Context: an optimization exercise on an open-source flow, tuned for small area. The choices shown serve that exercise and are no tape-out recipe. At most, simulation tests tie the RTL to the original design; equivalence was not proved. The series may have gaps, and a smaller design here may also do less where the tests do not look. Function not checked in runs 8 to 10: the RTL went through the layout flow alone. Power and IR drop assume default switching activity.

==> flow/design.v <==
module count_fifo #(   
    parameter DATA_WIDTH = 8,
    parameter FIFO_DEPTH = 4
) (
    input logic clk,
    input logic rst,
    input logic wr_en,
    input logic rd_en,
    input logic [DATA_WIDTH-1:0] wdata,
    output logic [DATA_WIDTH-1:0] rdata,
    output logic full,
    output logic empty
);
  localparam ADDR_WIDTH = $clog2(FIFO_DEPTH);
  logic [DATA_WIDTH-1:0] fifo_mem[FIFO_DEPTH];
  logic [ADDR_WIDTH-1:0] write_ptr, read_ptr;
  logic [ADDR_WIDTH:0] fifo_count;
  always_ff @(posedge clk) begin
    if (rst) begin
      write_ptr  <= 0;
      read_ptr   <= 0;
      fifo_count <= 0;
    end else begin
      case ({
        wr_en, rd_en
      })
        2'b10:   fifo_count <= fifo_count + 1;
        2'b01:   fifo_count <= fifo_count - 1;
        default: fifo_count <= fifo_count;
      endcase
      if (wr_en && !full) begin
        fifo_mem[write_ptr] <= wdata;
        write_ptr <= write_ptr + 1;
      end
      if (rd_en && !empty) begin
        rdata <= fifo_mem[read_ptr];
        read_ptr <= read_ptr + 1;
      end
    end
  end
  assign full  = (fifo_count == FIFO_DEPTH);
  assign empty = (fifo_count == 0);
endmodule
module le_fifo #(
    parameter DATA_WIDTH = 8,
    parameter FIFO_DEPTH = 4
) (
    input logic clk,
    input logic rst,
    input logic wr_en,
    input logic rd_en,
    input logic [DATA_WIDTH-1:0] wdata,
    output logic [DATA_WIDTH-1:0] rdata,
    output logic full,
    output logic empty
);
  localparam ADDR_WIDTH = $clog2(FIFO_DEPTH);
  logic [DATA_WIDTH-1:0] fifo_mem[FIFO_DEPTH];
  logic [ADDR_WIDTH-1:0] write_ptr, read_ptr;
  always_ff @(posedge clk) begin
    if (rst) begin
      write_ptr <= 0;
      read_ptr  <= 0;
    end else begin
      if (wr_en && !full) begin
        fifo_mem[write_ptr] <= wdata;
        write_ptr <= write_ptr + 1;
      end
      if (rd_en && !empty) begin
        rdata <= fifo_mem[read_ptr];
        read_ptr <= read_ptr + 1;
      end
    end
  end
  assign full  = ((write_ptr + 1'b1) == read_ptr);
  assign empty = (write_ptr == read_ptr);
endmodule
module wbit_fifo #(
    parameter DATA_WIDTH = 8,
    parameter FIFO_DEPTH = 4
) (
    input logic clk,
    input logic rst,
    input logic wr_en,
    input logic rd_en,
    input logic [DATA_WIDTH-1:0] wdata,
    output logic [DATA_WIDTH-1:0] rdata,
    output logic full,
    output logic empty
);
  localparam ADDR_WIDTH = $clog2(FIFO_DEPTH);
  logic [DATA_WIDTH-1:0] fifo_mem[FIFO_DEPTH];
  logic [ADDR_WIDTH:0] write_ptr, read_ptr;
  logic wrap_around;
  always_ff @(posedge clk) begin
    if (rst) begin
      write_ptr <= 0;
      read_ptr  <= 0;
    end else begin
      if (wr_en && !full) begin
        fifo_mem[write_ptr[ADDR_WIDTH-1:0]] <= wdata;
        write_ptr <= write_ptr + 1;
      end
      if (rd_en && !empty) begin
        rdata <= fifo_mem[read_ptr[ADDR_WIDTH-1:0]];
        read_ptr <= read_ptr + 1;
      end
    end
  end
  assign wrap_around = (write_ptr[ADDR_WIDTH] ^ read_ptr[ADDR_WIDTH]);
  assign full = wrap_around & (write_ptr[ADDR_WIDTH-1:0] == read_ptr[ADDR_WIDTH-1:0]);
  assign empty = (write_ptr == read_ptr);
endmodule
module uart_tx #(
    parameter DATA_WIDTH = 8,
    parameter FIFO_DEPTH = 16
) (
    input logic clk_i,
    input logic rst_ni,
    input logic [15:0] baud_div_i,
    input logic tx_we_i,      
    input logic tx_en_i,      
    input logic [DATA_WIDTH-1:0] din_i,  
    output logic empty_o,   
    output logic full_o,    
    output logic tx_bit_o   
);
  localparam COUNTER_WIDTH = $clog2(DATA_WIDTH);
  logic                     rd_en;   
  logic [   DATA_WIDTH-1:0] data;   
  logic [   DATA_WIDTH-1:0] data_q;   
  logic [COUNTER_WIDTH-1:0] bit_counter;   
  logic [             15:0] baud_counter;   
  typedef enum logic [1:0] {
    IDLE,            
    SENDING_START,   
    SENDING_DATA,    
    SENDING_STOP     
  } state_t;
  state_t state, next_state;
  wbit_fifo #(
      .DATA_WIDTH(DATA_WIDTH),
      .FIFO_DEPTH(FIFO_DEPTH)
  ) tx_buffer (
      .clk  (clk_i),
      .rst  (!rst_ni),
      .wr_en(tx_we_i),
      .rd_en(rd_en),
      .wdata(din_i),
      .rdata(data),
      .full (full_o),
      .empty(empty_o)
  );
  always_comb begin
    next_state = state;
    rd_en = 1'b0;   
    unique case (state)
      IDLE: begin
        if (tx_en_i && !empty_o) begin
          rd_en = 1'b1;
          next_state = SENDING_START;
        end
      end
      SENDING_START: begin
        if (baud_counter == baud_div_i - 1) begin
          next_state = SENDING_DATA;
        end
      end
      SENDING_DATA: begin
        if (baud_counter == baud_div_i - 1 && bit_counter == DATA_WIDTH - 1) begin
          next_state = SENDING_STOP;
        end
      end
      SENDING_STOP: begin
        if (baud_counter == baud_div_i - 1) begin
          if (tx_en_i && !empty_o) begin
            rd_en = 1'b1;
            next_state = SENDING_START;
          end else begin
            next_state = IDLE;
          end
        end
      end
    endcase
    case (state)
      IDLE:          tx_bit_o = 1'b1;
      SENDING_START: tx_bit_o = 1'b0;
      SENDING_DATA:  tx_bit_o = data_q[bit_counter];
      SENDING_STOP:  tx_bit_o = 1'b1;
      default:       tx_bit_o = 1'b1;
    endcase
  end
  always_ff @(posedge clk_i or negedge rst_ni) begin
    if (!rst_ni) begin
      state <= IDLE;
      baud_counter <= 0;
      bit_counter <= 0;
      data_q <= '1;
    end else begin
      state <= next_state;
      if (state == IDLE) begin
        baud_counter <= 0;
      end else if (baud_counter == baud_div_i - 1) begin
        baud_counter <= 0;
      end else begin
        baud_counter <= baud_counter + 1;
      end
      if (baud_counter == baud_div_i - 1) begin
        case (state)
          IDLE: begin
            bit_counter <= 0;
          end
          SENDING_START: begin
            bit_counter <= 0;
            data_q <= data;
          end
          SENDING_DATA: begin
            if (bit_counter < DATA_WIDTH - 1) begin
              bit_counter <= bit_counter + 1;
            end
          end
          SENDING_STOP: begin
            bit_counter <= 0;
          end
          default: ;
        endcase
      end
    end
  end
endmodule
module uart_rx #(
    parameter DATA_WIDTH = 8,
    parameter FIFO_DEPTH = 16
) (
    input logic        clk_i,        
    input logic        rst_ni,       
    input logic [15:0] baud_div_i,   
    input logic        rx_re_i,      
    input logic        rx_en_i,      
    input logic        rx_bit_i,     
    output logic [DATA_WIDTH-1:0] dout_o,   
    output logic                  full_o,   
    output logic                  empty_o   
);
  localparam COUNTER_WIDTH = $clog2(DATA_WIDTH + 1);
  logic [   DATA_WIDTH-1:0] rx_data_reg;   
  logic [COUNTER_WIDTH-1:0] bit_counter;   
  logic [             15:0] baud_counter;   
  typedef enum logic [1:0] {
    IDLE,   
    START_BIT,   
    DATA_BITS,   
    STOP_BIT   
  } state_t;
  state_t state, next_state;
  logic mid_tick;
  logic end_tick;
  logic rx_we;
  assign mid_tick = (baud_counter == (baud_div_i >> 1));
  assign end_tick = (baud_counter == baud_div_i);
  wbit_fifo #(
      .DATA_WIDTH(DATA_WIDTH),
      .FIFO_DEPTH(FIFO_DEPTH)
  ) rx_buffer (
      .clk  (clk_i),
      .rst  (!rst_ni),
      .wr_en(rx_we),
      .rd_en(rx_re_i),
      .wdata(rx_data_reg),
      .rdata(dout_o),
      .full (full_o),
      .empty(empty_o)
  );
  assign rx_we = (state == STOP_BIT) && end_tick;
  always_comb begin
    next_state = state;
    unique case (state)
      IDLE: begin
        if (rx_en_i && !rx_bit_i && !full_o) begin
          next_state = START_BIT;
        end
      end
      START_BIT: begin
        if (mid_tick) begin
          if (!rx_bit_i) begin
            next_state = DATA_BITS;
          end else begin
            next_state = IDLE;
          end
        end
      end
      DATA_BITS: begin
        if (mid_tick && bit_counter == DATA_WIDTH - 1) begin
          next_state = STOP_BIT;
        end
      end
      STOP_BIT: begin
        if (mid_tick) begin
          if (rx_bit_i == 1'b1) begin
            next_state = IDLE;
          end
        end
      end
    endcase
  end
  always_ff @(posedge clk_i or negedge rst_ni) begin
    if (!rst_ni) begin
      state    <= IDLE;
      baud_counter <= '0;
      bit_counter <= '0;
      rx_data_reg <= '0;
    end else begin
      state <= next_state;
      if (state == IDLE || end_tick) begin
        baud_counter <= '0;
      end else begin
        baud_counter <= baud_counter + 1'b1;
      end
      if (mid_tick) begin
        if (state == DATA_BITS) begin
          rx_data_reg[bit_counter] <= rx_bit_i;
          if (bit_counter < DATA_WIDTH - 1) begin
            bit_counter <= bit_counter + 1'b1;
          end
        end else if (state == START_BIT) begin
          bit_counter <= '0;
        end
      end
    end
  end
endmodule
module uart #(
    parameter DATA_WIDTH = 8,
    parameter FIFO_DEPTH = 16
) (
    input  logic        clk_i,        
    input  logic        rst_ni,       
    input  logic        stb_i,        
    input  logic [ 1:0] adr_i,        
    input  logic [ 3:0] byte_sel_i,   
    input  logic        we_i,         
    input  logic [31:0] dat_i,        
    output logic [31:0] dat_o,        
    input  logic        uart_rx_i,    
    output logic        uart_tx_o     
);
  logic                                                                                                               [          15:0] baud_div_reg;   
  logic                                                                                                                                tx_en_reg;   
  logic                                                                                                                                rx_en_reg;   
  logic                                                                                                                                tx_full_o;   
  logic                                                                                                                                tx_empty_o;   
  logic                                                                                                                                rx_full_o;   
  logic                                                                                                                                rx_empty_o;   
  logic                                                                                                                                rx_frame_error;   
  logic                                                                                                                                tx_we_o;   
  logic                                                                                                                                rx_re_o;   
  logic                                                                                                               [DATA_WIDTH-1:0] dout_o;   
  logic                                                                                                               [          31:0] rdata;
  logic                                                                                                                                rd_state;
  assign rx_frame_error = 1'b0;
  enum logic [1:0] {UART_BAUD_ADDR = 2'b00, UART_CTRL_ADDR = 2'b01, UART_STATUS_ADDR = 2'b10, UART_DATA_ADDR = 2'b11}                  uart_reg_e;
  uart_tx #(
      .DATA_WIDTH(DATA_WIDTH),
      .FIFO_DEPTH(FIFO_DEPTH)
  ) uart_tx_inst (
      .clk_i     (clk_i),
      .rst_ni    (rst_ni),
      .baud_div_i(baud_div_reg),
      .tx_we_i   (tx_we_o),
      .tx_en_i   (tx_en_reg),
      .din_i     (dat_i[DATA_WIDTH-1:0]),
      .full_o    (tx_full_o),
      .empty_o   (tx_empty_o),
      .tx_bit_o  (uart_tx_o)
  );
  uart_rx #(
      .DATA_WIDTH(DATA_WIDTH),
      .FIFO_DEPTH(FIFO_DEPTH)
  ) uart_rx_inst (
      .clk_i     (clk_i),
      .rst_ni    (rst_ni),
      .baud_div_i(baud_div_reg),
      .rx_re_i   (rx_re_o),
      .rx_en_i   (rx_en_reg),
      .dout_o    (dout_o),
      .full_o    (rx_full_o),
      .empty_o   (rx_empty_o),
      .rx_bit_i  (uart_rx_i)
  );
  always_ff @(posedge clk_i) begin
    if (!rst_ni) begin
      baud_div_reg <= 16'd0;
      tx_en_reg    <= 1'b0;
      rx_en_reg    <= 1'b0;
    end else if (stb_i && we_i) begin
      unique case (adr_i)
        UART_BAUD_ADDR: begin
          if (byte_sel_i[0] || byte_sel_i[1]) baud_div_reg <= dat_i[15:0];
        end
        UART_CTRL_ADDR: begin
          if (byte_sel_i[0]) begin
            tx_en_reg <= dat_i[0];
            rx_en_reg <= dat_i[1];
          end
        end
        default: ;   
      endcase
    end
  end
  always_comb begin
    tx_we_o = 1'b0;
    rx_re_o = 1'b0;
    if (stb_i) begin
      unique case (adr_i)
        UART_DATA_ADDR: begin
          if (we_i) begin
            tx_we_o = ~tx_full_o;
          end else begin
            rx_re_o = ~rx_empty_o;
          end
        end
        default: ;
      endcase
    end
  end
  always_ff @(posedge clk_i) begin
    if (!rst_ni) begin
      rdata <= '0;
      rd_state <= '0;
    end else begin
      rdata <= rdata;
      rd_state <= stb_i && adr_i == UART_DATA_ADDR && !we_i && !rx_empty_o;
      if (stb_i) begin
        unique case (adr_i)
          UART_BAUD_ADDR:   rdata <= {16'b0, baud_div_reg};
          UART_CTRL_ADDR:   rdata <= {29'b0, rx_en_reg, tx_en_reg};
          UART_STATUS_ADDR: rdata <= {27'b0, rx_frame_error, rx_empty_o, rx_full_o, tx_empty_o, tx_full_o};
          default:          rdata <= '0;
        endcase
      end
    end
  end
  assign dat_o = rd_state ? {{(32 - DATA_WIDTH) {1'b0}}, dout_o} : rdata;
endmodule
==> flow/run.sh <==
#!/bin/bash
# synth_recipe.tcl (not shown) runs the flow's synth.tcl, then flattens the netlist and writes it again
# the make line also repeats each setting of config.mk as NAME=value (left out here)
make -C /OpenROAD-flow-scripts/flow DESIGN_CONFIG=/design/flow/config.mk WORK_HOME=/design/flow/orfs CLKGATE_MAP_FILE= SYNTH_SCRIPT=/design/flow/synth_recipe.tcl finish
==> flow/config.mk <==
export PLATFORM = sky130hd
export DESIGN_NAME = uart
export DESIGN_NICKNAME = uart
export VERILOG_FILES = /design/flow/design.v
export SDC_FILE = /design/flow/constraint.sdc
export NUM_CORES = 4
export LEC_CHECK = 0
export CAP_MARGIN = 20
export CORE_MARGIN = 2
export CORE_UTILIZATION = 40
export PLACE_DENSITY = 0.6
export SLEW_MARGIN = 20
==> flow/constraint.sdc <==
create_clock -name core_clock -period 10.0 [get_ports {clk_i}]
set_input_delay 2.0000 -clock core_clock [delete_from_list [all_inputs] [get_ports {clk_i}]]
set_output_delay 2.0000 -clock core_clock [all_outputs]
set_load 0.01 [all_outputs]
==> summary.md, run 1 <==
| Metric | Value |
|---|---|
| Peak Freq | 213 MHz |
| Finish-stage setup viols | 0 |
| Fraction of power consumed by combinational cells | 7.5% |
| Floorplan core area | 42,000 sq um |
| Worst slack at placement | 4.70 ns |
| Number of remaining DRC errors | 0 |
| Min-Delay Path Class | reg2reg |
| Most common library cell in the layout ignoring fill and taps | sky130_fd_sc_hd__edfxtp_1 |
| Flop+latch power | 1.94 mW |
| Source-to-sink clock delay at the later pin of the worst-skew pair | 0.58 ns |
| Hold Vio Cnt, Final | 0 |
| Setup repair after global routing missed its margin | false |
| Worst Clk Skew | 0.0274 ns |
| Initial DRC Count | 641 |
| Die footprint | 44,300 sq um |
| Slowest cell on the critical path | sky130_fd_sc_hd__nor3b_1 |
| Design internal power | 2.90 mW |
| Count of flip-flops with a built-in enable after synthesis | 272 |
| Critical-path cell list | clkdlybuf4s50_1 -> nand3_1 -> nor3b_1 -> nand3_1 -> nor2_1 |
| Peak supply drop | 0.114 mV |
| Standard-cell rows | 75 |
| Most frequent cells in the layout | sky130_fd_sc_hd__edfxtp_1 (272), sky130_fd_sc_hd__nor2_1 (110), sky130_fd_sc_hd__mux4_2 (82), sky130_fd_sc_hd__nand2_1 (69) |
| Pin count of the biggest net entering global routing | 71 |
| Req. time, crit path | 10.18 ns |
| Crit-path leading delay family | simple AND/OR/NAND/NOR gates |
| Measured slew at the worst slew-check pin | 1.04 ns |
| Post-synthesis average cell area | 14.5 sq um |
| P_comb | 289 uW |
| Reported leakage power | 6.53 nW |
| Largest family of logic cells by synthesized area | multiplexers |
| Reported max-cap violation count | 0 |
| Fraction of layout cells with a size suffix above 1 | 16.1% |
| Die Span Y | 210 um |
| Number of buffers on the longest clock path | 3 |
| Switch Pwr | 935 uW |
| Register bit count reported by yosys | 386 |
| Type of the worst setup path | in2reg |
| Startpoint of the most critical register-to-register path | uart_tx_inst.tx_buffer.read_ptr[0]$_SDFFE_PN0P_ |
| Wire length of the first global-routing pass | 55,300 um |
| Routed wirelength normalized by instance count | 19.9 um |
| Yosys warns | 4 |
| Power consumed by the clock network | 1.61 mW |
| Antenna Diode Count | 0 |
| Cell count of the worst reg-to-reg path | 7 |
| Cell area power density | 200 nW/um^2 |
| Power group with the largest share | sequential cells |
| Max incr delay on CP | 0.88 ns |
| HPWL Detailed | 23,000 um |
| Synth Area in XOR/XNOR | 4.93% |
| Number of antenna violations at the first check in global routing | 0 |
| Share of flip-flops with an asynchronous set or reset | 15.3% |
| Area fraction in compound gates after synthesis | 4.40% |
| GRT Residual Overflow | 0 |
| Chip width | 210 um |
| Number of hold-repair buffers added at the cts stage | 0 |
| Cell count of the worst hold path | 1 |
| End point of the most critical hold path | uart_tx_inst.data_q[7]$_DFFE_PN1P_ |
| Remaining antenna violation count after routing | 0 |
| Most frequently used cell type in the post-synthesis netlist | sky130_fd_sc_hd__edfxtp_1 |
| Adder-Cell Fraction of Synth Area | 1.91% |
| Buffers added on ports | 41 |
| Post-route setup slack | 5.30 ns |
| CP max FO | 11 |
| Levels on crit path | 5 |
| Critical Path Source | adr_i[1] |
| Starting Density | 40.5% |
| Count of nets after finishing | 1,273 |
| Run status | finished clean |
| Switching part of the total | 24.4% |
## run 1: worst register-to-register path: cells and delay by family, from the launching register on
kind	cells	cell delay, ns
buffers and inverters	1	0.56
DFF	1	0.31
xor gates and xnor gates	1	0.18
and+or+nand+nor	5	2.15
## run 1: metal layers
layer | global-route usage [%] | up-vias | wire length (um)
met5 | 0 | - | 0
met2 | 26.9 | 176 | 17300
met3 | 3.19 | 46 | 1540
met1 | 22.3 | 4732 | 15800
li1 | - | 4400 | -
met4 | 4.10 | 0 | 607
## run 1: per-stage QoR
step                instances  hold WS, ns  cell area, sq um  utilization (%)  power (mW)
floorplan                1193        0.434             17100                -        2.15
global placement         1700        0.440             17800             42.3        2.25
detailed placement       1700        0.449             17800             42.3        2.26
CTS                      1775        0.465             19200             45.7        3.88
global route             1775        0.482             19200             45.7        4.00
finish                   1775        0.461             19200             45.7        3.84
## run 1: area by class of cell
class	instances	area (sq um)
fillers	3622	22800
flip-flops and latches	386	10800
multi-input cells	694	5750
clock buffers	62	1270
well taps	539	674
repair buffers	51	483
clock inverters	13	181
inverters	30	113
Fig. 1: run 1, met2 routing
Scale: 2 px per um. Cells faint in the background.
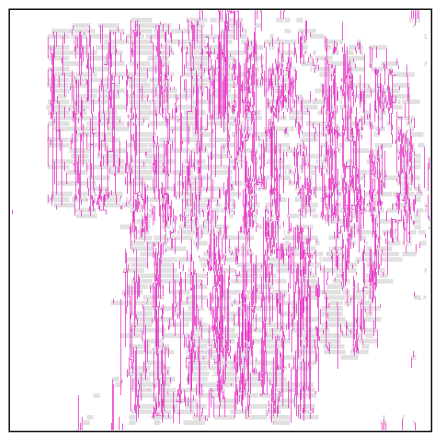
- wire length on this layer: 17,300 um
- longest straight run: 83.8 um
- share of all routed wire: 49%
detailed-route wire length: 35,300 um
via count: 9,354
met2 Use GR: 26.9%

Fig. 2: run 1, register map, names as in the netlist
Scale: 2 px per um. Other sequential cells in the stronger gray, the rest of the logic in the fainter gray.
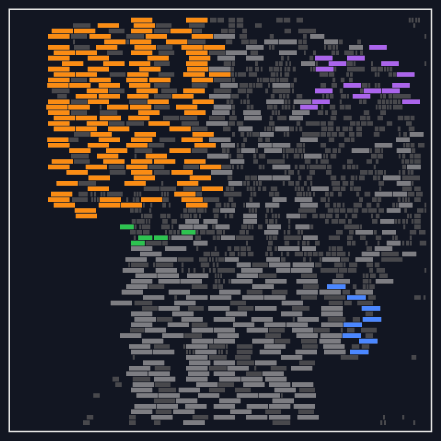
- uart_tx_inst.data_q: blue (sequential cells 8; where bottom right)
- uart_rx_inst.baud_counter: purple (sequential cells 16; where top right)
- uart_rx_inst.rx_buffer.write_ptr: green (sequential cells 5)
- uart_rx_inst.rx_buffer.fifo_mem: orange (sequential cells 128)

Fig. 3: run 1, the clock tree on the layout
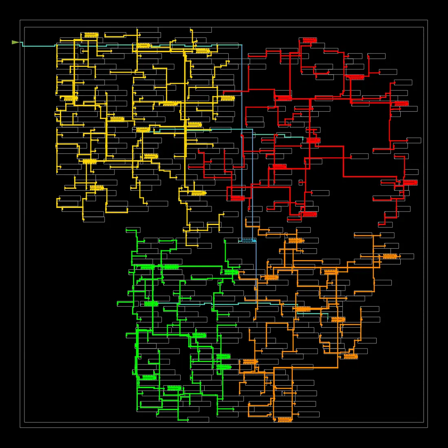
total number of clock tree sinks: 386
number of buffers inserted during clock tree synthesis: 41
cell chosen for the clock root: sky130_fd_sc_hd__clkbuf_16
maximum level of the CTS H-tree: 2

Fig. 4: run 1, close-up of the layout
Window x 93 to 118, y 135 to 160 um. Cells in gray, sequential cells in the stronger gray; small squares are vias.
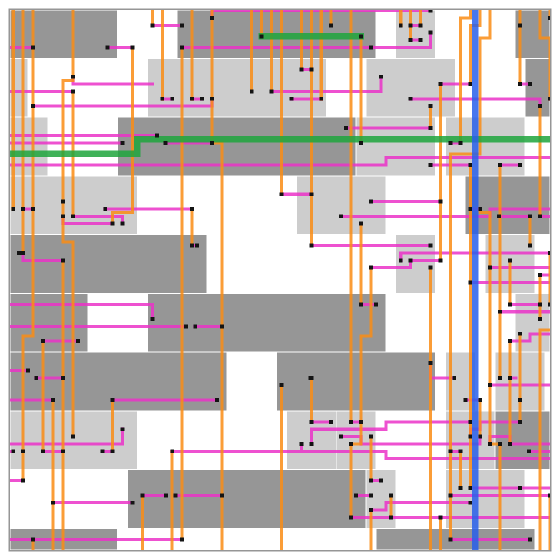
- met3: green
- met4: blue
- met1: magenta
- met2: orange
- cells with their middle in the window: 26
- sequential cells in the window: 8
- netlist names of flops here include: uart_rx_inst.rx_buffer.rdata (3), rdata (2), uart_rx_inst.rx_buffer.fifo_mem (2)
- most frequent: edfxtp_1 (5), mux4_2 (3), o21ai_0 (3)

--- run 2 (changed files replaced; the others as in run 1) ---
==> flow/design.v <==
module shift_fifo #(
    parameter DEPTH = 16,
    parameter EXTRA = 1
) (
    input  logic                        clk,
    input  logic                        rst,
    input  logic                        wr_en,   
    input  logic                        rd_en,   
    input  logic [7:0]                  wdata,
    output logic [8*(DEPTH+EXTRA)-1:0]  mem,
    output logic [$clog2(DEPTH+1)-1:0]  count
);
  always_ff @(posedge clk) begin
    if (wr_en) mem <= {mem[8*(DEPTH+EXTRA)-9:0], wdata};
  end
  always_ff @(posedge clk) begin
    if (rst) count <= '0;
    else if (wr_en && !rd_en) count <= count + 1'b1;
    else if (!wr_en && rd_en) count <= count - 1'b1;
  end
endmodule
module uart_tx (
    input  logic        clk_i,
    input  logic        rst_ni,
    input  logic [15:0] baud_div_i,
    input  logic        tx_we_i,    
    input  logic        tx_en_i,
    input  logic [ 7:0] din_i,
    output logic        empty_o,
    output logic        full_o,
    output logic        tx_bit_o
);
  function automatic logic [7:0] mux16(input logic [127:0] m, input logic [3:0] s);
    logic [63:0] l1;
    logic [31:0] l2;
    logic [15:0] l3;
    for (int i = 0; i < 8; i++) l1[8*i+:8] = s[0] ? m[16*i+8+:8] : m[16*i+:8];
    for (int i = 0; i < 4; i++) l2[8*i+:8] = s[1] ? l1[16*i+8+:8] : l1[16*i+:8];
    for (int i = 0; i < 2; i++) l3[8*i+:8] = s[2] ? l2[16*i+8+:8] : l2[16*i+:8];
    mux16 = s[3] ? l3[15:8] : l3[7:0];
  endfunction
  localparam logic [3:0] P_STOP = 4'b0000, P_IDLE = 4'b0001, P_START = 4'b0111;
  logic [  3:0] phase;
  logic [ 15:0] baud_counter;
  logic [135:0] mem;
  logic [  4:0] count;
  logic         tick, go, pop, push;
  logic [ 16:0] bc_inc;
  logic [  7:0] cur;
  assign empty_o = (count == 5'd0);
  assign full_o  = count[4];
  assign bc_inc = {1'b0, baud_counter} + 17'd1;
  assign tick   = (bc_inc == {1'b0, baud_div_i});
  assign go     = tx_en_i && !empty_o;
  assign pop    = go && (phase == P_IDLE || (phase == P_STOP && tick));
  assign push   = tx_we_i && !full_o;
  shift_fifo #(
      .DEPTH(16),
      .EXTRA(1)
  ) tx_buffer (
      .clk  (clk_i),
      .rst  (!rst_ni),
      .wr_en(push),
      .rd_en(pop),
      .wdata(din_i),
      .mem  (mem),
      .count(count)
  );
  assign cur = count[4] ? mem[135:128] : mux16(mem[127:0], count[3:0]);
  always_comb begin
    if (phase[3]) tx_bit_o = cur[phase[2:0]];
    else tx_bit_o = (phase != P_START);
  end
  always_ff @(posedge clk_i or negedge rst_ni) begin
    if (!rst_ni) begin
      phase <= P_IDLE;
    end else begin
      if (phase == P_IDLE) begin
        if (go) phase <= P_START;
      end else if (tick) begin
        if (phase == P_STOP) phase <= go ? P_START : P_IDLE;
        else phase <= phase + 4'd1;
      end
    end
  end
  always_ff @(posedge clk_i) begin
    if (phase == P_IDLE || tick) baud_counter <= '0;
    else baud_counter <= bc_inc[15:0];
  end
endmodule
module uart_rx (
    input  logic        clk_i,
    input  logic        rst_ni,
    input  logic [15:0] baud_div_i,
    input  logic        rx_re_i,    
    input  logic        rx_en_i,
    input  logic        rx_bit_i,
    output logic [ 7:0] dout_o,     
    output logic        full_o,
    output logic        empty_o
);
  function automatic logic [7:0] mux16(input logic [127:0] m, input logic [3:0] s);
    logic [63:0] l1;
    logic [31:0] l2;
    logic [15:0] l3;
    for (int i = 0; i < 8; i++) l1[8*i+:8] = s[0] ? m[16*i+8+:8] : m[16*i+:8];
    for (int i = 0; i < 4; i++) l2[8*i+:8] = s[1] ? l1[16*i+8+:8] : l1[16*i+:8];
    for (int i = 0; i < 2; i++) l3[8*i+:8] = s[2] ? l2[16*i+8+:8] : l2[16*i+:8];
    mux16 = s[3] ? l3[15:8] : l3[7:0];
  endfunction
  localparam logic [3:0] P_STOP = 4'b0000, P_IDLE = 4'b0001, P_START = 4'b0111;
  logic [  3:0] phase;
  logic [ 15:0] baud_counter;
  logic [  7:0] shift;
  logic [127:0] mem;
  logic [  4:0] count;
  logic         mid_tick, end_tick, rx_we;
  assign mid_tick = (baud_counter == {1'b0, baud_div_i[15:1]});
  assign end_tick = (baud_counter == baud_div_i);
  assign empty_o = (count == 5'd0);
  assign full_o  = count[4];
  assign rx_we   = (phase == P_STOP) && end_tick && !full_o;
  shift_fifo #(
      .DEPTH(16),
      .EXTRA(0)
  ) rx_buffer (
      .clk  (clk_i),
      .rst  (!rst_ni),
      .wr_en(rx_we),
      .rd_en(rx_re_i),
      .wdata(shift),
      .mem  (mem),
      .count(count)
  );
  assign dout_o = mux16(mem, count[3:0]);
  always_ff @(posedge clk_i or negedge rst_ni) begin
    if (!rst_ni) begin
      phase <= P_IDLE;
    end else begin
      if (phase == P_IDLE) begin
        if (rx_en_i && !rx_bit_i && !full_o) phase <= P_START;
      end else if (mid_tick) begin
        if (phase == P_START) phase <= rx_bit_i ? P_IDLE : 4'b1000;
        else if (phase == P_STOP) begin
          if (rx_bit_i) phase <= P_IDLE;
        end else phase <= phase + 4'd1;
      end
    end
  end
  always_ff @(posedge clk_i) begin
    if (phase == P_IDLE || end_tick) baud_counter <= '0;
    else baud_counter <= baud_counter + 16'd1;
  end
  always_ff @(posedge clk_i) begin
    if (phase[3] && mid_tick) shift <= {rx_bit_i, shift[7:1]};
  end
endmodule
module uart #(
    parameter DATA_WIDTH = 8,
    parameter FIFO_DEPTH = 16
) (
    input  logic        clk_i,
    input  logic        rst_ni,
    input  logic        stb_i,
    input  logic [ 1:0] adr_i,
    input  logic [ 3:0] byte_sel_i,
    input  logic        we_i,
    input  logic [31:0] dat_i,
    output logic [31:0] dat_o,
    input  logic        uart_rx_i,
    output logic        uart_tx_o
);
  logic [15:0] baud_div_reg;
  logic        tx_en_reg, rx_en_reg;
  logic        tx_full, tx_empty, rx_full, rx_empty;
  logic [ 7:0] rx_byte;
  logic [ 1:0] rd_adr;   
  logic [ 3:0] status_q;   
  uart_tx uart_tx_inst (
      .clk_i     (clk_i),
      .rst_ni    (rst_ni),
      .baud_div_i(baud_div_reg),
      .tx_we_i   (stb_i && we_i && adr_i == 2'd3),
      .tx_en_i   (tx_en_reg),
      .din_i     (dat_i[7:0]),
      .empty_o   (tx_empty),
      .full_o    (tx_full),
      .tx_bit_o  (uart_tx_o)
  );
  uart_rx uart_rx_inst (
      .clk_i     (clk_i),
      .rst_ni    (rst_ni),
      .baud_div_i(baud_div_reg),
      .rx_re_i   (stb_i && !we_i && adr_i == 2'd3 && !rx_empty),
      .rx_en_i   (rx_en_reg),
      .rx_bit_i  (uart_rx_i),
      .dout_o    (rx_byte),
      .full_o    (rx_full),
      .empty_o   (rx_empty)
  );
  always_ff @(posedge clk_i) begin
    if (!rst_ni) begin
      baud_div_reg <= 16'd0;
      tx_en_reg    <= 1'b0;
      rx_en_reg    <= 1'b0;
    end else if (stb_i && we_i) begin
      if (adr_i == 2'd0 && (byte_sel_i[0] || byte_sel_i[1])) baud_div_reg <= dat_i[15:0];
      if (adr_i == 2'd1 && byte_sel_i[0]) begin
        tx_en_reg <= dat_i[0];
        rx_en_reg <= dat_i[1];
      end
    end
  end
  always_ff @(posedge clk_i) begin
    rd_adr   <= adr_i;
    status_q <= {rx_empty, rx_full, tx_empty, tx_full};
  end
  always_comb begin
    dat_o = '0;
    unique case (rd_adr)
      2'd0: dat_o[15:0] = baud_div_reg;
      2'd1: dat_o[1:0] = {rx_en_reg, tx_en_reg};
      2'd2: dat_o[3:0] = status_q;
      2'd3: if (!status_q[3]) dat_o[7:0] = rx_byte;
    endcase
  end
endmodule
==> flow/config.mk <==
export PLATFORM = sky130hd
export DESIGN_NAME = uart
export DESIGN_NICKNAME = uart
export VERILOG_FILES = /design/flow/design.v
export SDC_FILE = /design/flow/constraint.sdc
export NUM_CORES = 4
export LEC_CHECK = 0
export CAP_MARGIN = 20
export CORE_MARGIN = 2
export CORE_UTILIZATION = 40
export CTS_BUF_LIST = sky130_fd_sc_hd__clkbuf_4
export PLACE_DENSITY = 0.6
export SLEW_MARGIN = 20
Fig. 5: run 2, routing congestion
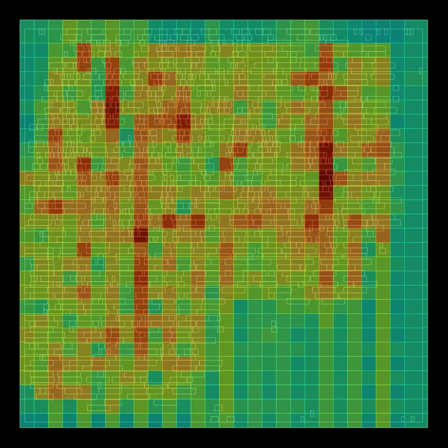
routed wirelength normalized by instance count: 18.4 um
Final Core Density: 46.1%
met1 track utilization from global routing: 22.6%

Fig. 6: run 2, the clock tree on the layout
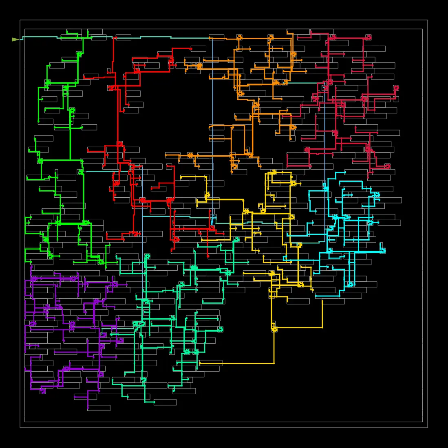
number of buffers inserted during clock tree synthesis: 93
layout sequential cell count: 346
cell chosen for the clock root: sky130_fd_sc_hd__clkbuf_4
total number of clock tree sinks: 346
maximum level of the CTS H-tree: 3

Fig. 7: run 2, ports around the boundary
Scale: 2 px per um. Pins as bars across the die edge, other pins in gray.
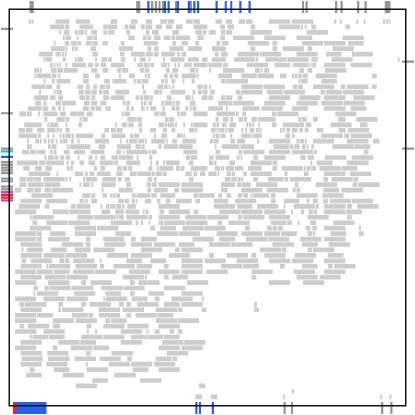
- dat_i: blue (pins 32; direction input; edge 19 bottom, 12 top, 1 left)
- uart_rx_i: cyan (pins 1; direction input; edge left)
- adr_i: magenta (pins 2; direction input; edge left)
- byte_sel_i: red (pins 4; direction input; edge 2 left, 2 bottom)
- all pins by edge: 31 top, 25 bottom, 18 left, 2 right

Fig. 8: run 2, met2 routing
Scale: 2 px per um. Cells faint in the background.
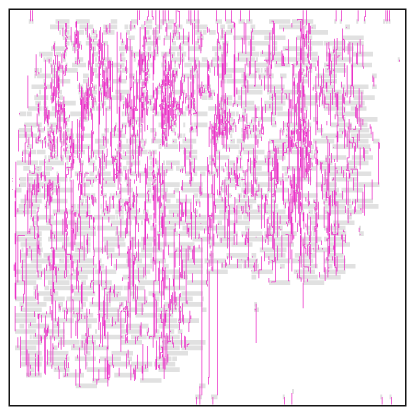
- main direction: vertical
- longest straight run: 80.6 um
- nets with wire on the layer: 981
- share of all routed wire: 45%
- wire length on this layer: 13,300 um

==> summary.md, run 2 <==
| Metric | Value |
|---|---|
| Req. time, crit path | 8.00 ns |
| Synth Area in XOR/XNOR | 4.73% |
| Multi-input gate area in the final layout | 4890 sq um |
| Count of flip-flops with a built-in enable after synthesis | 272 |
| Antenna Diode Count | 1 |
| CP max FO | 29 |
| Count of nets after finishing | 1,131 |
| Number of buffers outside the clock class in the layout | 50 |
| Measured slew at the worst slew-check pin | 1.07 ns |
| Source-to-sink clock delay at the later pin of the worst-skew pair | 0.74 ns |
| Max incr delay on CP | 0.57 ns |
| Standard-cell rows | 70 |
| P_comb | 431 uW |
| Slowest cell on the critical path | sky130_fd_sc_hd__mux4_2 |
| WP buf/inv | 2 |
| Detailed-route wire length | 29,600 um |
| Fraction of standard cell area in multi-input logic | 28.9% |
| Hold path startpoint | uart_rx_inst.shift[0]$_DFFE_PP_ |
| Most frequent cells in the layout | sky130_fd_sc_hd__edfxtp_1 (272), sky130_fd_sc_hd__clkbuf_4 (133), sky130_fd_sc_hd__mux4_2 (71), sky130_fd_sc_hd__nor2_1 (63), sky130_fd_sc_hd__dfxtp_1 (63) |
| Largest family of logic cells by synthesized area | multiplexers |
| Met1 routed wirelength after detailed routing | 13,900 um |
| CTS tree | done |
| Die footprint | 39,000 sq um |
| HPWL Detailed | 18,000 um |
| Number of hold-repair buffers added at the cts stage | 0 |
| Seq/total area | 57.3% |
| Clock period minus final worst setup slack | 5.80 ns |
| Setup repair after global routing missed its margin | false |
| Data-path buffer share of cell area in the final layout | 2.84% |
| Flop pwr share | 50.6% |
| Most Used Layer, Global Route | met2 |
| Register bit count reported by yosys | 346 |
| Worst hold slack across all endpoints | 0.410 ns |
| Cell count of the worst reg-to-reg path | 15 |
| Switching part of the total | 26.9% |
| Fraction of layout cells with a size suffix above 1 | 21.5% |
| Number of antenna violations at the first check in global routing | 1 |
| Num tapcells | 468 |
| Reported max-cap violation count | 0 |
| Routed length on met3 | 1640 um |
| Total power draw | 3.40 mW |
| Critical Path Source | uart_tx_inst.tx_buffer.count[1]$_SDFFE_PN0P_ |
| Overall Global Routing Usage | 15.8% |
| Reported leakage power | 5.73 nW |
| Min-Delay Path Class | reg2reg |
| Clock distribution area overhead in the final layout | 6.96% |
| Area-dominant cell class after layout | sequential cells |
| Share of flip-flops with an asynchronous set or reset | 2.31% |
| Flop+latch power | 1.72 mW |
| Initial DRC Count | 554 |
| Met3 Track Usage GR | 3.98% |
| Post-route cell area | 16,900 sq um |
| Proportion of power drawn by the clock network | 36.8% |
| Worst slack at placement | 4.79 ns |
| Number of cells produced by synthesis | 983 |
| Post-synthesis average cell area | 15.2 sq um |
| Peak Freq | 172 MHz |
| Area fraction in compound gates after synthesis | 4.75% |
| Power group with the largest share | sequential cells |
| Area Growth Syn to Fin | 13.1% |
| Register cell area after layout | 9700 sq um |
| Buffers added on ports | 41 |
| Finish-stage setup viols | 0 |
| Levels on crit path | 9 |
| GRT Residual Overflow | 0 |
| Flip-flop count of the largest register, all copies and words added | 136 |
| Sequential area share after synthesis | 64.7% |
| Number of remaining DRC errors | 0 |
| Chip width | 197 um |
| Power consumed by the clock network | 1.25 mW |
| Worst Clk Skew | 0.0372 ns |
| Number of cells in the design after placement | 1,443 |
| Cell count of the worst hold path | 0 |
| Run status | finished clean |
| Switch Pwr | 913 uW |
| Critical-path cell list | buf_4 -> mux4_2 -> mux2i_1 -> nor2_1 -> a211oi_1 -> a31oi_1 -> a32oi_1 -> o21ai_0 -> clkdlybuf4s50_1 |
| Filler cell count | 3,200 |
| Count of multi-input combinational gates | 553 |
| Vias per inst | 5.27 |
| Number of buffers on the longest clock path | 3 |
| Non-clock inverter total of the final layout | 26 |
| Cell area power density | 201 nW/um^2 |
| Adder-Cell Fraction of Synth Area | 1.60% |
| Peak supply drop | 0.123 mV |
| Data arrival time of the critical path | 3.80 ns |
| Detailed Routing Iterations Pass 1 | 4 |
| End point of the most critical hold path | uart_rx_inst.rx_buffer.mem[0]$_DFFE_PP_ |
| Pin count of the biggest net entering global routing | 92 |
| Post-cts resize count | 0 |
| Hold Vio Cnt, Final | 0 |
| Starting Density | 40.8% |
| Crit-path leading delay family | buffers and inverters |
| Remaining antenna violation count after routing | 0 |
| Setup crit start kind | register |
| Layout clock buffers | 133 |
| Routed wl met2 | 13,300 um |
| Floorplan core area | 36,700 sq um |
| Number of non-filler instances in the completed layout | 1,607 |
| Via count | 8,476 |
| Design internal power | 2.48 mW |
| Fraction of synthesized area in multiplexers | 12.7% |
| Remaining max-slew budget at the tightest pin | 28.6% |
| Post CTS Setup Buffer Count | 0 |
| Die Span Y | 197 um |
| Area after detailed placement | 15,700 sq um |
| Most frequently used cell type in the post-synthesis netlist | sky130_fd_sc_hd__edfxtp_1 |
| Startpoint of the most critical register-to-register path | uart_tx_inst.baud_counter[4]$_SDFF_PP0_ |
| Yosys warns | 5 |
| Most common library cell in the layout ignoring fill and taps | sky130_fd_sc_hd__edfxtp_1 |
| Type of the worst setup path | reg2out |
| Fraction of power consumed by combinational cells | 12.7% |
| Top routing layer in use | met4 |
| Met2 Use GR | 22.8% |
| Share of Yosys cell area claimed by the top area cell type | 54.5% |
| Simple-Gate Fraction of Synth Area | 8.26% |
| Post-route setup slack | 4.20 ns |
| Wire length of the first global-routing pass | 47,900 um |
run 2: changes by cell type in the layout (fill, tap and decap cells not counted), moves of 11 or more:
cell	before	now
sky130_fd_sc_hd__clkbuf_4	0	133
sky130_fd_sc_hd__nor2_1	110	63
sky130_fd_sc_hd__dfrtp_1	51	6
sky130_fd_sc_hd__clkbuf_16	44	0
sky130_fd_sc_hd__nand2_1	69	34
sky130_fd_sc_hd__a21oi_1	46	23
sky130_fd_sc_hd__mux2i_1	9	27
sky130_fd_sc_hd__clkinv_1	3	19
sky130_fd_sc_hd__and2_1	2	17
sky130_fd_sc_hd__xnor2_1	53	41
sky130_fd_sc_hd__mux4_2	82	71
sky130_fd_sc_hd__o21ai_0	36	25
run 2: logic make-up (layout without fill, tap and decap cells):
| group | count (synthesis) | after routing |
|---|---|---|
| adder cells (fa/ha/maj) | 18 | 18 |
| AND/OR/NAND/NOR | 232 | 232 |
| AO/OA/AOI/OAI | 106 | 106 |
| multiplexers | 101 | 101 |
| flip-flops | 346 | 346 |
| XOR/XNOR | 80 | 80 |
| other | 1 | 17 |
| buffers and inverters | 99 | 239 |
==> run 3, diff against run 2 <==
--- a/flow/config.mk
+++ b/flow/config.mk
@@ -9,5 +9,4 @@
 export CORE_MARGIN = 2
 export CORE_UTILIZATION = 40
-export CTS_BUF_LIST = sky130_fd_sc_hd__clkbuf_4
 export PLACE_DENSITY = 0.6
 export SLEW_MARGIN = 20
Fig. 9: run 3, register map, names as in the netlist
Scale: 2 px per um. Other sequential cells in the stronger gray, the rest of the logic in the fainter gray.
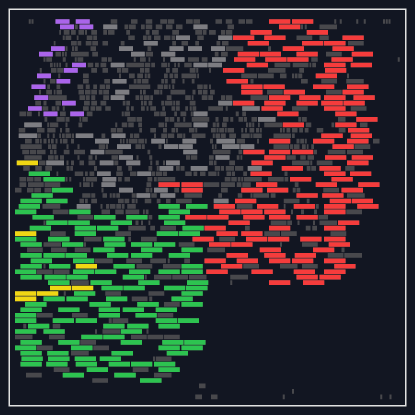
- uart_rx_inst.rx_buffer.mem: green (sequential cells 128)
- uart_rx_inst.shift: yellow (sequential cells 8)
- uart_tx_inst.tx_buffer.mem: red (sequential cells 136)
- uart_rx_inst.baud_counter: purple (sequential cells 16; where top left)
- not colored: 58

Fig. 10: run 3, close-up of the layout
Window x 86 to 111, y 126 to 151 um. Cells in gray, sequential cells in the stronger gray; small squares are vias.
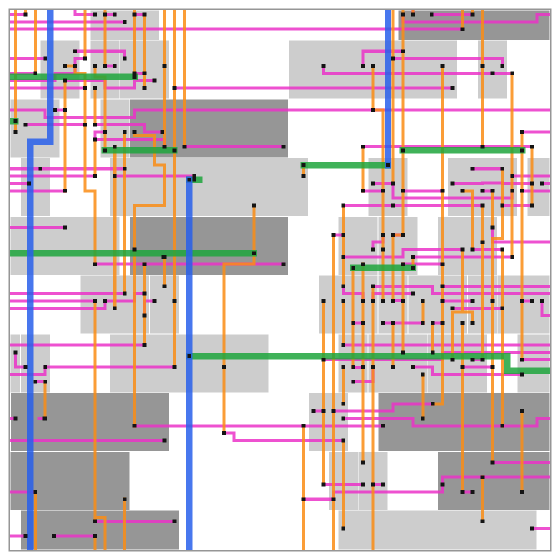
- met2: orange
- met3: green
- met1: magenta
- met4: blue
- netlist names of flops here include: baud_div_reg (3), uart_tx_inst.baud_counter (3), uart_tx_inst.phase (2)
- cells with their middle in the window: 41
- sequential cells in the window: 8
- most frequent: nor2_1 (9), dfxtp_1 (6)

Fig. 11: run 3, ports around the boundary
Scale: 2 px per um. Pins as bars across the die edge, other pins in gray.
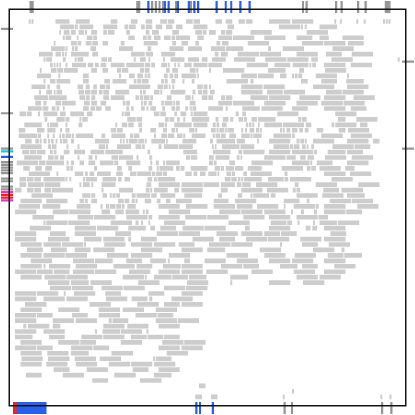
- byte_sel_i: red (pins 4; direction input; edge 2 left, 2 bottom)
- dat_i: blue (pins 32; direction input; edge 19 bottom, 12 top, 1 left)
- adr_i: magenta (pins 2; direction input; edge left)
- uart_rx_i: cyan (pins 1; direction input; edge left)

Fig. 12: run 3, routing congestion
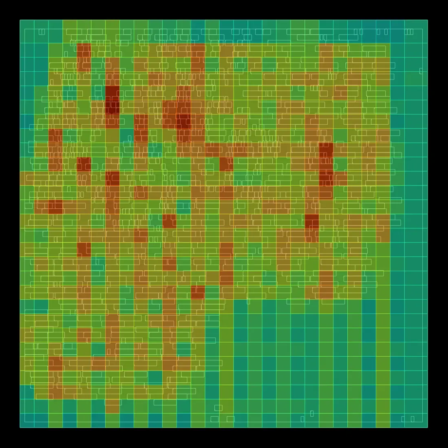
Most Used Layer, Global Route: met2
met3 Track Usage GR: 2.75%
met1 track utilization from global routing: 22.3%
routed wirelength normalized by instance count: 19.0 um

==> summary.md, run 3 <==
| Metric | Value |
|---|---|
| Run status | finished clean |
| Source-to-sink clock delay at the later pin of the worst-skew pair | 0.53 ns |
| Post CTS Setup Buffer Count | 0 |
| Number of non-filler instances in the completed layout | 1,513 |
| Chip width | 197 um |
| Cell chosen for the clock root | sky130_fd_sc_hd__clkbuf_16 |
| Setup slack of the worst register-to-register path | 5.57 ns |
| Number of buffers inserted during clock tree synthesis | 38 |
| Flip-flop count of the largest register, all copies and words added | 136 |
| Number of distinct library cells after synthesis | 67 |
| Reported max-cap violation count | 0 |
| Number of cells produced by synthesis | 983 |
| Register cell area after layout | 9700 sq um |
| Sequential area share after synthesis | 64.7% |
| Share of flip-flops with an asynchronous set or reset | 2.31% |
| Worst Clk Skew | 0.0134 ns |
| Cell count of the worst reg-to-reg path | 15 |
| Cell count of the worst hold path | 0 |
| Seq/total area | 57.1% |
| Number of antenna violations at the first check in global routing | 0 |
| Hold Vio Cnt, Final | 0 |
| Number of buffers on the longest clock path | 3 |
| Post-synthesis average cell area | 15.2 sq um |
| Number of remaining DRC errors | 0 |
| Maximum level of the CTS H-tree | 2 |
| Area-dominant cell class after layout | sequential cells |
| Total number of clock tree sinks | 346 |
| CTS tree | done |
| Fraction of layout cells with a size suffix above 1 | 15.2% |
| Vias per inst | 5.36 |
| Clock period minus final worst setup slack | 5.56 ns |
| Levels on crit path | 9 |
| Req. time, crit path | 8.00 ns |
| Post-route setup slack | 4.44 ns |
| Detailed Routing Iterations Pass 1 | 5 |
| Fraction of standard cell area in multi-input logic | 28.8% |
| Floorplan core area | 36,700 sq um |
| Met1 routed wirelength after detailed routing | 13,900 um |
| Count of nets after finishing | 1,076 |
| Setup crit start kind | register |
| Remaining antenna violation count after routing | 0 |
| Non-clock inverter total of the final layout | 26 |
| Data arrival time of the critical path | 3.56 ns |
| Remaining max-slew budget at the tightest pin | 29.4% |
| Final Core Density | 46.3% |
| Worst hold slack across all endpoints | 0.432 ns |
| CP max FO | 29 |
| Area Growth Syn to Fin | 13.4% |
| Met2 Use GR | 22.4% |
| Clock transition at the register clock pins on the worst setup and hold paths after CTS | 0.06 ns |
| Measured slew at the worst slew-check pin | 1.06 ns |
| GRT Residual Overflow | 0 |
| Share of Yosys cell area claimed by the top area cell type | 54.5% |
| Wire length of the first global-routing pass | 46,400 um |
| Buffers added on ports | 41 |
| Critical-path cell list | buf_4 -> mux4_2 -> mux2i_1 -> nor2_1 -> a211oi_1 -> a31oi_1 -> a32oi_1 -> o21ai_0 -> clkdlybuf4s50_1 |
| Initial DRC Count | 530 |
| Peak Freq | 180 MHz |
| HPWL Detailed | 18,000 um |
| Number of cells in the design after placement | 1,443 |
| Layout sequential cell count | 346 |
| Count of multi-input combinational gates | 553 |
| Most common library cell in the layout ignoring fill and taps | sky130_fd_sc_hd__edfxtp_1 |
| Post-route cell area | 17,000 sq um |
| Layout clock buffers | 49 |
| WP buf/inv | 2 |
| Worst slack at placement | 4.79 ns |
| Reported leakage power | 5.64 nW |
| Multi-input gate area in the final layout | 4890 sq um |
| Routed wl met2 | 12,900 um |
| Crit-path leading delay family | buffers and inverters |
| Clock distribution area overhead in the final layout | 7.20% |
| Starting Density | 40.8% |
| Register bit count reported by yosys | 346 |
| Most frequently used cell type in the post-synthesis netlist | sky130_fd_sc_hd__edfxtp_1 |
| Die footprint | 39,000 sq um |
| Number of hold-repair buffers added at the cts stage | 0 |
| Detailed-route wire length | 28,800 um |
| Type of the worst setup path | reg2out |
| Via count | 8,108 |
| Antenna Diode Count | 0 |
| Die Span Y | 197 um |
| Final period utilization | 55.6% |
| Peak supply drop | 0.156 mV |
| Most frequent cells in the layout | sky130_fd_sc_hd__edfxtp_1 (272), sky130_fd_sc_hd__mux4_2 (71), sky130_fd_sc_hd__nor2_1 (63), sky130_fd_sc_hd__dfxtp_1 (63) |
| Count of flip-flops with a built-in enable after synthesis | 272 |
| Slowest cell on the critical path | sky130_fd_sc_hd__mux4_2 |
| Total power draw | 3.51 mW |
| Number of buffers outside the clock class in the layout | 50 |
| Finish-stage setup viols | 0 |
| Critical path capture point type | primary output |
| Filler cell count | 3,144 |
| Area after detailed placement | 15,700 sq um |
| Pin count of the biggest net entering global routing | 92 |
| Data-path buffer share of cell area in the final layout | 2.84% |
| Top routing layer in use | met4 |
| Overall Global Routing Usage | 15.1% |
| Post-cts resize count | 0 |
| Num tapcells | 468 |
| Min-Delay Path Class | reg2reg |
| Synth top cells by count | sky130_fd_sc_hd__edfxtp_1 (272), sky130_fd_sc_hd__mux4_2 (71), sky130_fd_sc_hd__dfxtp_1 (66) |
| Cell area power density | 207 nW/um^2 |
| Max incr delay on CP | 0.58 ns |
| Yosys warns | 5 |
| Standard-cell rows | 70 |
| Setup repair after global routing missed its margin | false |
| Routed length on met3 | 1220 um |
-- run 3: logic make-up after synthesis --
| group | share of synthesized area [%] |
|---|---|
| AOI/OAI and AO/OA | 4.75 |
| other | 0.0250 |
| and+or+nand+nor | 8.26 |
| adders and majority gates | 1.60 |
| DFF | 64.7 |
| muxes | 12.7 |
| buffers and inverters | 3.20 |
| xor gates and xnor gates | 4.73 |
-- run 3: worst paths after layout --
kind	from	to
worst max-delay path	uart_tx_inst.tx_buffer.count[1]$_SDFFE_PN0P_	uart_tx_o
worst min-delay path	uart_rx_inst.shift[0]$_DFFE_PP_	uart_rx_inst.rx_buffer.mem[0]$_DFFE_PP_
worst max register to register	uart_tx_inst.baud_counter[4]$_SDFF_PP0_	uart_tx_inst.tx_buffer.count[4]$_SDFFE_PN0P_
worst min register to register	uart_rx_inst.shift[0]$_DFFE_PP_	uart_rx_inst.rx_buffer.mem[0]$_DFFE_PP_
max in group asynchronous	rst_ni	uart_tx_inst.phase[0]$_DFFE_PN1P_
min in group asynchronous	rst_ni	uart_rx_inst.phase[1]$_DFFE_PN0P_
-- run 3: power by group --
part	switching, mW	internal (mW)
clock	0.560	0.800
combinational	0.240	0.191
sequential	0.0878	1.63
==> run 4, diff against run 3 <==
--- a/flow/config.mk
+++ b/flow/config.mk
@@ -9,4 +9,7 @@
 export CORE_MARGIN = 2
 export CORE_UTILIZATION = 40
+export CTS_BUF_LIST = sky130_fd_sc_hd__clkbuf_16
+export CTS_CLUSTER_DIAMETER = 60
+export CTS_CLUSTER_SIZE = 30
 export PLACE_DENSITY = 0.6
 export SLEW_MARGIN = 20
Fig. 13: run 4, routing congestion
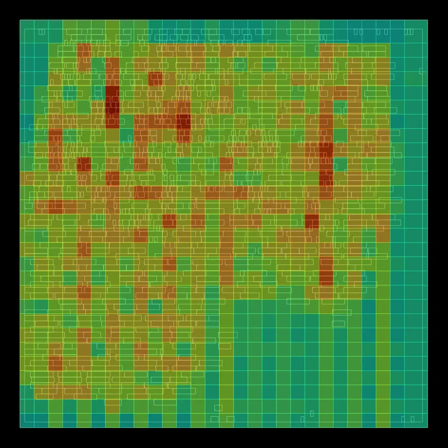
met2 Use GR: 22.2%
met3 Track Usage GR: 2.46%
Overall Global Routing Usage: 14.9%
routed wirelength normalized by instance count: 19.0 um
Most Used Layer, Global Route: met1

Fig. 14: run 4, register map, names as in the netlist
Scale: 2 px per um. Other sequential cells in the stronger gray, the rest of the logic in the fainter gray.
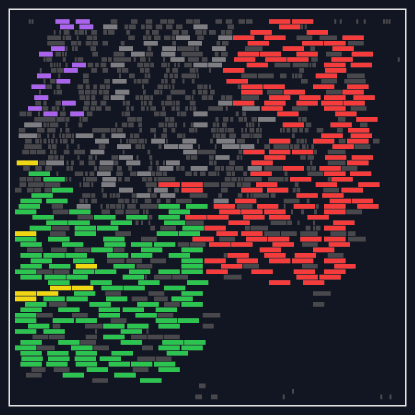
- uart_rx_inst.shift: yellow (sequential cells 8)
- uart_rx_inst.baud_counter: purple (sequential cells 16; where top left)
- uart_tx_inst.tx_buffer.mem: red (sequential cells 136)
- uart_rx_inst.rx_buffer.mem: green (sequential cells 128)
- not colored: 58
Final Core Density: 46.1%
Seq/total area: 57.4%
Flop+latch power: 1.72 mW
register cell area after layout: 9700 sq um

Fig. 15: run 4, close-up of the layout
Window x 86 to 111, y 126 to 151 um. Cells in gray, sequential cells in the stronger gray; small squares are vias.
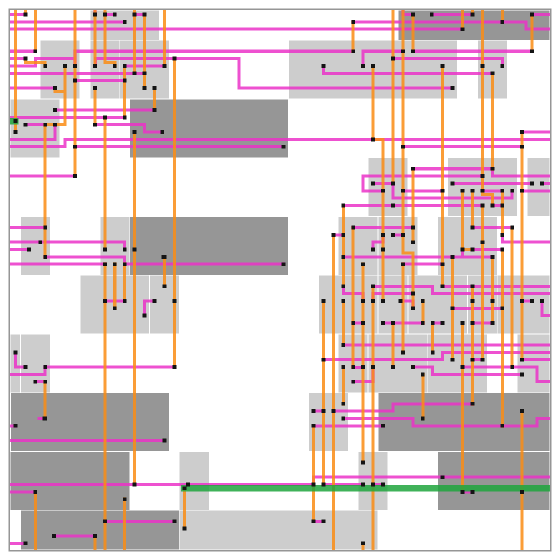
- met2: orange
- met3: green
- met1: magenta
- sequential cells in the window: 8
- cells with their middle in the window: 38
- netlist names of flops here include: baud_div_reg (3), uart_tx_inst.baud_counter (3), uart_tx_inst.phase (2)
- most frequent: nor2_1 (9), dfxtp_1 (6), a211oi_1 (3)

Fig. 16: run 4, the clock tree on the layout
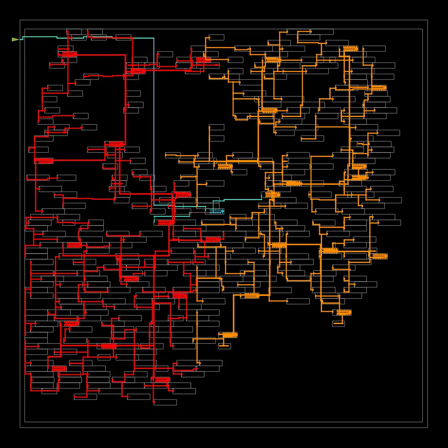
maximum level of the CTS H-tree: 1
number of buffers inserted during clock tree synthesis: 31
cell chosen for the clock root: sky130_fd_sc_hd__clkbuf_16

==> summary.md, run 4 <==
| Metric | Value |
|---|---|
| Run status | finished clean |
| Number of distinct library cells after synthesis | 67 |
| Post-route cell area | 16,900 sq um |
| Area fraction in compound gates after synthesis | 4.75% |
| Met1 track utilization from global routing | 22.6% |
| Startpoint of the most critical register-to-register path | uart_tx_inst.baud_counter[4]$_SDFF_PP0_ |
| Number of hold-repair buffers added at the cts stage | 0 |
| CTS tree | done |
| Number of cells in the design after placement | 1,443 |
| Antenna Diode Count | 0 |
| Buffers added on ports | 41 |
| End point of the most critical hold path | uart_rx_inst.rx_buffer.mem[90]$_DFFE_PP_ |
| Share of Yosys cell area claimed by the top area cell type | 54.5% |
| Via count | 8,110 |
| Die Span Y | 197 um |
| Number of remaining DRC errors | 0 |
| Cell count of the worst hold path | 0 |
| Starting Density | 40.8% |
| Remaining max-slew budget at the tightest pin | 28.5% |
| Number of cells produced by synthesis | 983 |
| Post-cts resize count | 0 |
| Flip-flop count of the largest register, all copies and words added | 136 |
| Cell count of the worst reg-to-reg path | 15 |
| Worst Clk Skew | 0.0388 ns |
| Most common library cell in the layout ignoring fill and taps | sky130_fd_sc_hd__edfxtp_1 |
| Clock period minus final worst setup slack | 5.62 ns |
| Total number of clock tree sinks | 346 |
| Multi-input gate area in the final layout | 4890 sq um |
| Fraction of layout cells with a size suffix above 1 | 15.0% |
| Reported leakage power | 5.59 nW |
| Clock transition at the register clock pins on the worst setup and hold paths after CTS | 0.09 ns |
| Setup slack of the worst register-to-register path | 5.56 ns |
| Most frequent cells in the layout | sky130_fd_sc_hd__edfxtp_1 (272), sky130_fd_sc_hd__mux4_2 (71), sky130_fd_sc_hd__nor2_1 (63), sky130_fd_sc_hd__dfxtp_1 (63) |
| Met1 routed wirelength after detailed routing | 13,900 um |
| Largest family of logic cells by synthesized area | multiplexers |
| Vias in the first global route | 8,123 |
| CP max FO | 29 |
| Chip width | 197 um |
| Yosys warns | 5 |
| Simple-Gate Fraction of Synth Area | 8.26% |
| Peak Freq | 178 MHz |
| Most frequently used cell type in the post-synthesis netlist | sky130_fd_sc_hd__edfxtp_1 |
| Wire length of the first global-routing pass | 46,100 um |
| Hold path startpoint | uart_rx_inst.rx_buffer.mem[82]$_DFFE_PP_ |
| Share of flip-flops with an asynchronous set or reset | 2.31% |
| Total power draw | 3.44 mW |
| Synth top cells by count | sky130_fd_sc_hd__edfxtp_1 (272), sky130_fd_sc_hd__mux4_2 (71), sky130_fd_sc_hd__dfxtp_1 (66) |
| Routed length on met3 | 1200 um |
| Post CTS Setup Buffer Count | 0 |
| Register bit count reported by yosys | 346 |
| Number of buffers on the longest clock path | 3 |
| Finish-stage setup viols | 0 |
| HPWL Detailed | 18,000 um |
| Req. time, crit path | 8.00 ns |
| Detailed Routing Iterations Pass 1 | 5 |
| Sequential area share after synthesis | 64.7% |
| Count of flip-flops with a built-in enable after synthesis | 272 |
| Remaining antenna violation count after routing | 0 |
| Post-route setup slack | 4.38 ns |
| Floorplan core area | 36,700 sq um |
| Reported max-cap violation count | 0 |
| Die footprint | 39,000 sq um |
| Min-Delay Path Class | reg2reg |
| Critical Path Source | uart_tx_inst.tx_buffer.count[1]$_SDFFE_PN0P_ |
| Number of non-filler instances in the completed layout | 1,500 |
| Hold Vio Cnt, Final | 0 |
| Pin count of the biggest net entering global routing | 92 |
| Vias per inst | 5.41 |
| Post-synthesis average cell area | 15.2 sq um |
| Final period utilization | 56.2% |
| Number of antenna violations at the first check in global routing | 0 |
| Critical path endpoint | uart_tx_o |
| Setup crit start kind | register |
| Fraction of synthesized area in multiplexers | 12.7% |
| Top routing layer in use | met4 |
| GRT Residual Overflow | 0 |
| Critical path capture point type | primary output |
| Top Registers | uart_tx_inst.tx_buffer.mem x136, uart_rx_inst.rx_buffer.mem x128 |
| Routed wl met2 | 12,800 um |
| Cell area power density | 204 nW/um^2 |
| Detailed-route wire length | 28,500 um |
| Data arrival time of the critical path | 3.62 ns |
| Setup repair after global routing missed its margin | false |
| Area after detailed placement | 15,700 sq um |
| Initial DRC Count | 569 |
| Standard-cell rows | 70 |
| Top cell type by total area after synthesis | sky130_fd_sc_hd__edfxtp_1 |
| Register bank with the most flops | uart_tx_inst.tx_buffer.mem |
| Most frequently used flop master after synthesis | sky130_fd_sc_hd__edfxtp_1 |
| Count of nets after finishing | 1,069 |
| Worst slack at placement | 4.79 ns |
| Synth Area in XOR/XNOR | 4.73% |
| Worst hold slack across all endpoints | 0.434 ns |
| Area Growth Syn to Fin | 12.9% |
| Type of the worst setup path | reg2out |
| R2r endpoint | uart_tx_inst.tx_buffer.count[4]$_SDFFE_PN0P_ |
| Adder-Cell Fraction of Synth Area | 1.60% |
| Source-to-sink clock delay at the later pin of the worst-skew pair | 0.58 ns |
| Peak supply drop | 0.178 mV |
| Measured slew at the worst slew-check pin | 1.07 ns |
| Filler cell count | 3,144 |
run 4: cell types whose count changed in the layout (fill, tap and decap cells not counted), sizes merged:
| cell | previous run | this run |
|---|---|---|
| inv | 28 | 39 |
| bufinv | 2 | 1 |
| clkinv | 16 | 11 |
| clkbuf | 49 | 31 |
run 4: area by class of cell:
cell class	instances	share of cell area (%)
inverters	26	0.577
repair buffers	50	2.85
clock inverters	26	2.24
well taps	468	3.46
flip-flops and latches	346	57.4
clock buffers	31	4.59
multi-input cells	553	28.9
run 4: critical path, cell delays in order (launching register included):
cell and delay [ns]:
sky130_fd_sc_hd__dfxtp_2 0.44, sky130_fd_sc_hd__buf_4 0.47, sky130_fd_sc_hd__mux4_2 0.58, sky130_fd_sc_hd__mux2i_1 0.15, sky130_fd_sc_hd__nor2_1 0.06, sky130_fd_sc_hd__a211oi_1 0.35, sky130_fd_sc_hd__a31oi_1 0.13, sky130_fd_sc_hd__a32oi_1 0.19
sky130_fd_sc_hd__o21ai_0 0.16, sky130_fd_sc_hd__clkdlybuf4s50_1 0.52
run 4: report_power, final:
group | internal (mW) | switching, mW
Combinational | 0.191 | 0.240
Sequential | 1.63 | 0.0876
Clock | 0.657 | 0.640
==> run 5, diff against run 4 <==
--- a/flow/config.mk
+++ b/flow/config.mk
@@ -9,7 +9,7 @@
 export CORE_MARGIN = 2
 export CORE_UTILIZATION = 40
-export CTS_BUF_LIST = sky130_fd_sc_hd__clkbuf_16
-export CTS_CLUSTER_DIAMETER = 60
-export CTS_CLUSTER_SIZE = 30
+export CTS_BUF_LIST = sky130_fd_sc_hd__clkbuf_8
+export CTS_CLUSTER_DIAMETER = 40
+export CTS_CLUSTER_SIZE = 20
 export PLACE_DENSITY = 0.6
 export SLEW_MARGIN = 20
Fig. 17: run 5, register map, names as in the netlist
Scale: 2 px per um. Other sequential cells in the stronger gray, the rest of the logic in the fainter gray.
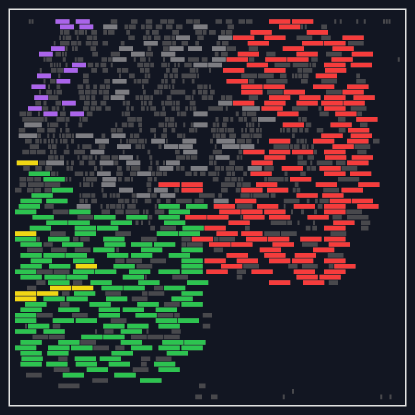
- uart_rx_inst.baud_counter: purple (sequential cells 16; where top left)
- uart_rx_inst.shift: yellow (sequential cells 8)
- uart_rx_inst.rx_buffer.mem: green (sequential cells 128)
- uart_tx_inst.tx_buffer.mem: red (sequential cells 136)
Final Core Density: 45.9%
Seq/total area: 57.6%

Fig. 18: run 5, met2 routing
Scale: 2 px per um. Cells faint in the background.
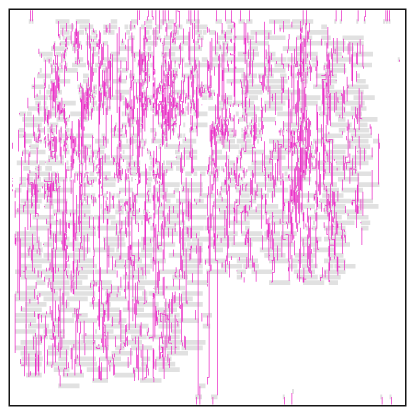
- longest straight run: 80.6 um
- share of all routed wire: 45%
via count: 8,184
met2 Use GR: 22.7%

Fig. 19: run 5, close-up of the layout
Window x 86 to 111, y 126 to 151 um. Cells in gray, sequential cells in the stronger gray; small squares are vias.
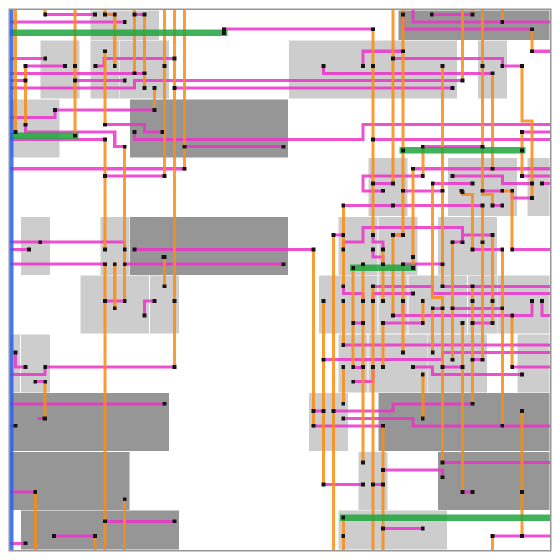
- met3: green
- met2: orange
- met1: magenta
- met4: blue
- most frequent: nor2_1 (9), dfxtp_1 (6), a211oi_1 (3)
- cells with their middle in the window: 37
- sequential cells in the window: 8
- netlist names of flops here include: baud_div_reg (3), uart_tx_inst.baud_counter (3), uart_tx_inst.phase (2)

Fig. 20: run 5, routing congestion
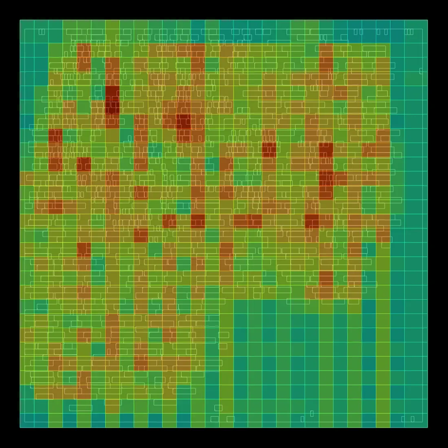
Most Used Layer, Global Route: met2
Overall Global Routing Usage: 15.4%
met1 track utilization from global routing: 22.4%
routed wirelength normalized by instance count: 18.9 um

==> summary.md, run 5 <==
| Metric | Value |
|---|---|
| Run status | finished clean |
| Worst Clk Skew | 0.0283 ns |
| Slowest cell on the critical path | sky130_fd_sc_hd__mux4_2 |
| Routability congestion estimate from global placement | 0.847 |
| Flip-flop count of the largest register, all copies and words added | 136 |
| Number of cells in the design after placement | 1,443 |
| End point of the most critical hold path | uart_rx_inst.rx_buffer.mem[0]$_DFFE_PP_ |
| Finish-stage setup viols | 0 |
| Number of hold-repair buffers added at the cts stage | 0 |
| Data arrival time of the critical path | 3.62 ns |
| Post-route setup slack | 4.38 ns |
| Count of nets after finishing | 1,087 |
| Buffers added on ports | 41 |
| Area Growth Syn to Fin | 12.5% |
| Clock transition at the register clock pins on the worst setup and hold paths after CTS | 0.08 ns |
| Vias in the first global route | 8,293 |
| Number of distinct library cells after synthesis | 67 |
| Number of remaining DRC errors | 0 |
| Sequential area share after synthesis | 64.7% |
| Post-synthesis instance area | 15,000 sq um |
| Critical-path cell list | buf_4 -> mux4_2 -> mux2i_1 -> nor2_1 -> a211oi_1 -> a31oi_1 -> a32oi_1 -> o21ai_0 -> clkdlybuf4s50_1 |
| Most common library cell in the layout ignoring fill and taps | sky130_fd_sc_hd__edfxtp_1 |
| Standard-cell rows | 70 |
| Most frequent cells in the layout | sky130_fd_sc_hd__edfxtp_1 (272), sky130_fd_sc_hd__mux4_2 (71), sky130_fd_sc_hd__nor2_1 (63), sky130_fd_sc_hd__dfxtp_1 (63), sky130_fd_sc_hd__clkbuf_8 (49) |
| Crit-path leading delay family | buffers and inverters |
| Area after detailed placement | 15,700 sq um |
| Worst hold slack across all endpoints | 0.433 ns |
| Final period utilization | 56.2% |
| Antenna Diode Count | 0 |
| WP buf/inv | 2 |
| Top Registers | uart_tx_inst.tx_buffer.mem x136, uart_rx_inst.rx_buffer.mem x128 |
| Total negative setup slack | 0 ns |
| Reported leakage power | 5.59 nW |
| Remaining antenna violation count after routing | 0 |
| Req. time, crit path | 8.00 ns |
| Share of Yosys cell area claimed by the top area cell type | 54.5% |
| CP max FO | 29 |
| Number of buffers inserted during clock tree synthesis | 49 |
| Die Span Y | 197 um |
| Count of flip-flops with a built-in enable after synthesis | 272 |
| HPWL Detailed | 18,000 um |
| Measured slew at the worst slew-check pin | 1.06 ns |
| Register bank with the most flops | uart_tx_inst.tx_buffer.mem |
| Number of cells produced by synthesis | 983 |
| Setup slack of the worst register-to-register path | 5.55 ns |
| Number of non-filler instances in the completed layout | 1,535 |
| Critical path capture point type | primary output |
| GRT Residual Overflow | 0 |
| Pin count of the biggest net entering global routing | 92 |
| Levels on crit path | 9 |
| Vias per inst | 5.33 |
| Cell area power density | 200 nW/um^2 |
| Number of antenna violations at the first check in global routing | 0 |
| Total number of clock tree sinks | 346 |
| Total power draw | 3.37 mW |
| Filler cell count | 3,181 |
| Number of buffers on the longest clock path | 3 |
| Type of the worst setup path | reg2out |
| Most frequently used flop master after synthesis | sky130_fd_sc_hd__edfxtp_1 |
| Post CTS Setup Buffer Count | 0 |
| Starting Density | 40.8% |
| Cell chosen for the clock root | sky130_fd_sc_hd__clkbuf_8 |
| Reported max-cap violation count | 0 |
| CTS tree | done |
| Detailed-route wire length | 29,000 um |
| Synth top cells by count | sky130_fd_sc_hd__edfxtp_1 (272), sky130_fd_sc_hd__mux4_2 (71), sky130_fd_sc_hd__dfxtp_1 (66) |
| Min-Delay Path Class | reg2reg |
| Yosys warns | 5 |
| Critical path endpoint | uart_tx_o |
| Wire length of the first global-routing pass | 46,800 um |
| Peak Freq | 178 MHz |
| Startpoint of the most critical register-to-register path | uart_tx_inst.baud_counter[4]$_SDFF_PP0_ |
| Floorplan core area | 36,700 sq um |
| Top cell type by total area after synthesis | sky130_fd_sc_hd__edfxtp_1 |
| Peak supply drop | 0.181 mV |
| Maximum level of the CTS H-tree | 2 |
| Die footprint | 39,000 sq um |
| Post-route cell area | 16,800 sq um |
| Top cells by area, synth | sky130_fd_sc_hd__edfxtp_1 (55%), sky130_fd_sc_hd__mux4_2 (11%), sky130_fd_sc_hd__dfxtp_1 (8.8%) |
| Number of top-level pins | 76 |
| R2r endpoint | uart_tx_inst.tx_buffer.count[4]$_SDFFE_PN0P_ |
| Max incr delay on CP | 0.58 ns |
| Source-to-sink clock delay at the later pin of the worst-skew pair | 0.62 ns |
| Fraction of layout cells with a size suffix above 1 | 17.3% |
| Hold path startpoint | uart_rx_inst.shift[0]$_DFFE_PP_ |
| Worst slack at placement | 4.79 ns |
| Register bit count reported by yosys | 346 |
| Post-cts resize count | 0 |
| Remaining max-slew budget at the tightest pin | 29.1% |
| Cell count of the worst reg-to-reg path | 15 |
| Max-slew violations | 0 |
| Most frequently used cell type in the post-synthesis netlist | sky130_fd_sc_hd__edfxtp_1 |
| Hold Vio Cnt, Final | 0 |
| Chip width | 197 um |
| Setup crit start kind | register |
| Cell count of the worst hold path | 0 |
| Critical Path Source | uart_tx_inst.tx_buffer.count[1]$_SDFFE_PN0P_ |
| Detailed Routing Iterations Pass 1 | 4 |
| Clock period minus final worst setup slack | 5.62 ns |
| Share of flip-flops with an asynchronous set or reset | 2.31% |
| Initial DRC Count | 613 |
| Post-synthesis average cell area | 15.2 sq um |
| Setup repair after global routing missed its margin | false |
run 5: cell counts after synthesis:
No cell type changed its count.
run 5: routing by layer:
metal | global-route usage (%) | vias up | part of all wire [%]
li1 | - | 3827 | -
met1 | 22.4 | 4132 | 48
met2 | 22.7 | 177 | 45
met3 | 3.19 | 48 | 4.8
met4 | 5.99 | 0 | 2.4
met5 | 0 | - | 0
run 5: cell families after synthesis:
logic type / synth area share, %
fa+ha+maj: 1.60
compound gates: 4.75
other cells: 0.0250
buf+inv: 3.20
simple gates: 8.26
flops: 64.7
xor+xnor: 4.73
mux: 12.7
run 5: where the power goes:
part,total (mW),internal (mW),leakage (nW),switching (mW)
registers,1.72,1.63,3.09,0.0877
clock network,1.23,0.622,0.561,0.604
logic,0.430,0.191,1.94,0.239
total,3.37,2.44,5.59,0.931
run 5: cell type report:
type                    count  area [sq um]  share of cell area (%)
clock buffers              49           674                    4.00
clock inverters            43           420                    2.50
inverters                  26          97.6                   0.579
multi-input cells         553          4890                    29.0
flip-flops and latches    346          9700                    57.6
well taps                 468           586                    3.48
repair buffers             50           482                    2.86
==> run 6, diff against run 5 <==
==> flow/flow/run.sh (new file) <==
#!/bin/bash
# Standard layout with two changes: clock tree without dummy loads, and
# port buffers of the smallest buffer cell.
set -euo pipefail
export CTS_ARGS="-sink_clustering_enable -repair_clock_nets -dont_use_dummy_load"
export BUFFER_PORTS_ARGS="-buffer_cell sky130_fd_sc_hd__buf_1"
bash standard.sh > standard.log 2>&1
==> flow/standard.sh (new file) <==
#!/bin/bash
# synth_recipe.tcl (not shown) runs the flow's synth.tcl, then flattens the netlist and writes it again
# the make line also repeats each setting of config.mk as NAME=value (left out here)
make -C /OpenROAD-flow-scripts/flow DESIGN_CONFIG=/design/flow/config.mk WORK_HOME=/design/flow/orfs CLKGATE_MAP_FILE= SYNTH_SCRIPT=/design/flow/synth_recipe.tcl "${@:-finish}"
--- a/flow/config.mk
+++ b/flow/config.mk
@@ -9,7 +9,4 @@
 export CORE_MARGIN = 2
 export CORE_UTILIZATION = 40
-export CTS_BUF_LIST = sky130_fd_sc_hd__clkbuf_8
-export CTS_CLUSTER_DIAMETER = 40
-export CTS_CLUSTER_SIZE = 20
 export PLACE_DENSITY = 0.6
 export SLEW_MARGIN = 20
removed: flow/run.sh
Fig. 21: run 6, the clock tree on the layout
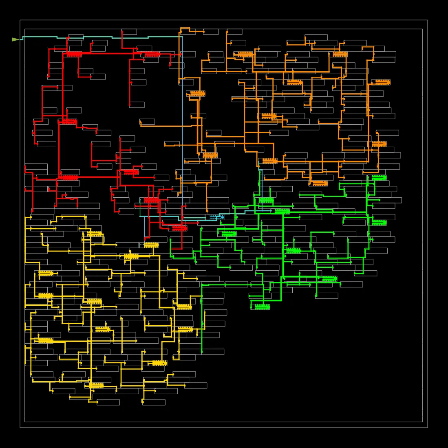
maximum level of the CTS H-tree: 2
number of buffers inserted during clock tree synthesis: 38

Fig. 22: run 6, routing congestion
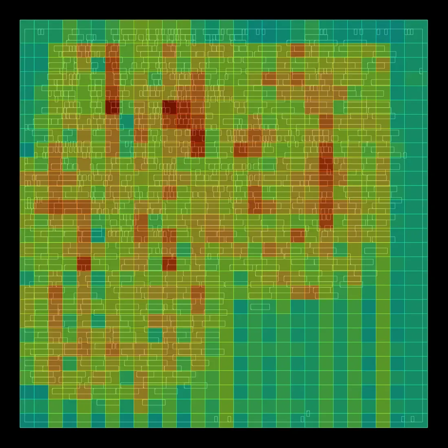
met2 Use GR: 21.7%
met3 Track Usage GR: 2.61%
Final Core Density: 44.8%
met1 track utilization from global routing: 22.2%
routed wirelength normalized by instance count: 19.0 um

Fig. 23: run 6, ports around the boundary
Scale: 2 px per um. Pins as bars across the die edge, other pins in gray.
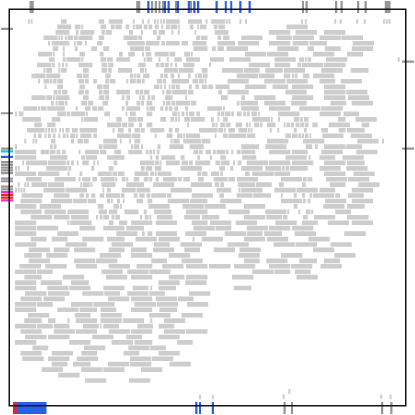
- dat_i: blue (pins 32; direction input; edge 19 bottom, 12 top, 1 left)
- byte_sel_i: red (pins 4; direction input; edge 2 left, 2 bottom)
- uart_rx_i: cyan (pins 1; direction input; edge left)
- adr_i: magenta (pins 2; direction input; edge left)

Fig. 24: run 6, register map, names as in the netlist
Scale: 2 px per um. Other sequential cells in the stronger gray, the rest of the logic in the fainter gray.
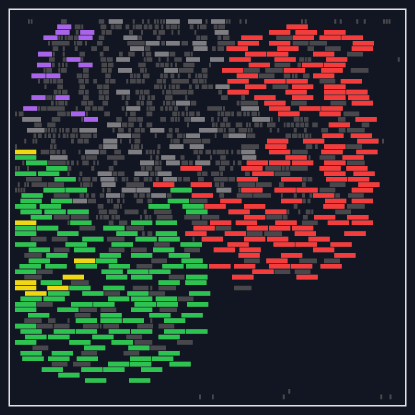
- uart_rx_inst.rx_buffer.mem: green (sequential cells 128)
- uart_rx_inst.shift: yellow (sequential cells 8)
- uart_rx_inst.baud_counter: purple (sequential cells 16; where top left)
- uart_tx_inst.tx_buffer.mem: red (sequential cells 136)
- not colored: 58
Seq/total area: 58.9%
register cell area after layout: 9700 sq um

==> summary.md, run 6 <==
| Metric | Value |
|---|---|
| Run status | finished clean |
| Detailed-route wire length | 28,200 um |
| Chip width | 197 um |
| Filler cell count | 3,190 |
| Power group with the largest share | sequential cells |
| Remaining antenna violation count after routing | 0 |
| Vias per inst | 5.44 |
| Register bank with the most flops | uart_tx_inst.tx_buffer.mem |
| P_comb | 420 uW |
| Fraction of layout cells with a size suffix above 1 | 13.8% |
| Clock distribution area overhead in the final layout | 5.78% |
| Cell count of the worst reg-to-reg path | 15 |
| Largest family of logic cells by synthesized area | multiplexers |
| End point of the most critical hold path | uart_rx_inst.rx_buffer.mem[71]$_DFFE_PP_ |
| Crit-path leading delay family | compound AO/OA/AOI/OAI gates |
| Num tapcells | 468 |
| Number of non-filler instances in the completed layout | 1,482 |
| Number of top-level pins | 76 |
| Top cell type by total area after synthesis | sky130_fd_sc_hd__edfxtp_1 |
| Cell count of the worst hold path | 0 |
| Share of Yosys cell area claimed by the top area cell type | 54.5% |
| Vias in the first global route | 7,958 |
| Count of flip-flops with a built-in enable after synthesis | 272 |
| HPWL Detailed | 18,000 um |
| Count of nets after finishing | 1,077 |
| Number of buffers outside the clock class in the layout | 51 |
| Non-clock inverter total of the final layout | 26 |
| Critical-path cell list | buf_4 -> mux4_2 -> a22oi_1 -> a31oi_1 -> a211o_1 -> a32oi_1 -> o21ai_0 -> buf_1 |
| Worst Clk Skew | 0.0606 ns |
| Most common library cell in the layout ignoring fill and taps | sky130_fd_sc_hd__edfxtp_1 |
| Peak supply drop | 0.140 mV |
| Most frequent cells in the layout | sky130_fd_sc_hd__edfxtp_1 (272), sky130_fd_sc_hd__mux4_2 (71), sky130_fd_sc_hd__nor2_1 (63), sky130_fd_sc_hd__dfxtp_1 (63) |
| Fraction of power consumed by combinational cells | 12.7% |
| Setup crit start kind | register |
| Fraction of synthesized area in multiplexers | 12.7% |
| Share of flip-flops with an asynchronous set or reset | 2.31% |
| Min-Delay Path Class | reg2reg |
| Switching part of the total | 24.9% |
| Top cells by area, synth | sky130_fd_sc_hd__edfxtp_1 (55%), sky130_fd_sc_hd__mux4_2 (11%), sky130_fd_sc_hd__dfxtp_1 (8.8%) |
| Starting Density | 40.8% |
| Flip-flop count of the largest register, all copies and words added | 136 |
| Peak Freq | 190 MHz |
| Slowest cell on the critical path | sky130_fd_sc_hd__dfxtp_2 |
| Most frequently used flop master after synthesis | sky130_fd_sc_hd__edfxtp_1 |
| Measured slew at the worst slew-check pin | 0.971 ns |
| Initial DRC Count | 730 |
| WP buf/inv | 2 |
| Adder-Cell Fraction of Synth Area | 1.60% |
| GRT Residual Overflow | 0 |
| Most frequently used cell type in the post-synthesis netlist | sky130_fd_sc_hd__edfxtp_1 |
| Routability congestion estimate from global placement | 0.843 |
| Area after detailed placement | 15,500 sq um |
| Layout clock buffers | 38 |
| Total negative setup slack | 0 ns |
| Standard-cell rows | 70 |
| Final period utilization | 52.7% |
| Layout sequential cell count | 346 |
| Yosys warns | 5 |
| Data arrival time of the critical path | 3.27 ns |
| Number of cells produced by synthesis | 983 |
| Source-to-sink clock delay at the later pin of the worst-skew pair | 0.52 ns |
| Synth top cells by count | sky130_fd_sc_hd__edfxtp_1 (272), sky130_fd_sc_hd__mux4_2 (71), sky130_fd_sc_hd__dfxtp_1 (66) |
| Cell chosen for the clock root | sky130_fd_sc_hd__clkbuf_16 |
| Power consumed by the clock network | 1.16 mW |
| Number of buffers on the longest clock path | 3 |
| Proportion of power drawn by the clock network | 35.2% |
| Detailed Routing Iterations Pass 1 | 5 |
| Via count | 8,064 |
| Reported max-cap violation count | 0 |
| Clock transition at the register clock pins on the worst setup and hold paths after CTS | 0.06 ns |
| Post CTS Setup Buffer Count | 0 |
| Reported leakage power | 5.40 nW |
| Req. time, crit path | 8.00 ns |
| Post-route setup slack | 4.73 ns |
| Sequential area share after synthesis | 64.7% |
==> run 6: cell counts after synthesis <==
No cell type changed its count.
==> run 6: how the worst max path moves through the flow <==
stage / slack (ns) / startpoint / cells past startpoint / end
after CTS: 4.65 / uart_tx_inst.tx_buffer.count[0]$_SDFFE_PN0P_ / 8 / uart_tx_o
after detailed placement: 4.94 / adr_i[1] / 12 / uart_tx_inst.tx_buffer.count[4]$_SDFFE_PN0P_
after global placement: 5.04 / adr_i[1] / 12 / uart_tx_inst.tx_buffer.count[4]$_SDFFE_PN0P_
after floorplan: 0.50 / stb_i / 10 / uart_tx_inst.tx_buffer.count[4]$_SDFFE_PN0P_
after global routing: 4.50 / uart_tx_inst.tx_buffer.count[0]$_SDFFE_PN0P_ / 8 / uart_tx_o
final: 4.73 / uart_tx_inst.tx_buffer.count[0]$_SDFFE_PN0P_ / 8 / uart_tx_o
==> run 6: layer usage <==
| metal | global-route usage (%) | vias up | wire length [um] |
|---|---|---|---|
| li1 | - | 3763 | - |
| met1 | 22.2 | 4056 | 13300 |
| met2 | 21.7 | 196 | 12800 |
| met3 | 2.61 | 49 | 1470 |
| met4 | 4.40 | 0 | 633 |
| met5 | 0 | - | 0 |
==> run 7, diff against run 6 <==
==> flow/flow/run.sh (replaced) <==
#!/bin/bash
# Standard layout with two changes: clock tree without dummy loads, and
# port buffers of the smallest buffer cell.
set -euo pipefail
export CTS_ARGS="-sink_clustering_enable -repair_clock_nets -dont_use_dummy_load -buf_list sky130_fd_sc_hd__clkbuf_8 -sink_clustering_size 20 -sink_clustering_max_diameter 40"
export BUFFER_PORTS_ARGS="-buffer_cell sky130_fd_sc_hd__buf_1"
bash standard.sh > standard.log 2>&1
Fig. 25: run 7, routing congestion
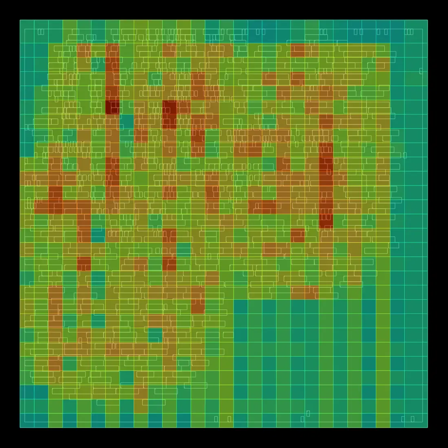
Overall Global Routing Usage: 14.9%
routed wirelength normalized by instance count: 19.0 um

Fig. 26: run 7, met2 routing
Scale: 2 px per um. Cells faint in the background.
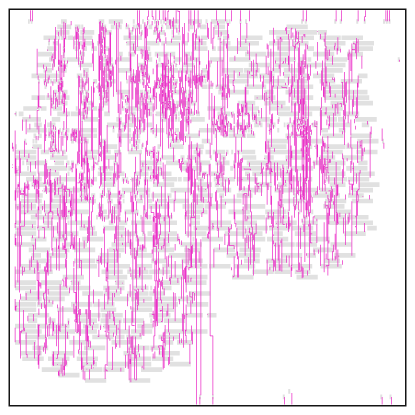
- wire length on this layer: 12,800 um
- longest straight run: 86.0 um
- nets with wire on the layer: 923
- share of all routed wire: 45%
- main direction: vertical
detailed-route wire length: 28,300 um
via count: 8,060
met2 Use GR: 21.9%

Fig. 27: run 7, register map, names as in the netlist
Scale: 2 px per um. Other sequential cells in the stronger gray, the rest of the logic in the fainter gray.
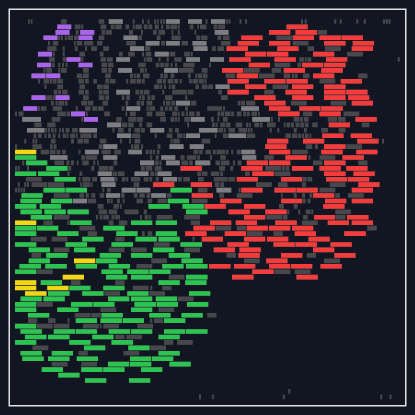
- uart_rx_inst.shift: yellow (sequential cells 8)
- uart_rx_inst.baud_counter: purple (sequential cells 16; where top left)
- uart_rx_inst.rx_buffer.mem: green (sequential cells 128)
- uart_tx_inst.tx_buffer.mem: red (sequential cells 136)
- not colored: 58
Seq/total area: 60.0%
Flop+latch power: 1.71 mW

Fig. 28: run 7, ports around the boundary
Scale: 2 px per um. Pins as bars across the die edge, other pins in gray.
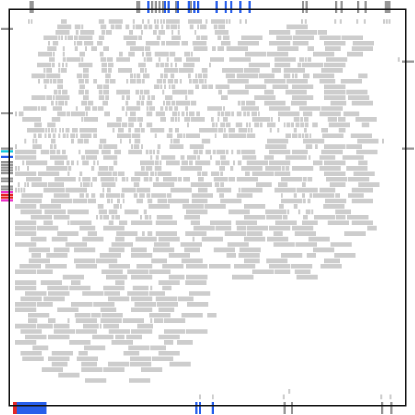
- dat_i: blue (pins 32; direction input; edge 19 bottom, 12 top, 1 left)
- uart_rx_i: cyan (pins 1; direction input; edge left)
- adr_i: magenta (pins 2; direction input; edge left)
- byte_sel_i: red (pins 4; direction input; edge 2 left, 2 bottom)
Die Span Y: 197 um
buffers added on ports: 41
chip width: 197 um

==> summary.md, run 7 <==
| Metric | Value |
|---|---|
| Run status | finished clean |
| Register bit count reported by yosys | 346 |
| Count of flip-flops with a built-in enable after synthesis | 272 |
| Register bank with the most flops | uart_tx_inst.tx_buffer.mem |
| Largest family of logic cells by synthesized area | multiplexers |
| GRT Residual Overflow | 0 |
| Measured slew at the worst slew-check pin | 0.989 ns |
| Critical Path Source | uart_tx_inst.tx_buffer.count[0]$_SDFFE_PN0P_ |
| Source-to-sink clock delay at the later pin of the worst-skew pair | 0.59 ns |
| WP buf/inv | 2 |
| Post-route cell area | 16,200 sq um |
| Most frequent cells in the layout | sky130_fd_sc_hd__edfxtp_1 (272), sky130_fd_sc_hd__mux4_2 (71), sky130_fd_sc_hd__nor2_1 (63), sky130_fd_sc_hd__dfxtp_1 (63), sky130_fd_sc_hd__clkbuf_8 (48) |
| Worst Clk Skew | 0.0553 ns |
| Reported max-cap violation count | 0 |
| Area after detailed placement | 15,500 sq um |
| Routability congestion estimate from global placement | 0.843 |
| Met1 track utilization from global routing | 21.8% |
| Share of Yosys cell area claimed by the top area cell type | 54.5% |
| Die footprint | 39,000 sq um |
| Sequential area share after synthesis | 64.7% |
| Starting Density | 40.8% |
| Maximum level of the CTS H-tree | 2 |
| Flip-flop count of the largest register, all copies and words added | 136 |
| Type of the worst setup path | reg2out |
| Fraction of synthesized area in multiplexers | 12.7% |
| Number of remaining DRC errors | 0 |
| Post CTS Setup Buffer Count | 0 |
| Register cell area after layout | 9700 sq um |
| Top Registers | uart_tx_inst.tx_buffer.mem x136, uart_rx_inst.rx_buffer.mem x128 |
| Flop pwr share | 56.6% |
| Fraction of power consumed by combinational cells | 13.9% |
| Worst slack at placement | 4.94 ns |
| Setup slack of the worst register-to-register path | 5.57 ns |
| Yosys warns | 5 |
| Vias in the first global route | 8,078 |
| Multi-input gate area in the final layout | 4890 sq um |
| Switching part of the total | 26.3% |
| Post-synthesis instance area | 15,000 sq um |
| Most frequently used flop master after synthesis | sky130_fd_sc_hd__edfxtp_1 |
| Num tapcells | 468 |
| Number of non-filler instances in the completed layout | 1,492 |
| Data-path buffer share of cell area in the final layout | 1.44% |
| Count of nets after finishing | 1,087 |
| Synth Area in XOR/XNOR | 4.73% |
| Area Growth Syn to Fin | 7.92% |
| Routed wl met2 | 12,800 um |
| Initial DRC Count | 517 |
| Peak supply drop | 0.122 mV |
| HPWL Detailed | 18,000 um |
| Area-dominant cell class after layout | sequential cells |
| Remaining antenna violation count after routing | 0 |
| Met1 routed wirelength after detailed routing | 13,300 um |
| CTS tree | done |
| Critical path capture point type | primary output |
| Critical-path cell list | buf_4 -> mux4_2 -> a22oi_1 -> a31oi_1 -> a211o_1 -> a32oi_1 -> o21ai_0 -> buf_1 |
| Most frequently used cell type in the post-synthesis netlist | sky130_fd_sc_hd__edfxtp_1 |
| Setup crit start kind | register |
| Clock period minus final worst setup slack | 5.35 ns |
| Post-cts resize count | 0 |
| Post-synthesis average cell area | 15.2 sq um |
| Top cells by area, synth | sky130_fd_sc_hd__edfxtp_1 (55%), sky130_fd_sc_hd__mux4_2 (11%), sky130_fd_sc_hd__dfxtp_1 (8.8%) |
| Remaining max-slew budget at the tightest pin | 34.0% |
| Total negative setup slack | 0 ns |
| Total power draw | 3.03 mW |
| Routed length on met3 | 1570 um |
| Max-slew violations | 0 |
| Most common library cell in the layout ignoring fill and taps | sky130_fd_sc_hd__edfxtp_1 |
| Number of hold-repair buffers added at the cts stage | 0 |
| Top cell type by total area after synthesis | sky130_fd_sc_hd__edfxtp_1 |
| Design internal power | 2.23 mW |
| Layout sequential cell count | 346 |
run 7: cell count changes in the layout (fill, tap and decap cells not counted):
cell | previous run | this run
sky130_fd_sc_hd__clkbuf_16 | 38 | 0
sky130_fd_sc_hd__clkbuf_8 | 0 | 48
run 7: cell families (layout without fill, tap and decap cells):
kind of cell / Yosys count / in the layout
DFF: 346 / 346
AOI/OAI and AO/OA: 106 / 106
and+or+nand+nor: 232 / 232
adders and majority gates: 18 / 18
other: 1 / 16
buffers and inverters: 99 / 125
xor gates and xnor gates: 80 / 80
muxes: 101 / 101
run 7: path summary, 6_finish.rpt:
kind                            cells past startpoint                                      endpoint
max in group asynchronous                           2             uart_tx_inst.phase[0]$_DFFE_PN1P_
worst min register to register                      0     uart_tx_inst.tx_buffer.mem[115]$_DFFE_PP_
worst min-delay path                                0     uart_tx_inst.tx_buffer.mem[115]$_DFFE_PP_
worst max-delay path                                8                                     uart_tx_o
min in group asynchronous                           2             uart_rx_inst.phase[1]$_DFFE_PN0P_
worst max register to register                     15  uart_tx_inst.tx_buffer.count[4]$_SDFFE_PN0P_
==> run 8, diff against run 7 <==
--- a/flow/design.v
+++ b/flow/design.v
@@ -50,5 +50,13 @@
   assign empty_o = (count == 5'd0);
   assign full_o  = count[4];
-  assign bc_inc = {1'b0, baud_counter} + 17'd1;
+  logic [16:0] carry;
+  always_comb begin
+    carry[0] = 1'b1;
+    for (int i = 0; i < 16; i++) begin
+      bc_inc[i]  = baud_counter[i] ^ carry[i];
+      carry[i+1] = baud_counter[i] & carry[i];
+    end
+    bc_inc[16] = carry[16];
+  end
   assign tick   = (bc_inc == {1'b0, baud_div_i});
   assign go     = tx_en_i && !empty_o;
@@ -116,4 +124,13 @@
   logic [  4:0] count;
   logic         mid_tick, end_tick, rx_we;
+  logic [15:0] bc_inc;
+  logic [16:0] carry;
+  always_comb begin
+    carry[0] = 1'b1;
+    for (int i = 0; i < 16; i++) begin
+      bc_inc[i]  = baud_counter[i] ^ carry[i];
+      carry[i+1] = baud_counter[i] & carry[i];
+    end
+  end
   assign mid_tick = (baud_counter == {1'b0, baud_div_i[15:1]});
   assign end_tick = (baud_counter == baud_div_i);
@@ -150,5 +167,5 @@
   always_ff @(posedge clk_i) begin
     if (phase == P_IDLE || end_tick) baud_counter <= '0;
-    else baud_counter <= baud_counter + 16'd1;
+    else baud_counter <= bc_inc;
   end
   always_ff @(posedge clk_i) begin
Fig. 29: run 8, close-up of the layout
Window x 85 to 110, y 124 to 149 um. Cells in gray, sequential cells in the stronger gray; small squares are vias.
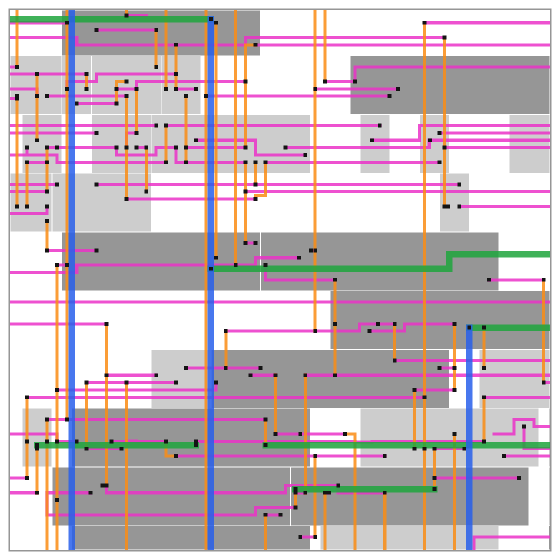
- met2: orange
- met1: magenta
- met3: green
- met4: blue
- most frequent: edfxtp_1 (7), inv_1 (3)
- sequential cells in the window: 9
- netlist names of flops here include: uart_tx_inst.tx_buffer.mem (7), uart_tx_inst.phase (2)
- cells with their middle in the window: 26

Fig. 30: run 8, ports around the boundary
Scale: 2 px per um. Pins as bars across the die edge, other pins in gray.
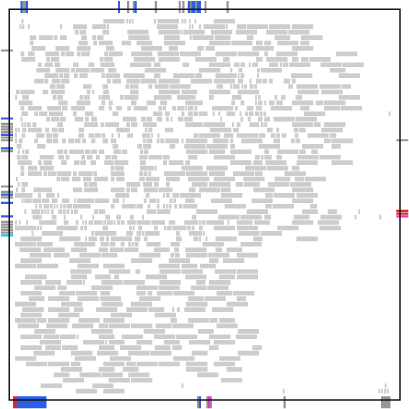
- dat_i: blue (pins 32; direction input; edge 17 bottom, 9 top, 6 left)
- uart_rx_i: cyan (pins 1; direction input; edge left)
- adr_i: magenta (pins 2; direction input; edge 1 right, 1 bottom)
- byte_sel_i: red (pins 4; direction input; edge 2 right, 2 bottom)

Fig. 31: run 8, met2 routing
Scale: 2 px per um. Cells faint in the background.
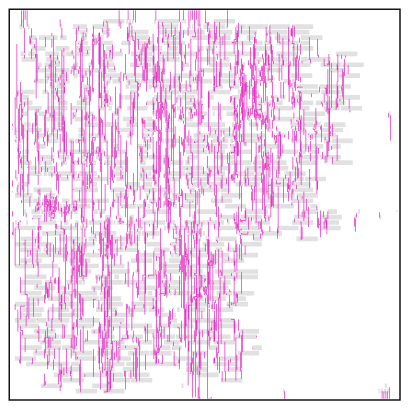
- share of all routed wire: 44%
- main direction: vertical
- longest straight run: 80.2 um
- nets with wire on the layer: 889
- wire length on this layer: 12,000 um

Fig. 32: run 8, the clock tree on the layout
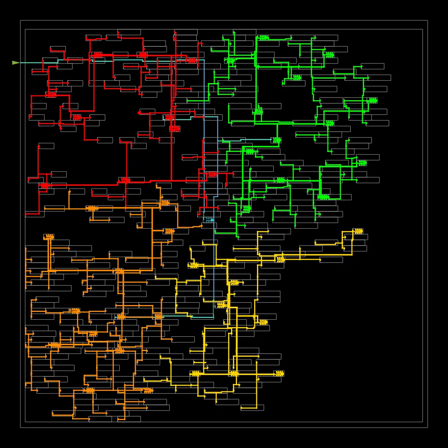
cell chosen for the clock root: sky130_fd_sc_hd__clkbuf_8
number of buffers inserted during clock tree synthesis: 46

==> summary.md, run 8 <==
| Metric | Value |
|---|---|
| Most frequently used cell type in the post-synthesis netlist | sky130_fd_sc_hd__edfxtp_1 |
| Peak supply drop | 0.143 mV |
| Routed length on met3 | 1390 um |
| Hold path startpoint | uart_tx_inst.tx_buffer.mem[104]$_DFFE_PP_ |
| Chip width | 195 um |
| Finish-stage setup viols | 0 |
| Maximum level of the CTS H-tree | 2 |
| Die footprint | 37,900 sq um |
| Filler cell count | 3,141 |
| Post-synthesis average cell area | 16.3 sq um |
| Worst hold slack across all endpoints | 0.384 ns |
| Min-Delay Path Class | reg2reg |
| Routability congestion estimate from global placement | 0.790 |
| Switching part of the total | 26.4% |
| Number of antenna violations at the first check in global routing | 1 |
| Type of the worst setup path | reg2reg |
| Routed wirelength normalized by instance count | 19.4 um |
| Max-slew violations | 0 |
| Count of nets after finishing | 1,037 |
| Multi-input gate area in the final layout | 4590 sq um |
| Setup repair after global routing missed its margin | false |
| Req. time, crit path | 10.48 ns |
| Routed wl met2 | 12,000 um |
| Total negative setup slack | 0 ns |
| Post-route setup slack | 4.17 ns |
| Yosys warns | 5 |
| Overall Global Routing Usage | 14.7% |
| Top routing layer in use | met5 |
| Met1 routed wirelength after detailed routing | 13,400 um |
| Final period utilization | 58.3% |
| Total number of clock tree sinks | 346 |
| Starting Density | 40.8% |
| Clock distribution area overhead in the final layout | 4.01% |
| Seq/total area | 61.3% |
| Hold Vio Cnt, Final | 0 |
| Most common library cell in the layout ignoring fill and taps | sky130_fd_sc_hd__edfxtp_1 |
| Register bit count reported by yosys | 346 |
| Synth top cells by count | sky130_fd_sc_hd__edfxtp_1 (272), sky130_fd_sc_hd__dfxtp_1 (66), sky130_fd_sc_hd__mux4_2 (56) |
| Run status | finished clean |
| Fraction of layout cells with a size suffix above 1 | 14.5% |
| Data-path buffer share of cell area in the final layout | 1.54% |
| Reported leakage power | 5.44 nW |
| Num tapcells | 461 |
| Post-cts resize count | 0 |
| Standard-cell rows | 69 |
| Register bank with the most flops | uart_tx_inst.tx_buffer.mem |
| Floorplan core area | 35,700 sq um |
| Flop+latch power | 1.76 mW |
| Via count | 7,440 |
| Worst Clk Skew | 0.0950 ns |
| Sequential area share after synthesis | 66.7% |
| Most used cell, CP | sky130_fd_sc_hd__ha_1 |
| Clock transition at the register clock pins on the worst setup and hold paths after CTS | 0.09 ns |
| Number of hold-repair buffers added at the cts stage | 0 |
| Top cells by area, synth | sky130_fd_sc_hd__edfxtp_1 (56%), sky130_fd_sc_hd__dfxtp_1 (9.1%), sky130_fd_sc_hd__mux4_2 (8.7%) |
| Buffers added on ports | 41 |
| Fraction of power consumed by combinational cells | 16.1% |
| Cell count of the worst hold path | 0 |
| Max incr delay on CP | 0.41 ns |
| Vias in the first global route | 7,622 |
| Top Registers | uart_tx_inst.tx_buffer.mem x136, uart_rx_inst.rx_buffer.mem x128 |
| Post-route cell area | 15,800 sq um |
| Worst slack at placement | 4.19 ns |
| End point of the most critical hold path | uart_tx_inst.tx_buffer.mem[112]$_DFFE_PP_ |
| Count of flip-flops with a built-in enable after synthesis | 272 |
| HPWL Detailed | 17,400 um |
| Initial DRC Count | 637 |
| Switch Pwr | 828 uW |
| Number of cells in the design after placement | 1,362 |
| Reported max-cap violation count | 0 |
| Antenna Diode Count | 0 |
| Setup crit start kind | register |
| Design internal power | 2.31 mW |
| Most frequently used flop master after synthesis | sky130_fd_sc_hd__edfxtp_1 |
| Number of non-filler instances in the completed layout | 1,408 |
| Data arrival time of the critical path | 6.31 ns |
| Pin count of the biggest net entering global routing | 77 |
| Critical path capture point type | register |
| Power group with the largest share | sequential cells |
| P_comb | 505 uW |
| Layout clock buffers | 46 |
| Detailed Routing Iterations Pass 1 | 4 |
| Cell count of the worst reg-to-reg path | 28 |
| Layout sequential cell count | 346 |
| CTS tree | done |
| Post-synthesis instance area | 14,500 sq um |
| Register cell area after layout | 9690 sq um |
| Number of top-level pins | 76 |
| Slowest cell on the critical path | sky130_fd_sc_hd__fa_1 |
| Setup slack of the worst register-to-register path | 4.17 ns |
| Remaining max-slew budget at the tightest pin | 36.5% |
| Peak Freq | 172 MHz |
| Non-clock inverter total of the final layout | 18 |
| Number of buffers outside the clock class in the layout | 53 |
| Fraction of standard cell area in multi-input logic | 29.0% |
| Top cell type by total area after synthesis | sky130_fd_sc_hd__edfxtp_1 |
| Share of Yosys cell area claimed by the top area cell type | 56.2% |
| Wire length of the first global-routing pass | 43,400 um |
| Clock period minus final worst setup slack | 5.83 ns |
| Detailed-route wire length | 27,300 um |
| Number of cells produced by synthesis | 890 |
| GRT Residual Overflow | 0 |
| Remaining antenna violation count after routing | 0 |
| Number of remaining DRC errors | 0 |
| CP max FO | 4 |
| Number of distinct library cells after synthesis | 64 |
| Total power draw | 3.13 mW |
| Post CTS Setup Buffer Count | 0 |
| Share of flip-flops with an asynchronous set or reset | 2.31% |
| Count of multi-input combinational gates | 484 |
| Die Span Y | 195 um |
| Flip-flop count of the largest register, all copies and words added | 136 |
| Source-to-sink clock delay at the later pin of the worst-skew pair | 0.60 ns |
| Area-dominant cell class after layout | sequential cells |
| Area after detailed placement | 15,200 sq um |
run 8: changes by cell type after synthesis, sizes merged, moves of 9 or more:
cell    change
and2       +14
clkbuf     -12
ha         +27
mux2i      +23
mux4       -15
nand2      -13
nand3      -17
nor2       -48
xnor2      -14
xor2        -9
run 8: per-layer routing:
| layer | track usage [%] | vias to the layer above |
|---|---|---|
| li1 | - | 3487 |
| met1 | 21.6 | 3754 |
| met2 | 21.6 | 153 |
| met3 | 3.51 | 44 |
| met4 | 4.39 | 2 |
| met5 | 0 | - |
run 8: kinds of logic (layout without fill, tap and decap cells):
family | Yosys count | after routing | share of synthesized area [%]
compound gates | 89 | 89 | 4.03
xor+xnor | 57 | 57 | 3.43
fa+ha+maj | 45 | 45 | 3.98
buf+inv | 75 | 117 | 2.47
flops | 346 | 346 | 66.7
mux | 116 | 116 | 12.9
other cells | 1 | 16 | 0.0258
simple gates | 161 | 161 | 6.52
run 8: critical path, delay by kind of cell (launching register included):
family | cells | cell delay, ns
flops | 1 | 0.34
fa+ha+maj | 17 | 3.48
simple gates | 4 | 0.86
xor+xnor | 2 | 0.23
compound gates | 4 | 0.71
buf+inv | 1 | 0.11
==> run 9, diff against run 8 <==
==> flow/flow/run.sh (replaced) <==
#!/bin/bash
# Standard layout with two changes: clock tree without dummy loads, and
# port buffers of the smallest buffer cell.
set -euo pipefail
export CTS_ARGS="-sink_clustering_enable -repair_clock_nets -dont_use_dummy_load -buf_list sky130_fd_sc_hd__clkbuf_16 -sink_clustering_size 30 -sink_clustering_max_diameter 50"
export BUFFER_PORTS_ARGS="-buffer_cell sky130_fd_sc_hd__buf_1"
bash standard.sh > standard.log 2>&1
Fig. 33: run 9, routing congestion
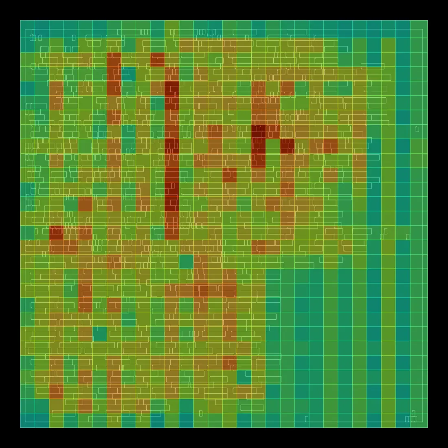
Final Core Density: 45.2%
met3 Track Usage GR: 2.79%
met2 Use GR: 21.6%

Fig. 34: run 9, close-up of the layout
Window x 85 to 110, y 124 to 149 um. Cells in gray, sequential cells in the stronger gray; small squares are vias.
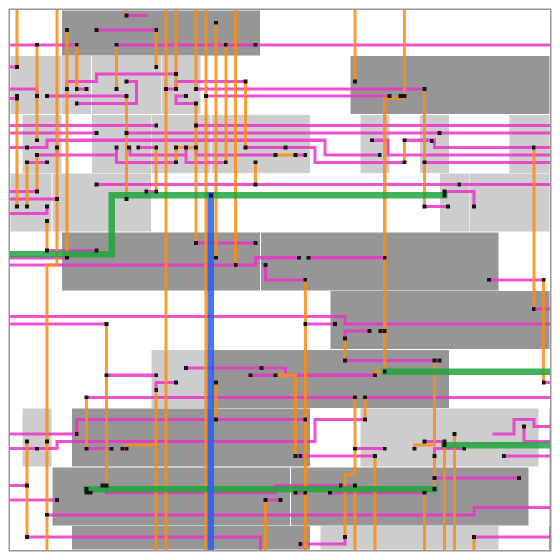
- met4: blue
- met3: green
- met1: magenta
- met2: orange
- most frequent: edfxtp_1 (7), inv_1 (3)
- netlist names of flops here include: uart_tx_inst.tx_buffer.mem (7), uart_tx_inst.phase (2)
- sequential cells in the window: 9
- cells with their middle in the window: 25

Fig. 35: run 9, met2 routing
Scale: 2 px per um. Cells faint in the background.
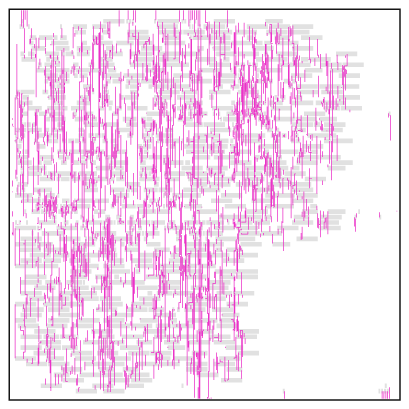
- wire length on this layer: 11,900 um
- main direction: vertical
- nets with wire on the layer: 881
- share of all routed wire: 44%
detailed-route wire length: 27,100 um
via count: 7,438

Fig. 36: run 9, the clock tree on the layout
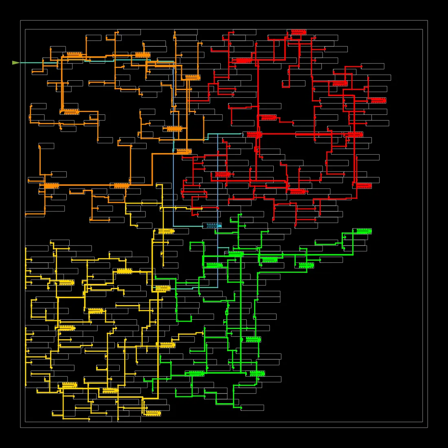
number of buffers inserted during clock tree synthesis: 37
cell chosen for the clock root: sky130_fd_sc_hd__clkbuf_16

==> summary.md, run 9 <==
| Metric | Value |
|---|---|
| Register bank with the most flops | uart_tx_inst.tx_buffer.mem |
| Top cells by area, synth | sky130_fd_sc_hd__edfxtp_1 (56%), sky130_fd_sc_hd__dfxtp_1 (9.1%), sky130_fd_sc_hd__mux4_2 (8.7%) |
| Critical path endpoint | uart_tx_inst.tx_buffer.count[4]$_SDFFE_PN0P_ |
| Met1 track utilization from global routing | 21.6% |
| Total number of clock tree sinks | 346 |
| Most Used Layer, Global Route | met1 |
| Cell area power density | 211 nW/um^2 |
| Chip width | 195 um |
| Initial DRC Count | 684 |
| Setup slack of the worst register-to-register path | 4.18 ns |
| Total power draw | 3.40 mW |
| Worst Clk Skew | 0.0748 ns |
| Area after detailed placement | 15,200 sq um |
| Post-synthesis instance area | 14,500 sq um |
| Count of nets after finishing | 1,028 |
| Routed length on met3 | 1270 um |
| Vias in the first global route | 7,571 |
| Startpoint of the most critical register-to-register path | uart_tx_inst.baud_counter[0]$_SDFF_PP0_ |
| Number of hold-repair buffers added at the cts stage | 0 |
| Number of non-filler instances in the completed layout | 1,399 |
| Yosys warns | 5 |
| Data arrival time of the critical path | 6.24 ns |
| Top cell type by total area after synthesis | sky130_fd_sc_hd__edfxtp_1 |
| Hold Vio Cnt, Final | 0 |
| Floorplan core area | 35,700 sq um |
| Share of flip-flops with an asynchronous set or reset | 2.31% |
| Die Span Y | 195 um |
| Final period utilization | 58.2% |
| Standard-cell rows | 69 |
| Min-Delay Path Class | reg2reg |
| Detailed Routing Iterations Pass 1 | 5 |
| Post-synthesis average cell area | 16.3 sq um |
| Cell count of the worst hold path | 0 |
| Clock transition at the register clock pins on the worst setup and hold paths after CTS | 0.08 ns |
| Most frequent cells in the layout | sky130_fd_sc_hd__edfxtp_1 (272), sky130_fd_sc_hd__dfxtp_1 (64), sky130_fd_sc_hd__mux4_2 (56), sky130_fd_sc_hd__mux2i_1 (50), sky130_fd_sc_hd__ha_1 (43) |
| Post-route cell area | 16,100 sq um |
| Worst hold slack across all endpoints | 0.405 ns |
| Setup crit start kind | register |
| Post-route setup slack | 4.18 ns |
| Share of Yosys cell area claimed by the top area cell type | 56.2% |
| Antenna Diode Count | 0 |
| Type of the worst setup path | reg2reg |
| Routed wirelength normalized by instance count | 19.4 um |
| Clock period minus final worst setup slack | 5.82 ns |
| Sequential area share after synthesis | 66.7% |
| Max-slew violations | 0 |
| Number of top-level pins | 76 |
| Die footprint | 37,900 sq um |
| Count of flip-flops with a built-in enable after synthesis | 272 |
| Remaining antenna violation count after routing | 0 |
| Pin count of the biggest net entering global routing | 77 |
| Cell count of the worst reg-to-reg path | 28 |
| Top routing layer in use | met5 |
| Routability congestion estimate from global placement | 0.790 |
| Flip-flop count of the largest register, all copies and words added | 136 |
| Peak supply drop | 0.121 mV |
| Area Growth Syn to Fin | 10.7% |
| CP max FO | 4 |
| End point of the most critical hold path | uart_tx_inst.tx_buffer.mem[112]$_DFFE_PP_ |
| Number of buffers on the longest clock path | 3 |
| GRT Residual Overflow | 0 |
| Fraction of layout cells with a size suffix above 1 | 13.6% |
| CTS tree | done |
| Routed wl met2 | 11,900 um |
| Most frequently used cell type in the post-synthesis netlist | sky130_fd_sc_hd__edfxtp_1 |
| Buffers added on ports | 41 |
| Most used cell, CP | sky130_fd_sc_hd__ha_1 |
| Number of cells in the design after placement | 1,362 |
| Most common library cell in the layout ignoring fill and taps | sky130_fd_sc_hd__edfxtp_1 |
| Total negative setup slack | 0 ns |
| Number of remaining DRC errors | 0 |
| Post-cts resize count | 0 |
| Measured slew at the worst slew-check pin | 0.941 ns |
| Most frequently used flop master after synthesis | sky130_fd_sc_hd__edfxtp_1 |
| Setup repair after global routing missed its margin | false |
| Top Registers | uart_tx_inst.tx_buffer.mem x136, uart_rx_inst.rx_buffer.mem x128 |
| HPWL Detailed | 17,400 um |
| Wire length of the first global-routing pass | 43,100 um |
| R2r endpoint | uart_tx_inst.tx_buffer.count[4]$_SDFFE_PN0P_ |
| Number of antenna violations at the first check in global routing | 1 |
| Number of distinct library cells after synthesis | 64 |
| Register bit count reported by yosys | 346 |
| Reported leakage power | 5.57 nW |
| Slowest cell on the critical path | sky130_fd_sc_hd__fa_1 |
| Run status | finished clean |
| Number of cells produced by synthesis | 890 |
| Met1 routed wirelength after detailed routing | 13,300 um |
| Overall Global Routing Usage | 14.5% |
| Synth top cells by count | sky130_fd_sc_hd__edfxtp_1 (272), sky130_fd_sc_hd__dfxtp_1 (66), sky130_fd_sc_hd__mux4_2 (56) |
| Hold path startpoint | uart_tx_inst.tx_buffer.mem[104]$_DFFE_PP_ |
| Reported max-cap violation count | 0 |
| Vias per inst | 5.32 |
| Peak Freq | 172 MHz |
| Source-to-sink clock delay at the later pin of the worst-skew pair | 0.54 ns |
| Maximum level of the CTS H-tree | 2 |
| Finish-stage setup viols | 0 |
| Worst slack at placement | 4.19 ns |
| Max incr delay on CP | 0.42 ns |
| Remaining max-slew budget at the tightest pin | 37.3% |
| Starting Density | 40.8% |
| Req. time, crit path | 10.42 ns |
| Critical path capture point type | register |
| Critical Path Source | uart_tx_inst.baud_counter[0]$_SDFF_PP0_ |
| Post CTS Setup Buffer Count | 0 |
run 9: kinds of logic (layout without fill, tap and decap cells):
kind of cell    Yosys count  count (layout)  share of synthesized area (%)
compound gates           89              89                           4.03
xor+xnor                 57              57                           3.43
fa+ha+maj                45              45                           3.98
buf+inv                  75             108                           2.47
flops                   346             346                           66.7
mux                     116             116                           12.9
other cells               1              16                         0.0258
simple gates            161             161                           6.52
run 9: worst max-delay path: cells and delay by family, from the launching register on:
| family | cells | cell delay [ns] |
|---|---|---|
| buffers and inverters | 1 | 0.11 |
| AND/OR/NAND/NOR | 4 | 0.86 |
| flip-flops | 1 | 0.33 |
| AO/OA/AOI/OAI | 4 | 0.71 |
| XOR/XNOR | 2 | 0.23 |
| adder cells (fa/ha/maj) | 17 | 3.49 |
run 9: cell type report:
cell class | count | area, sq um
Clock buffer | 37 | 926
Fill cell | 3116 | 19600
Inverter | 18 | 67.6
Multi-Input combinational cell | 484 | 4590
Sequential cell | 346 | 9690
Tap cell | 461 | 577
Timing Repair Buffer | 53 | 244
run 9: report_power, final:
group / switching, mW / internal [mW]
combinational: 0.273 / 0.232
clock: 0.488 / 0.648
sequential: 0.0889 / 1.67
==> run 10, diff against run 9 <==
--- a/flow/design.v
+++ b/flow/design.v
@@ -14,8 +14,20 @@
     if (wr_en) mem <= {mem[8*(DEPTH+EXTRA)-9:0], wdata};
   end
+  localparam CW = $clog2(DEPTH + 1);
+  logic up, dn;
+  logic [CW-1:0] all1, all0;
+  assign up = wr_en && !rd_en;
+  assign dn = rd_en && !wr_en;
+  always_comb begin
+    all1[0] = 1'b1;
+    all0[0] = 1'b1;
+    for (int i = 1; i < CW; i++) begin
+      all1[i] = all1[i-1] & count[i-1];
+      all0[i] = all0[i-1] & !count[i-1];
+    end
+  end
   always_ff @(posedge clk) begin
     if (rst) count <= '0;
-    else if (wr_en && !rd_en) count <= count + 1'b1;
-    else if (!wr_en && rd_en) count <= count - 1'b1;
+    else count <= count ^ ((all1 & {CW{up}}) | (all0 & {CW{dn}}));
   end
 endmodule
@@ -88,5 +100,5 @@
       end else if (tick) begin
         if (phase == P_STOP) phase <= go ? P_START : P_IDLE;
-        else phase <= phase + 4'd1;
+        else phase <= phase ^ {&phase[2:0], &phase[1:0], phase[0], 1'b1};
       end
     end
@@ -161,5 +173,5 @@
         else if (phase == P_STOP) begin
           if (rx_bit_i) phase <= P_IDLE;
-        end else phase <= phase + 4'd1;
+        end else phase <= phase ^ {&phase[2:0], &phase[1:0], phase[0], 1'b1};
       end
     end
==> flow/flow/run.sh (replaced) <==
#!/bin/bash
# Standard layout with two changes: clock tree without dummy loads, and
# port buffers of the smallest buffer cell.
set -euo pipefail
export CTS_ARGS="-sink_clustering_enable -repair_clock_nets -dont_use_dummy_load -buf_list sky130_fd_sc_hd__clkbuf_8 -sink_clustering_size 20 -sink_clustering_max_diameter 40"
export BUFFER_PORTS_ARGS="-buffer_cell sky130_fd_sc_hd__buf_1"
bash standard.sh > standard.log 2>&1
Fig. 37: run 10, register map, names as in the netlist
Scale: 2 px per um. Other sequential cells in the stronger gray, the rest of the logic in the fainter gray.
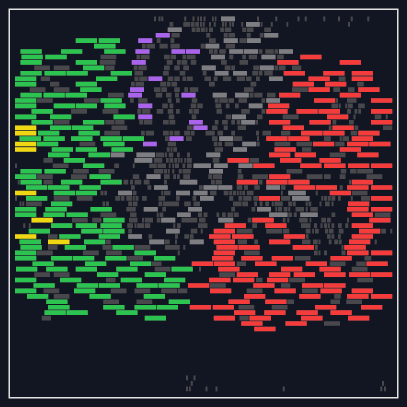
- uart_rx_inst.baud_counter: purple (sequential cells 16)
- uart_rx_inst.rx_buffer.mem: green (sequential cells 128)
- uart_tx_inst.tx_buffer.mem: red (sequential cells 136)
- uart_rx_inst.shift: yellow (sequential cells 8; where left middle)
- not colored: 58
Seq/total area: 62.6%
register cell area after layout: 9690 sq um
Final Core Density: 43.7%
Flop+latch power: 1.75 mW

Fig. 38: run 10, routing congestion
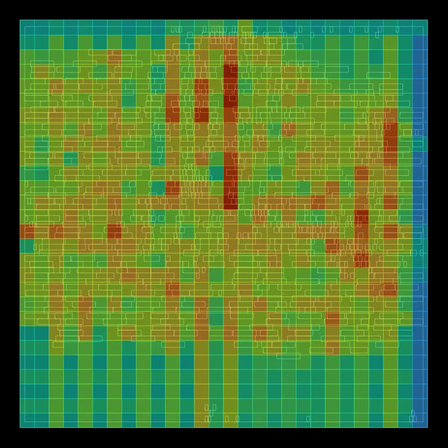
met2 Use GR: 21.9%
routed wirelength normalized by instance count: 19.0 um
met1 track utilization from global routing: 19.7%

Fig. 39: run 10, ports around the boundary
Scale: 2 px per um. Pins as bars across the die edge, other pins in gray.
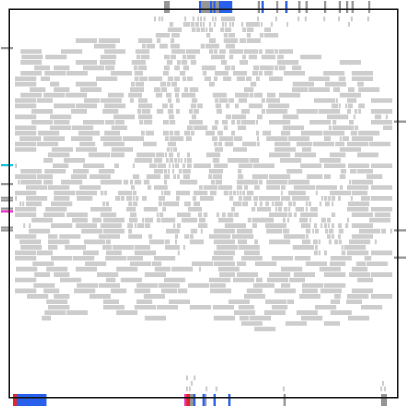
- uart_rx_i: cyan (pins 1; direction input; edge left)
- dat_i: blue (pins 32; direction input; edge 20 bottom, 12 top)
- adr_i: magenta (pins 2; direction input; edge 1 left, 1 bottom)
- byte_sel_i: red (pins 4; direction input; edge bottom)
- all pins by edge: 32 bottom, 32 top, 9 left, 3 right
Die Span Y: 193 um
chip width: 193 um

Fig. 40: run 10, close-up of the layout
Window x 84 to 109, y 123 to 148 um. Cells in gray, sequential cells in the stronger gray; small squares are vias.
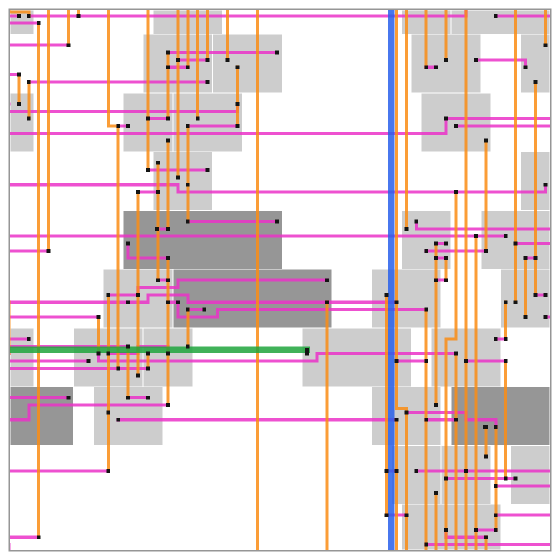
- met1: magenta
- met2: orange
- met3: green
- met4: blue
- netlist names of flops here include: uart_rx_inst.baud_counter (2), uart_tx_inst.baud_counter (1)
- most frequent: xnor2_1 (6), xor2_1 (6)
- cells with their middle in the window: 25
- sequential cells in the window: 3

==> summary.md, run 10 <==
| Metric | Value |
|---|---|
| Critical path endpoint | uart_tx_inst.tx_buffer.count[3]$_SDFF_PN0_ |
| Yosys warns | 5 |
| Top Registers | uart_tx_inst.tx_buffer.mem x136, uart_rx_inst.rx_buffer.mem x128 |
| Vias in the first global route | 7,331 |
| Number of buffers on the longest clock path | 3 |
| Most frequently used cell type in the post-synthesis netlist | sky130_fd_sc_hd__edfxtp_1 |
| Count of flip-flops with a built-in enable after synthesis | 272 |
| Reported leakage power | 5.10 nW |
| Vias per inst | 5.25 |
| Setup crit start kind | register |
| Register bit count reported by yosys | 346 |
| Initial DRC Count | 479 |
| WP buf/inv | 0 |
| Hold path startpoint | uart_rx_inst.rx_buffer.count[4]$_SDFF_PN0_ |
| Register bank with the most flops | uart_tx_inst.tx_buffer.mem |
| Req. time, crit path | 10.43 ns |
| Flip-flop count of the largest register, all copies and words added | 136 |
| Count of nets after finishing | 986 |
| Area after detailed placement | 14,900 sq um |
| Fraction of layout cells with a size suffix above 1 | 14.6% |
| Clock transition at the register clock pins on the worst setup and hold paths after CTS | 0.07 ns |
| Most common library cell in the layout ignoring fill and taps | sky130_fd_sc_hd__edfxtp_1 |
| Crit-path leading delay family | adder cells |
| Startpoint of the most critical register-to-register path | uart_tx_inst.baud_counter[0]$_SDFF_PP0_ |
| Remaining max-slew budget at the tightest pin | 37.9% |
| Data arrival time of the critical path | 5.95 ns |
| Setup slack of the worst register-to-register path | 4.49 ns |
| Detailed-route wire length | 25,800 um |
| Critical path capture point type | register |
| Total number of clock tree sinks | 346 |
| Sequential area share after synthesis | 67.5% |
| Max incr delay on CP | 0.40 ns |
| Via count | 7,146 |
| HPWL Detailed | 16,400 um |
| Run status | finished clean |
| Post-cts resize count | 0 |
| Top cell type by total area after synthesis | sky130_fd_sc_hd__edfxtp_1 |
| Starting Density | 40.5% |
| Cell count of the worst hold path | 0 |
| Standard-cell rows | 69 |
| Remaining antenna violation count after routing | 0 |
| Min-Delay Path Class | reg2reg |
| Most used cell, CP | sky130_fd_sc_hd__ha_1 |
| Adder-Cell Fraction of Synth Area | 3.57% |
| Area Growth Syn to Fin | 7.90% |
| Type of the worst setup path | reg2reg |
| Worst slack at placement | 4.41 ns |
| Slowest cell on the critical path | sky130_fd_sc_hd__nor3_1 |
| End point of the most critical hold path | status_q[2]$_DFF_P_ |
| Number of hold-repair buffers added at the cts stage | 0 |
| Largest family of logic cells by synthesized area | multiplexers |
| Number of cells in the design after placement | 1,321 |
| Share of Yosys cell area claimed by the top area cell type | 56.9% |
| Synth top cells by count | sky130_fd_sc_hd__edfxtp_1 (272), sky130_fd_sc_hd__mux4_2 (70), sky130_fd_sc_hd__dfxtp_1 (66) |
| Cell count of the worst reg-to-reg path | 26 |
| Buffers added on ports | 41 |
| CP max FO | 3 |
| Cell area power density | 192 nW/um^2 |
| Wire length of the first global-routing pass | 41,500 um |
| Setup repair after global routing missed its margin | false |
| Most frequently used flop master after synthesis | sky130_fd_sc_hd__edfxtp_1 |
| Simple-Gate Fraction of Synth Area | 6.51% |
| Reported max-cap violation count | 0 |
| CTS tree | done |
| GRT Residual Overflow | 0 |
| Post CTS Setup Buffer Count | 0 |
| R2r endpoint | uart_tx_inst.tx_buffer.count[3]$_SDFF_PN0_ |
| Antenna Diode Count | 0 |
| Floorplan core area | 35,500 sq um |
| Most frequent cells in the layout | sky130_fd_sc_hd__edfxtp_1 (272), sky130_fd_sc_hd__mux4_2 (70), sky130_fd_sc_hd__dfxtp_1 (64), sky130_fd_sc_hd__and2_1 (48) |
| Max-slew violations | 0 |
| Maximum level of the CTS H-tree | 2 |
| Peak Freq | 181 MHz |
| Routability congestion estimate from global placement | 0.773 |
| Finish-stage setup viols | 0 |
| Critical Path Source | uart_tx_inst.baud_counter[0]$_SDFF_PP0_ |
| Pin count of the biggest net entering global routing | 70 |
[run 10: cells by family after synthesis]
group,Yosys count
flops,346
xor+xnor,56
simple gates,165
buf+inv,68
other cells,1
compound gates,61
fa+ha+maj,41
mux,113
[run 10: cell type report]
class,instances,area [sq um]
Fill cell,3107,20000
Sequential cell,346,9690
Multi-Input combinational cell,452,4400
Tap cell,461,577
Clock buffer,40,551
Timing Repair Buffer,50,221
Inverter,12,50.0
[run 10: report_power, final]
group | total [mW] | leakage (nW) | switching [mW] | internal [mW]
clock network | 0.803 | 0.288 | 0.447 | 0.356
logic | 0.423 | 1.72 | 0.241 | 0.182
registers | 1.75 | 3.09 | 0.0760 | 1.68
total | 2.98 | 5.10 | 0.764 | 2.22
[run 10: metal layers]
metal / vias to the layer above / GRT usage [%] / routed length, um
met5: - / 0 / 13
met4: 2 / 3.96 / 537
met3: 49 / 2.75 / 1130
met2: 135 / 21.9 / 12100
met1: 3645 / 19.7 / 12000
li1: 3315 / - / -

==> notes/layouts.md <==
Pictures saved along the way, in no particular order.

The clock tree on the layout.
image #1
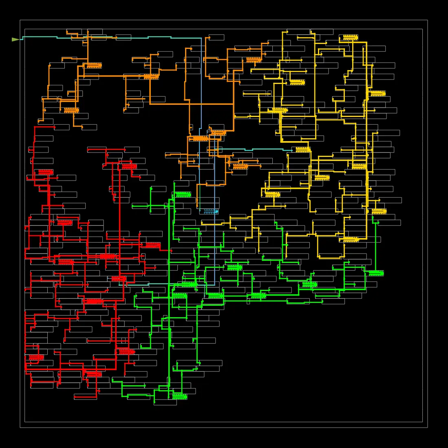
image #2
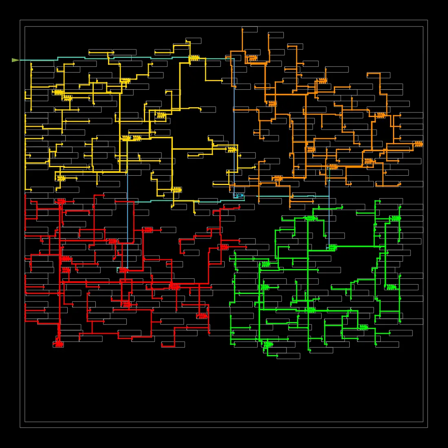
Image #2 comes from run 10.
Image #1 comes from run 3.

[static timing again, ports no longer ideal]
Ports are ideal in the flow. The routed layouts listed here were re-timed in OpenROAD.
Step 1 sets driving cells, clkbuf_16 on the clock port and buf_2 on the other inputs (assumed; they add their load-dependent delay and slew).
Step 2 moves the port delays by t, midway between the first and last clock arrival at a register: inputs arrive t later, outputs are due t later. That takes back most of the time a late clock gives input paths.
Slacks: ideal / step 1 / step 2; pairs: ideal / step 1.
| run | shift t [ns] | setup slack, ns | hold WS [ns] |
|---|---|---|---|
| run 1 | 0.627 | 5.301 / 5.292 / 4.665 | 0.461 / 0.461 / 0.461 |
| run 2 | 0.774 | 4.203 / 4.156 / 4.812 | 0.410 / 0.410 / 0.410 |
| run 3 | 0.571 | 4.440 / 4.389 / 4.791 | 0.432 / 0.432 / 0.432 |
| run 4 | 0.615 | 4.383 / 4.332 / 4.787 | 0.434 / 0.434 / 0.434 |
| run 5 | 0.656 | 4.381 / 4.333 / 4.794 | 0.433 / 0.433 / 0.433 |
| run 6 | 0.546 | 4.727 / 4.675 / 5.026 | 0.420 / 0.420 / 0.420 |
| run 7 | 0.611 | 4.646 / 4.598 / 4.991 | 0.423 / 0.423 / 0.423 |
| run 8 | 0.598 | 4.174 / 4.174 / 4.174 | 0.384 / 0.384 / 0.384 |
| run 9 | 0.552 | 4.180 / 4.180 / 4.180 | 0.405 / 0.405 / 0.405 |
| run 10 | 0.594 | 4.487 / 4.487 / 4.487 | 0.403 / 0.403 / 0.403 |
After both steps every run listed still meets setup and hold. For run 1, which loses most, drivers alone change the setup slack by -0.009 ns; drivers and shift together by -0.636 ns.
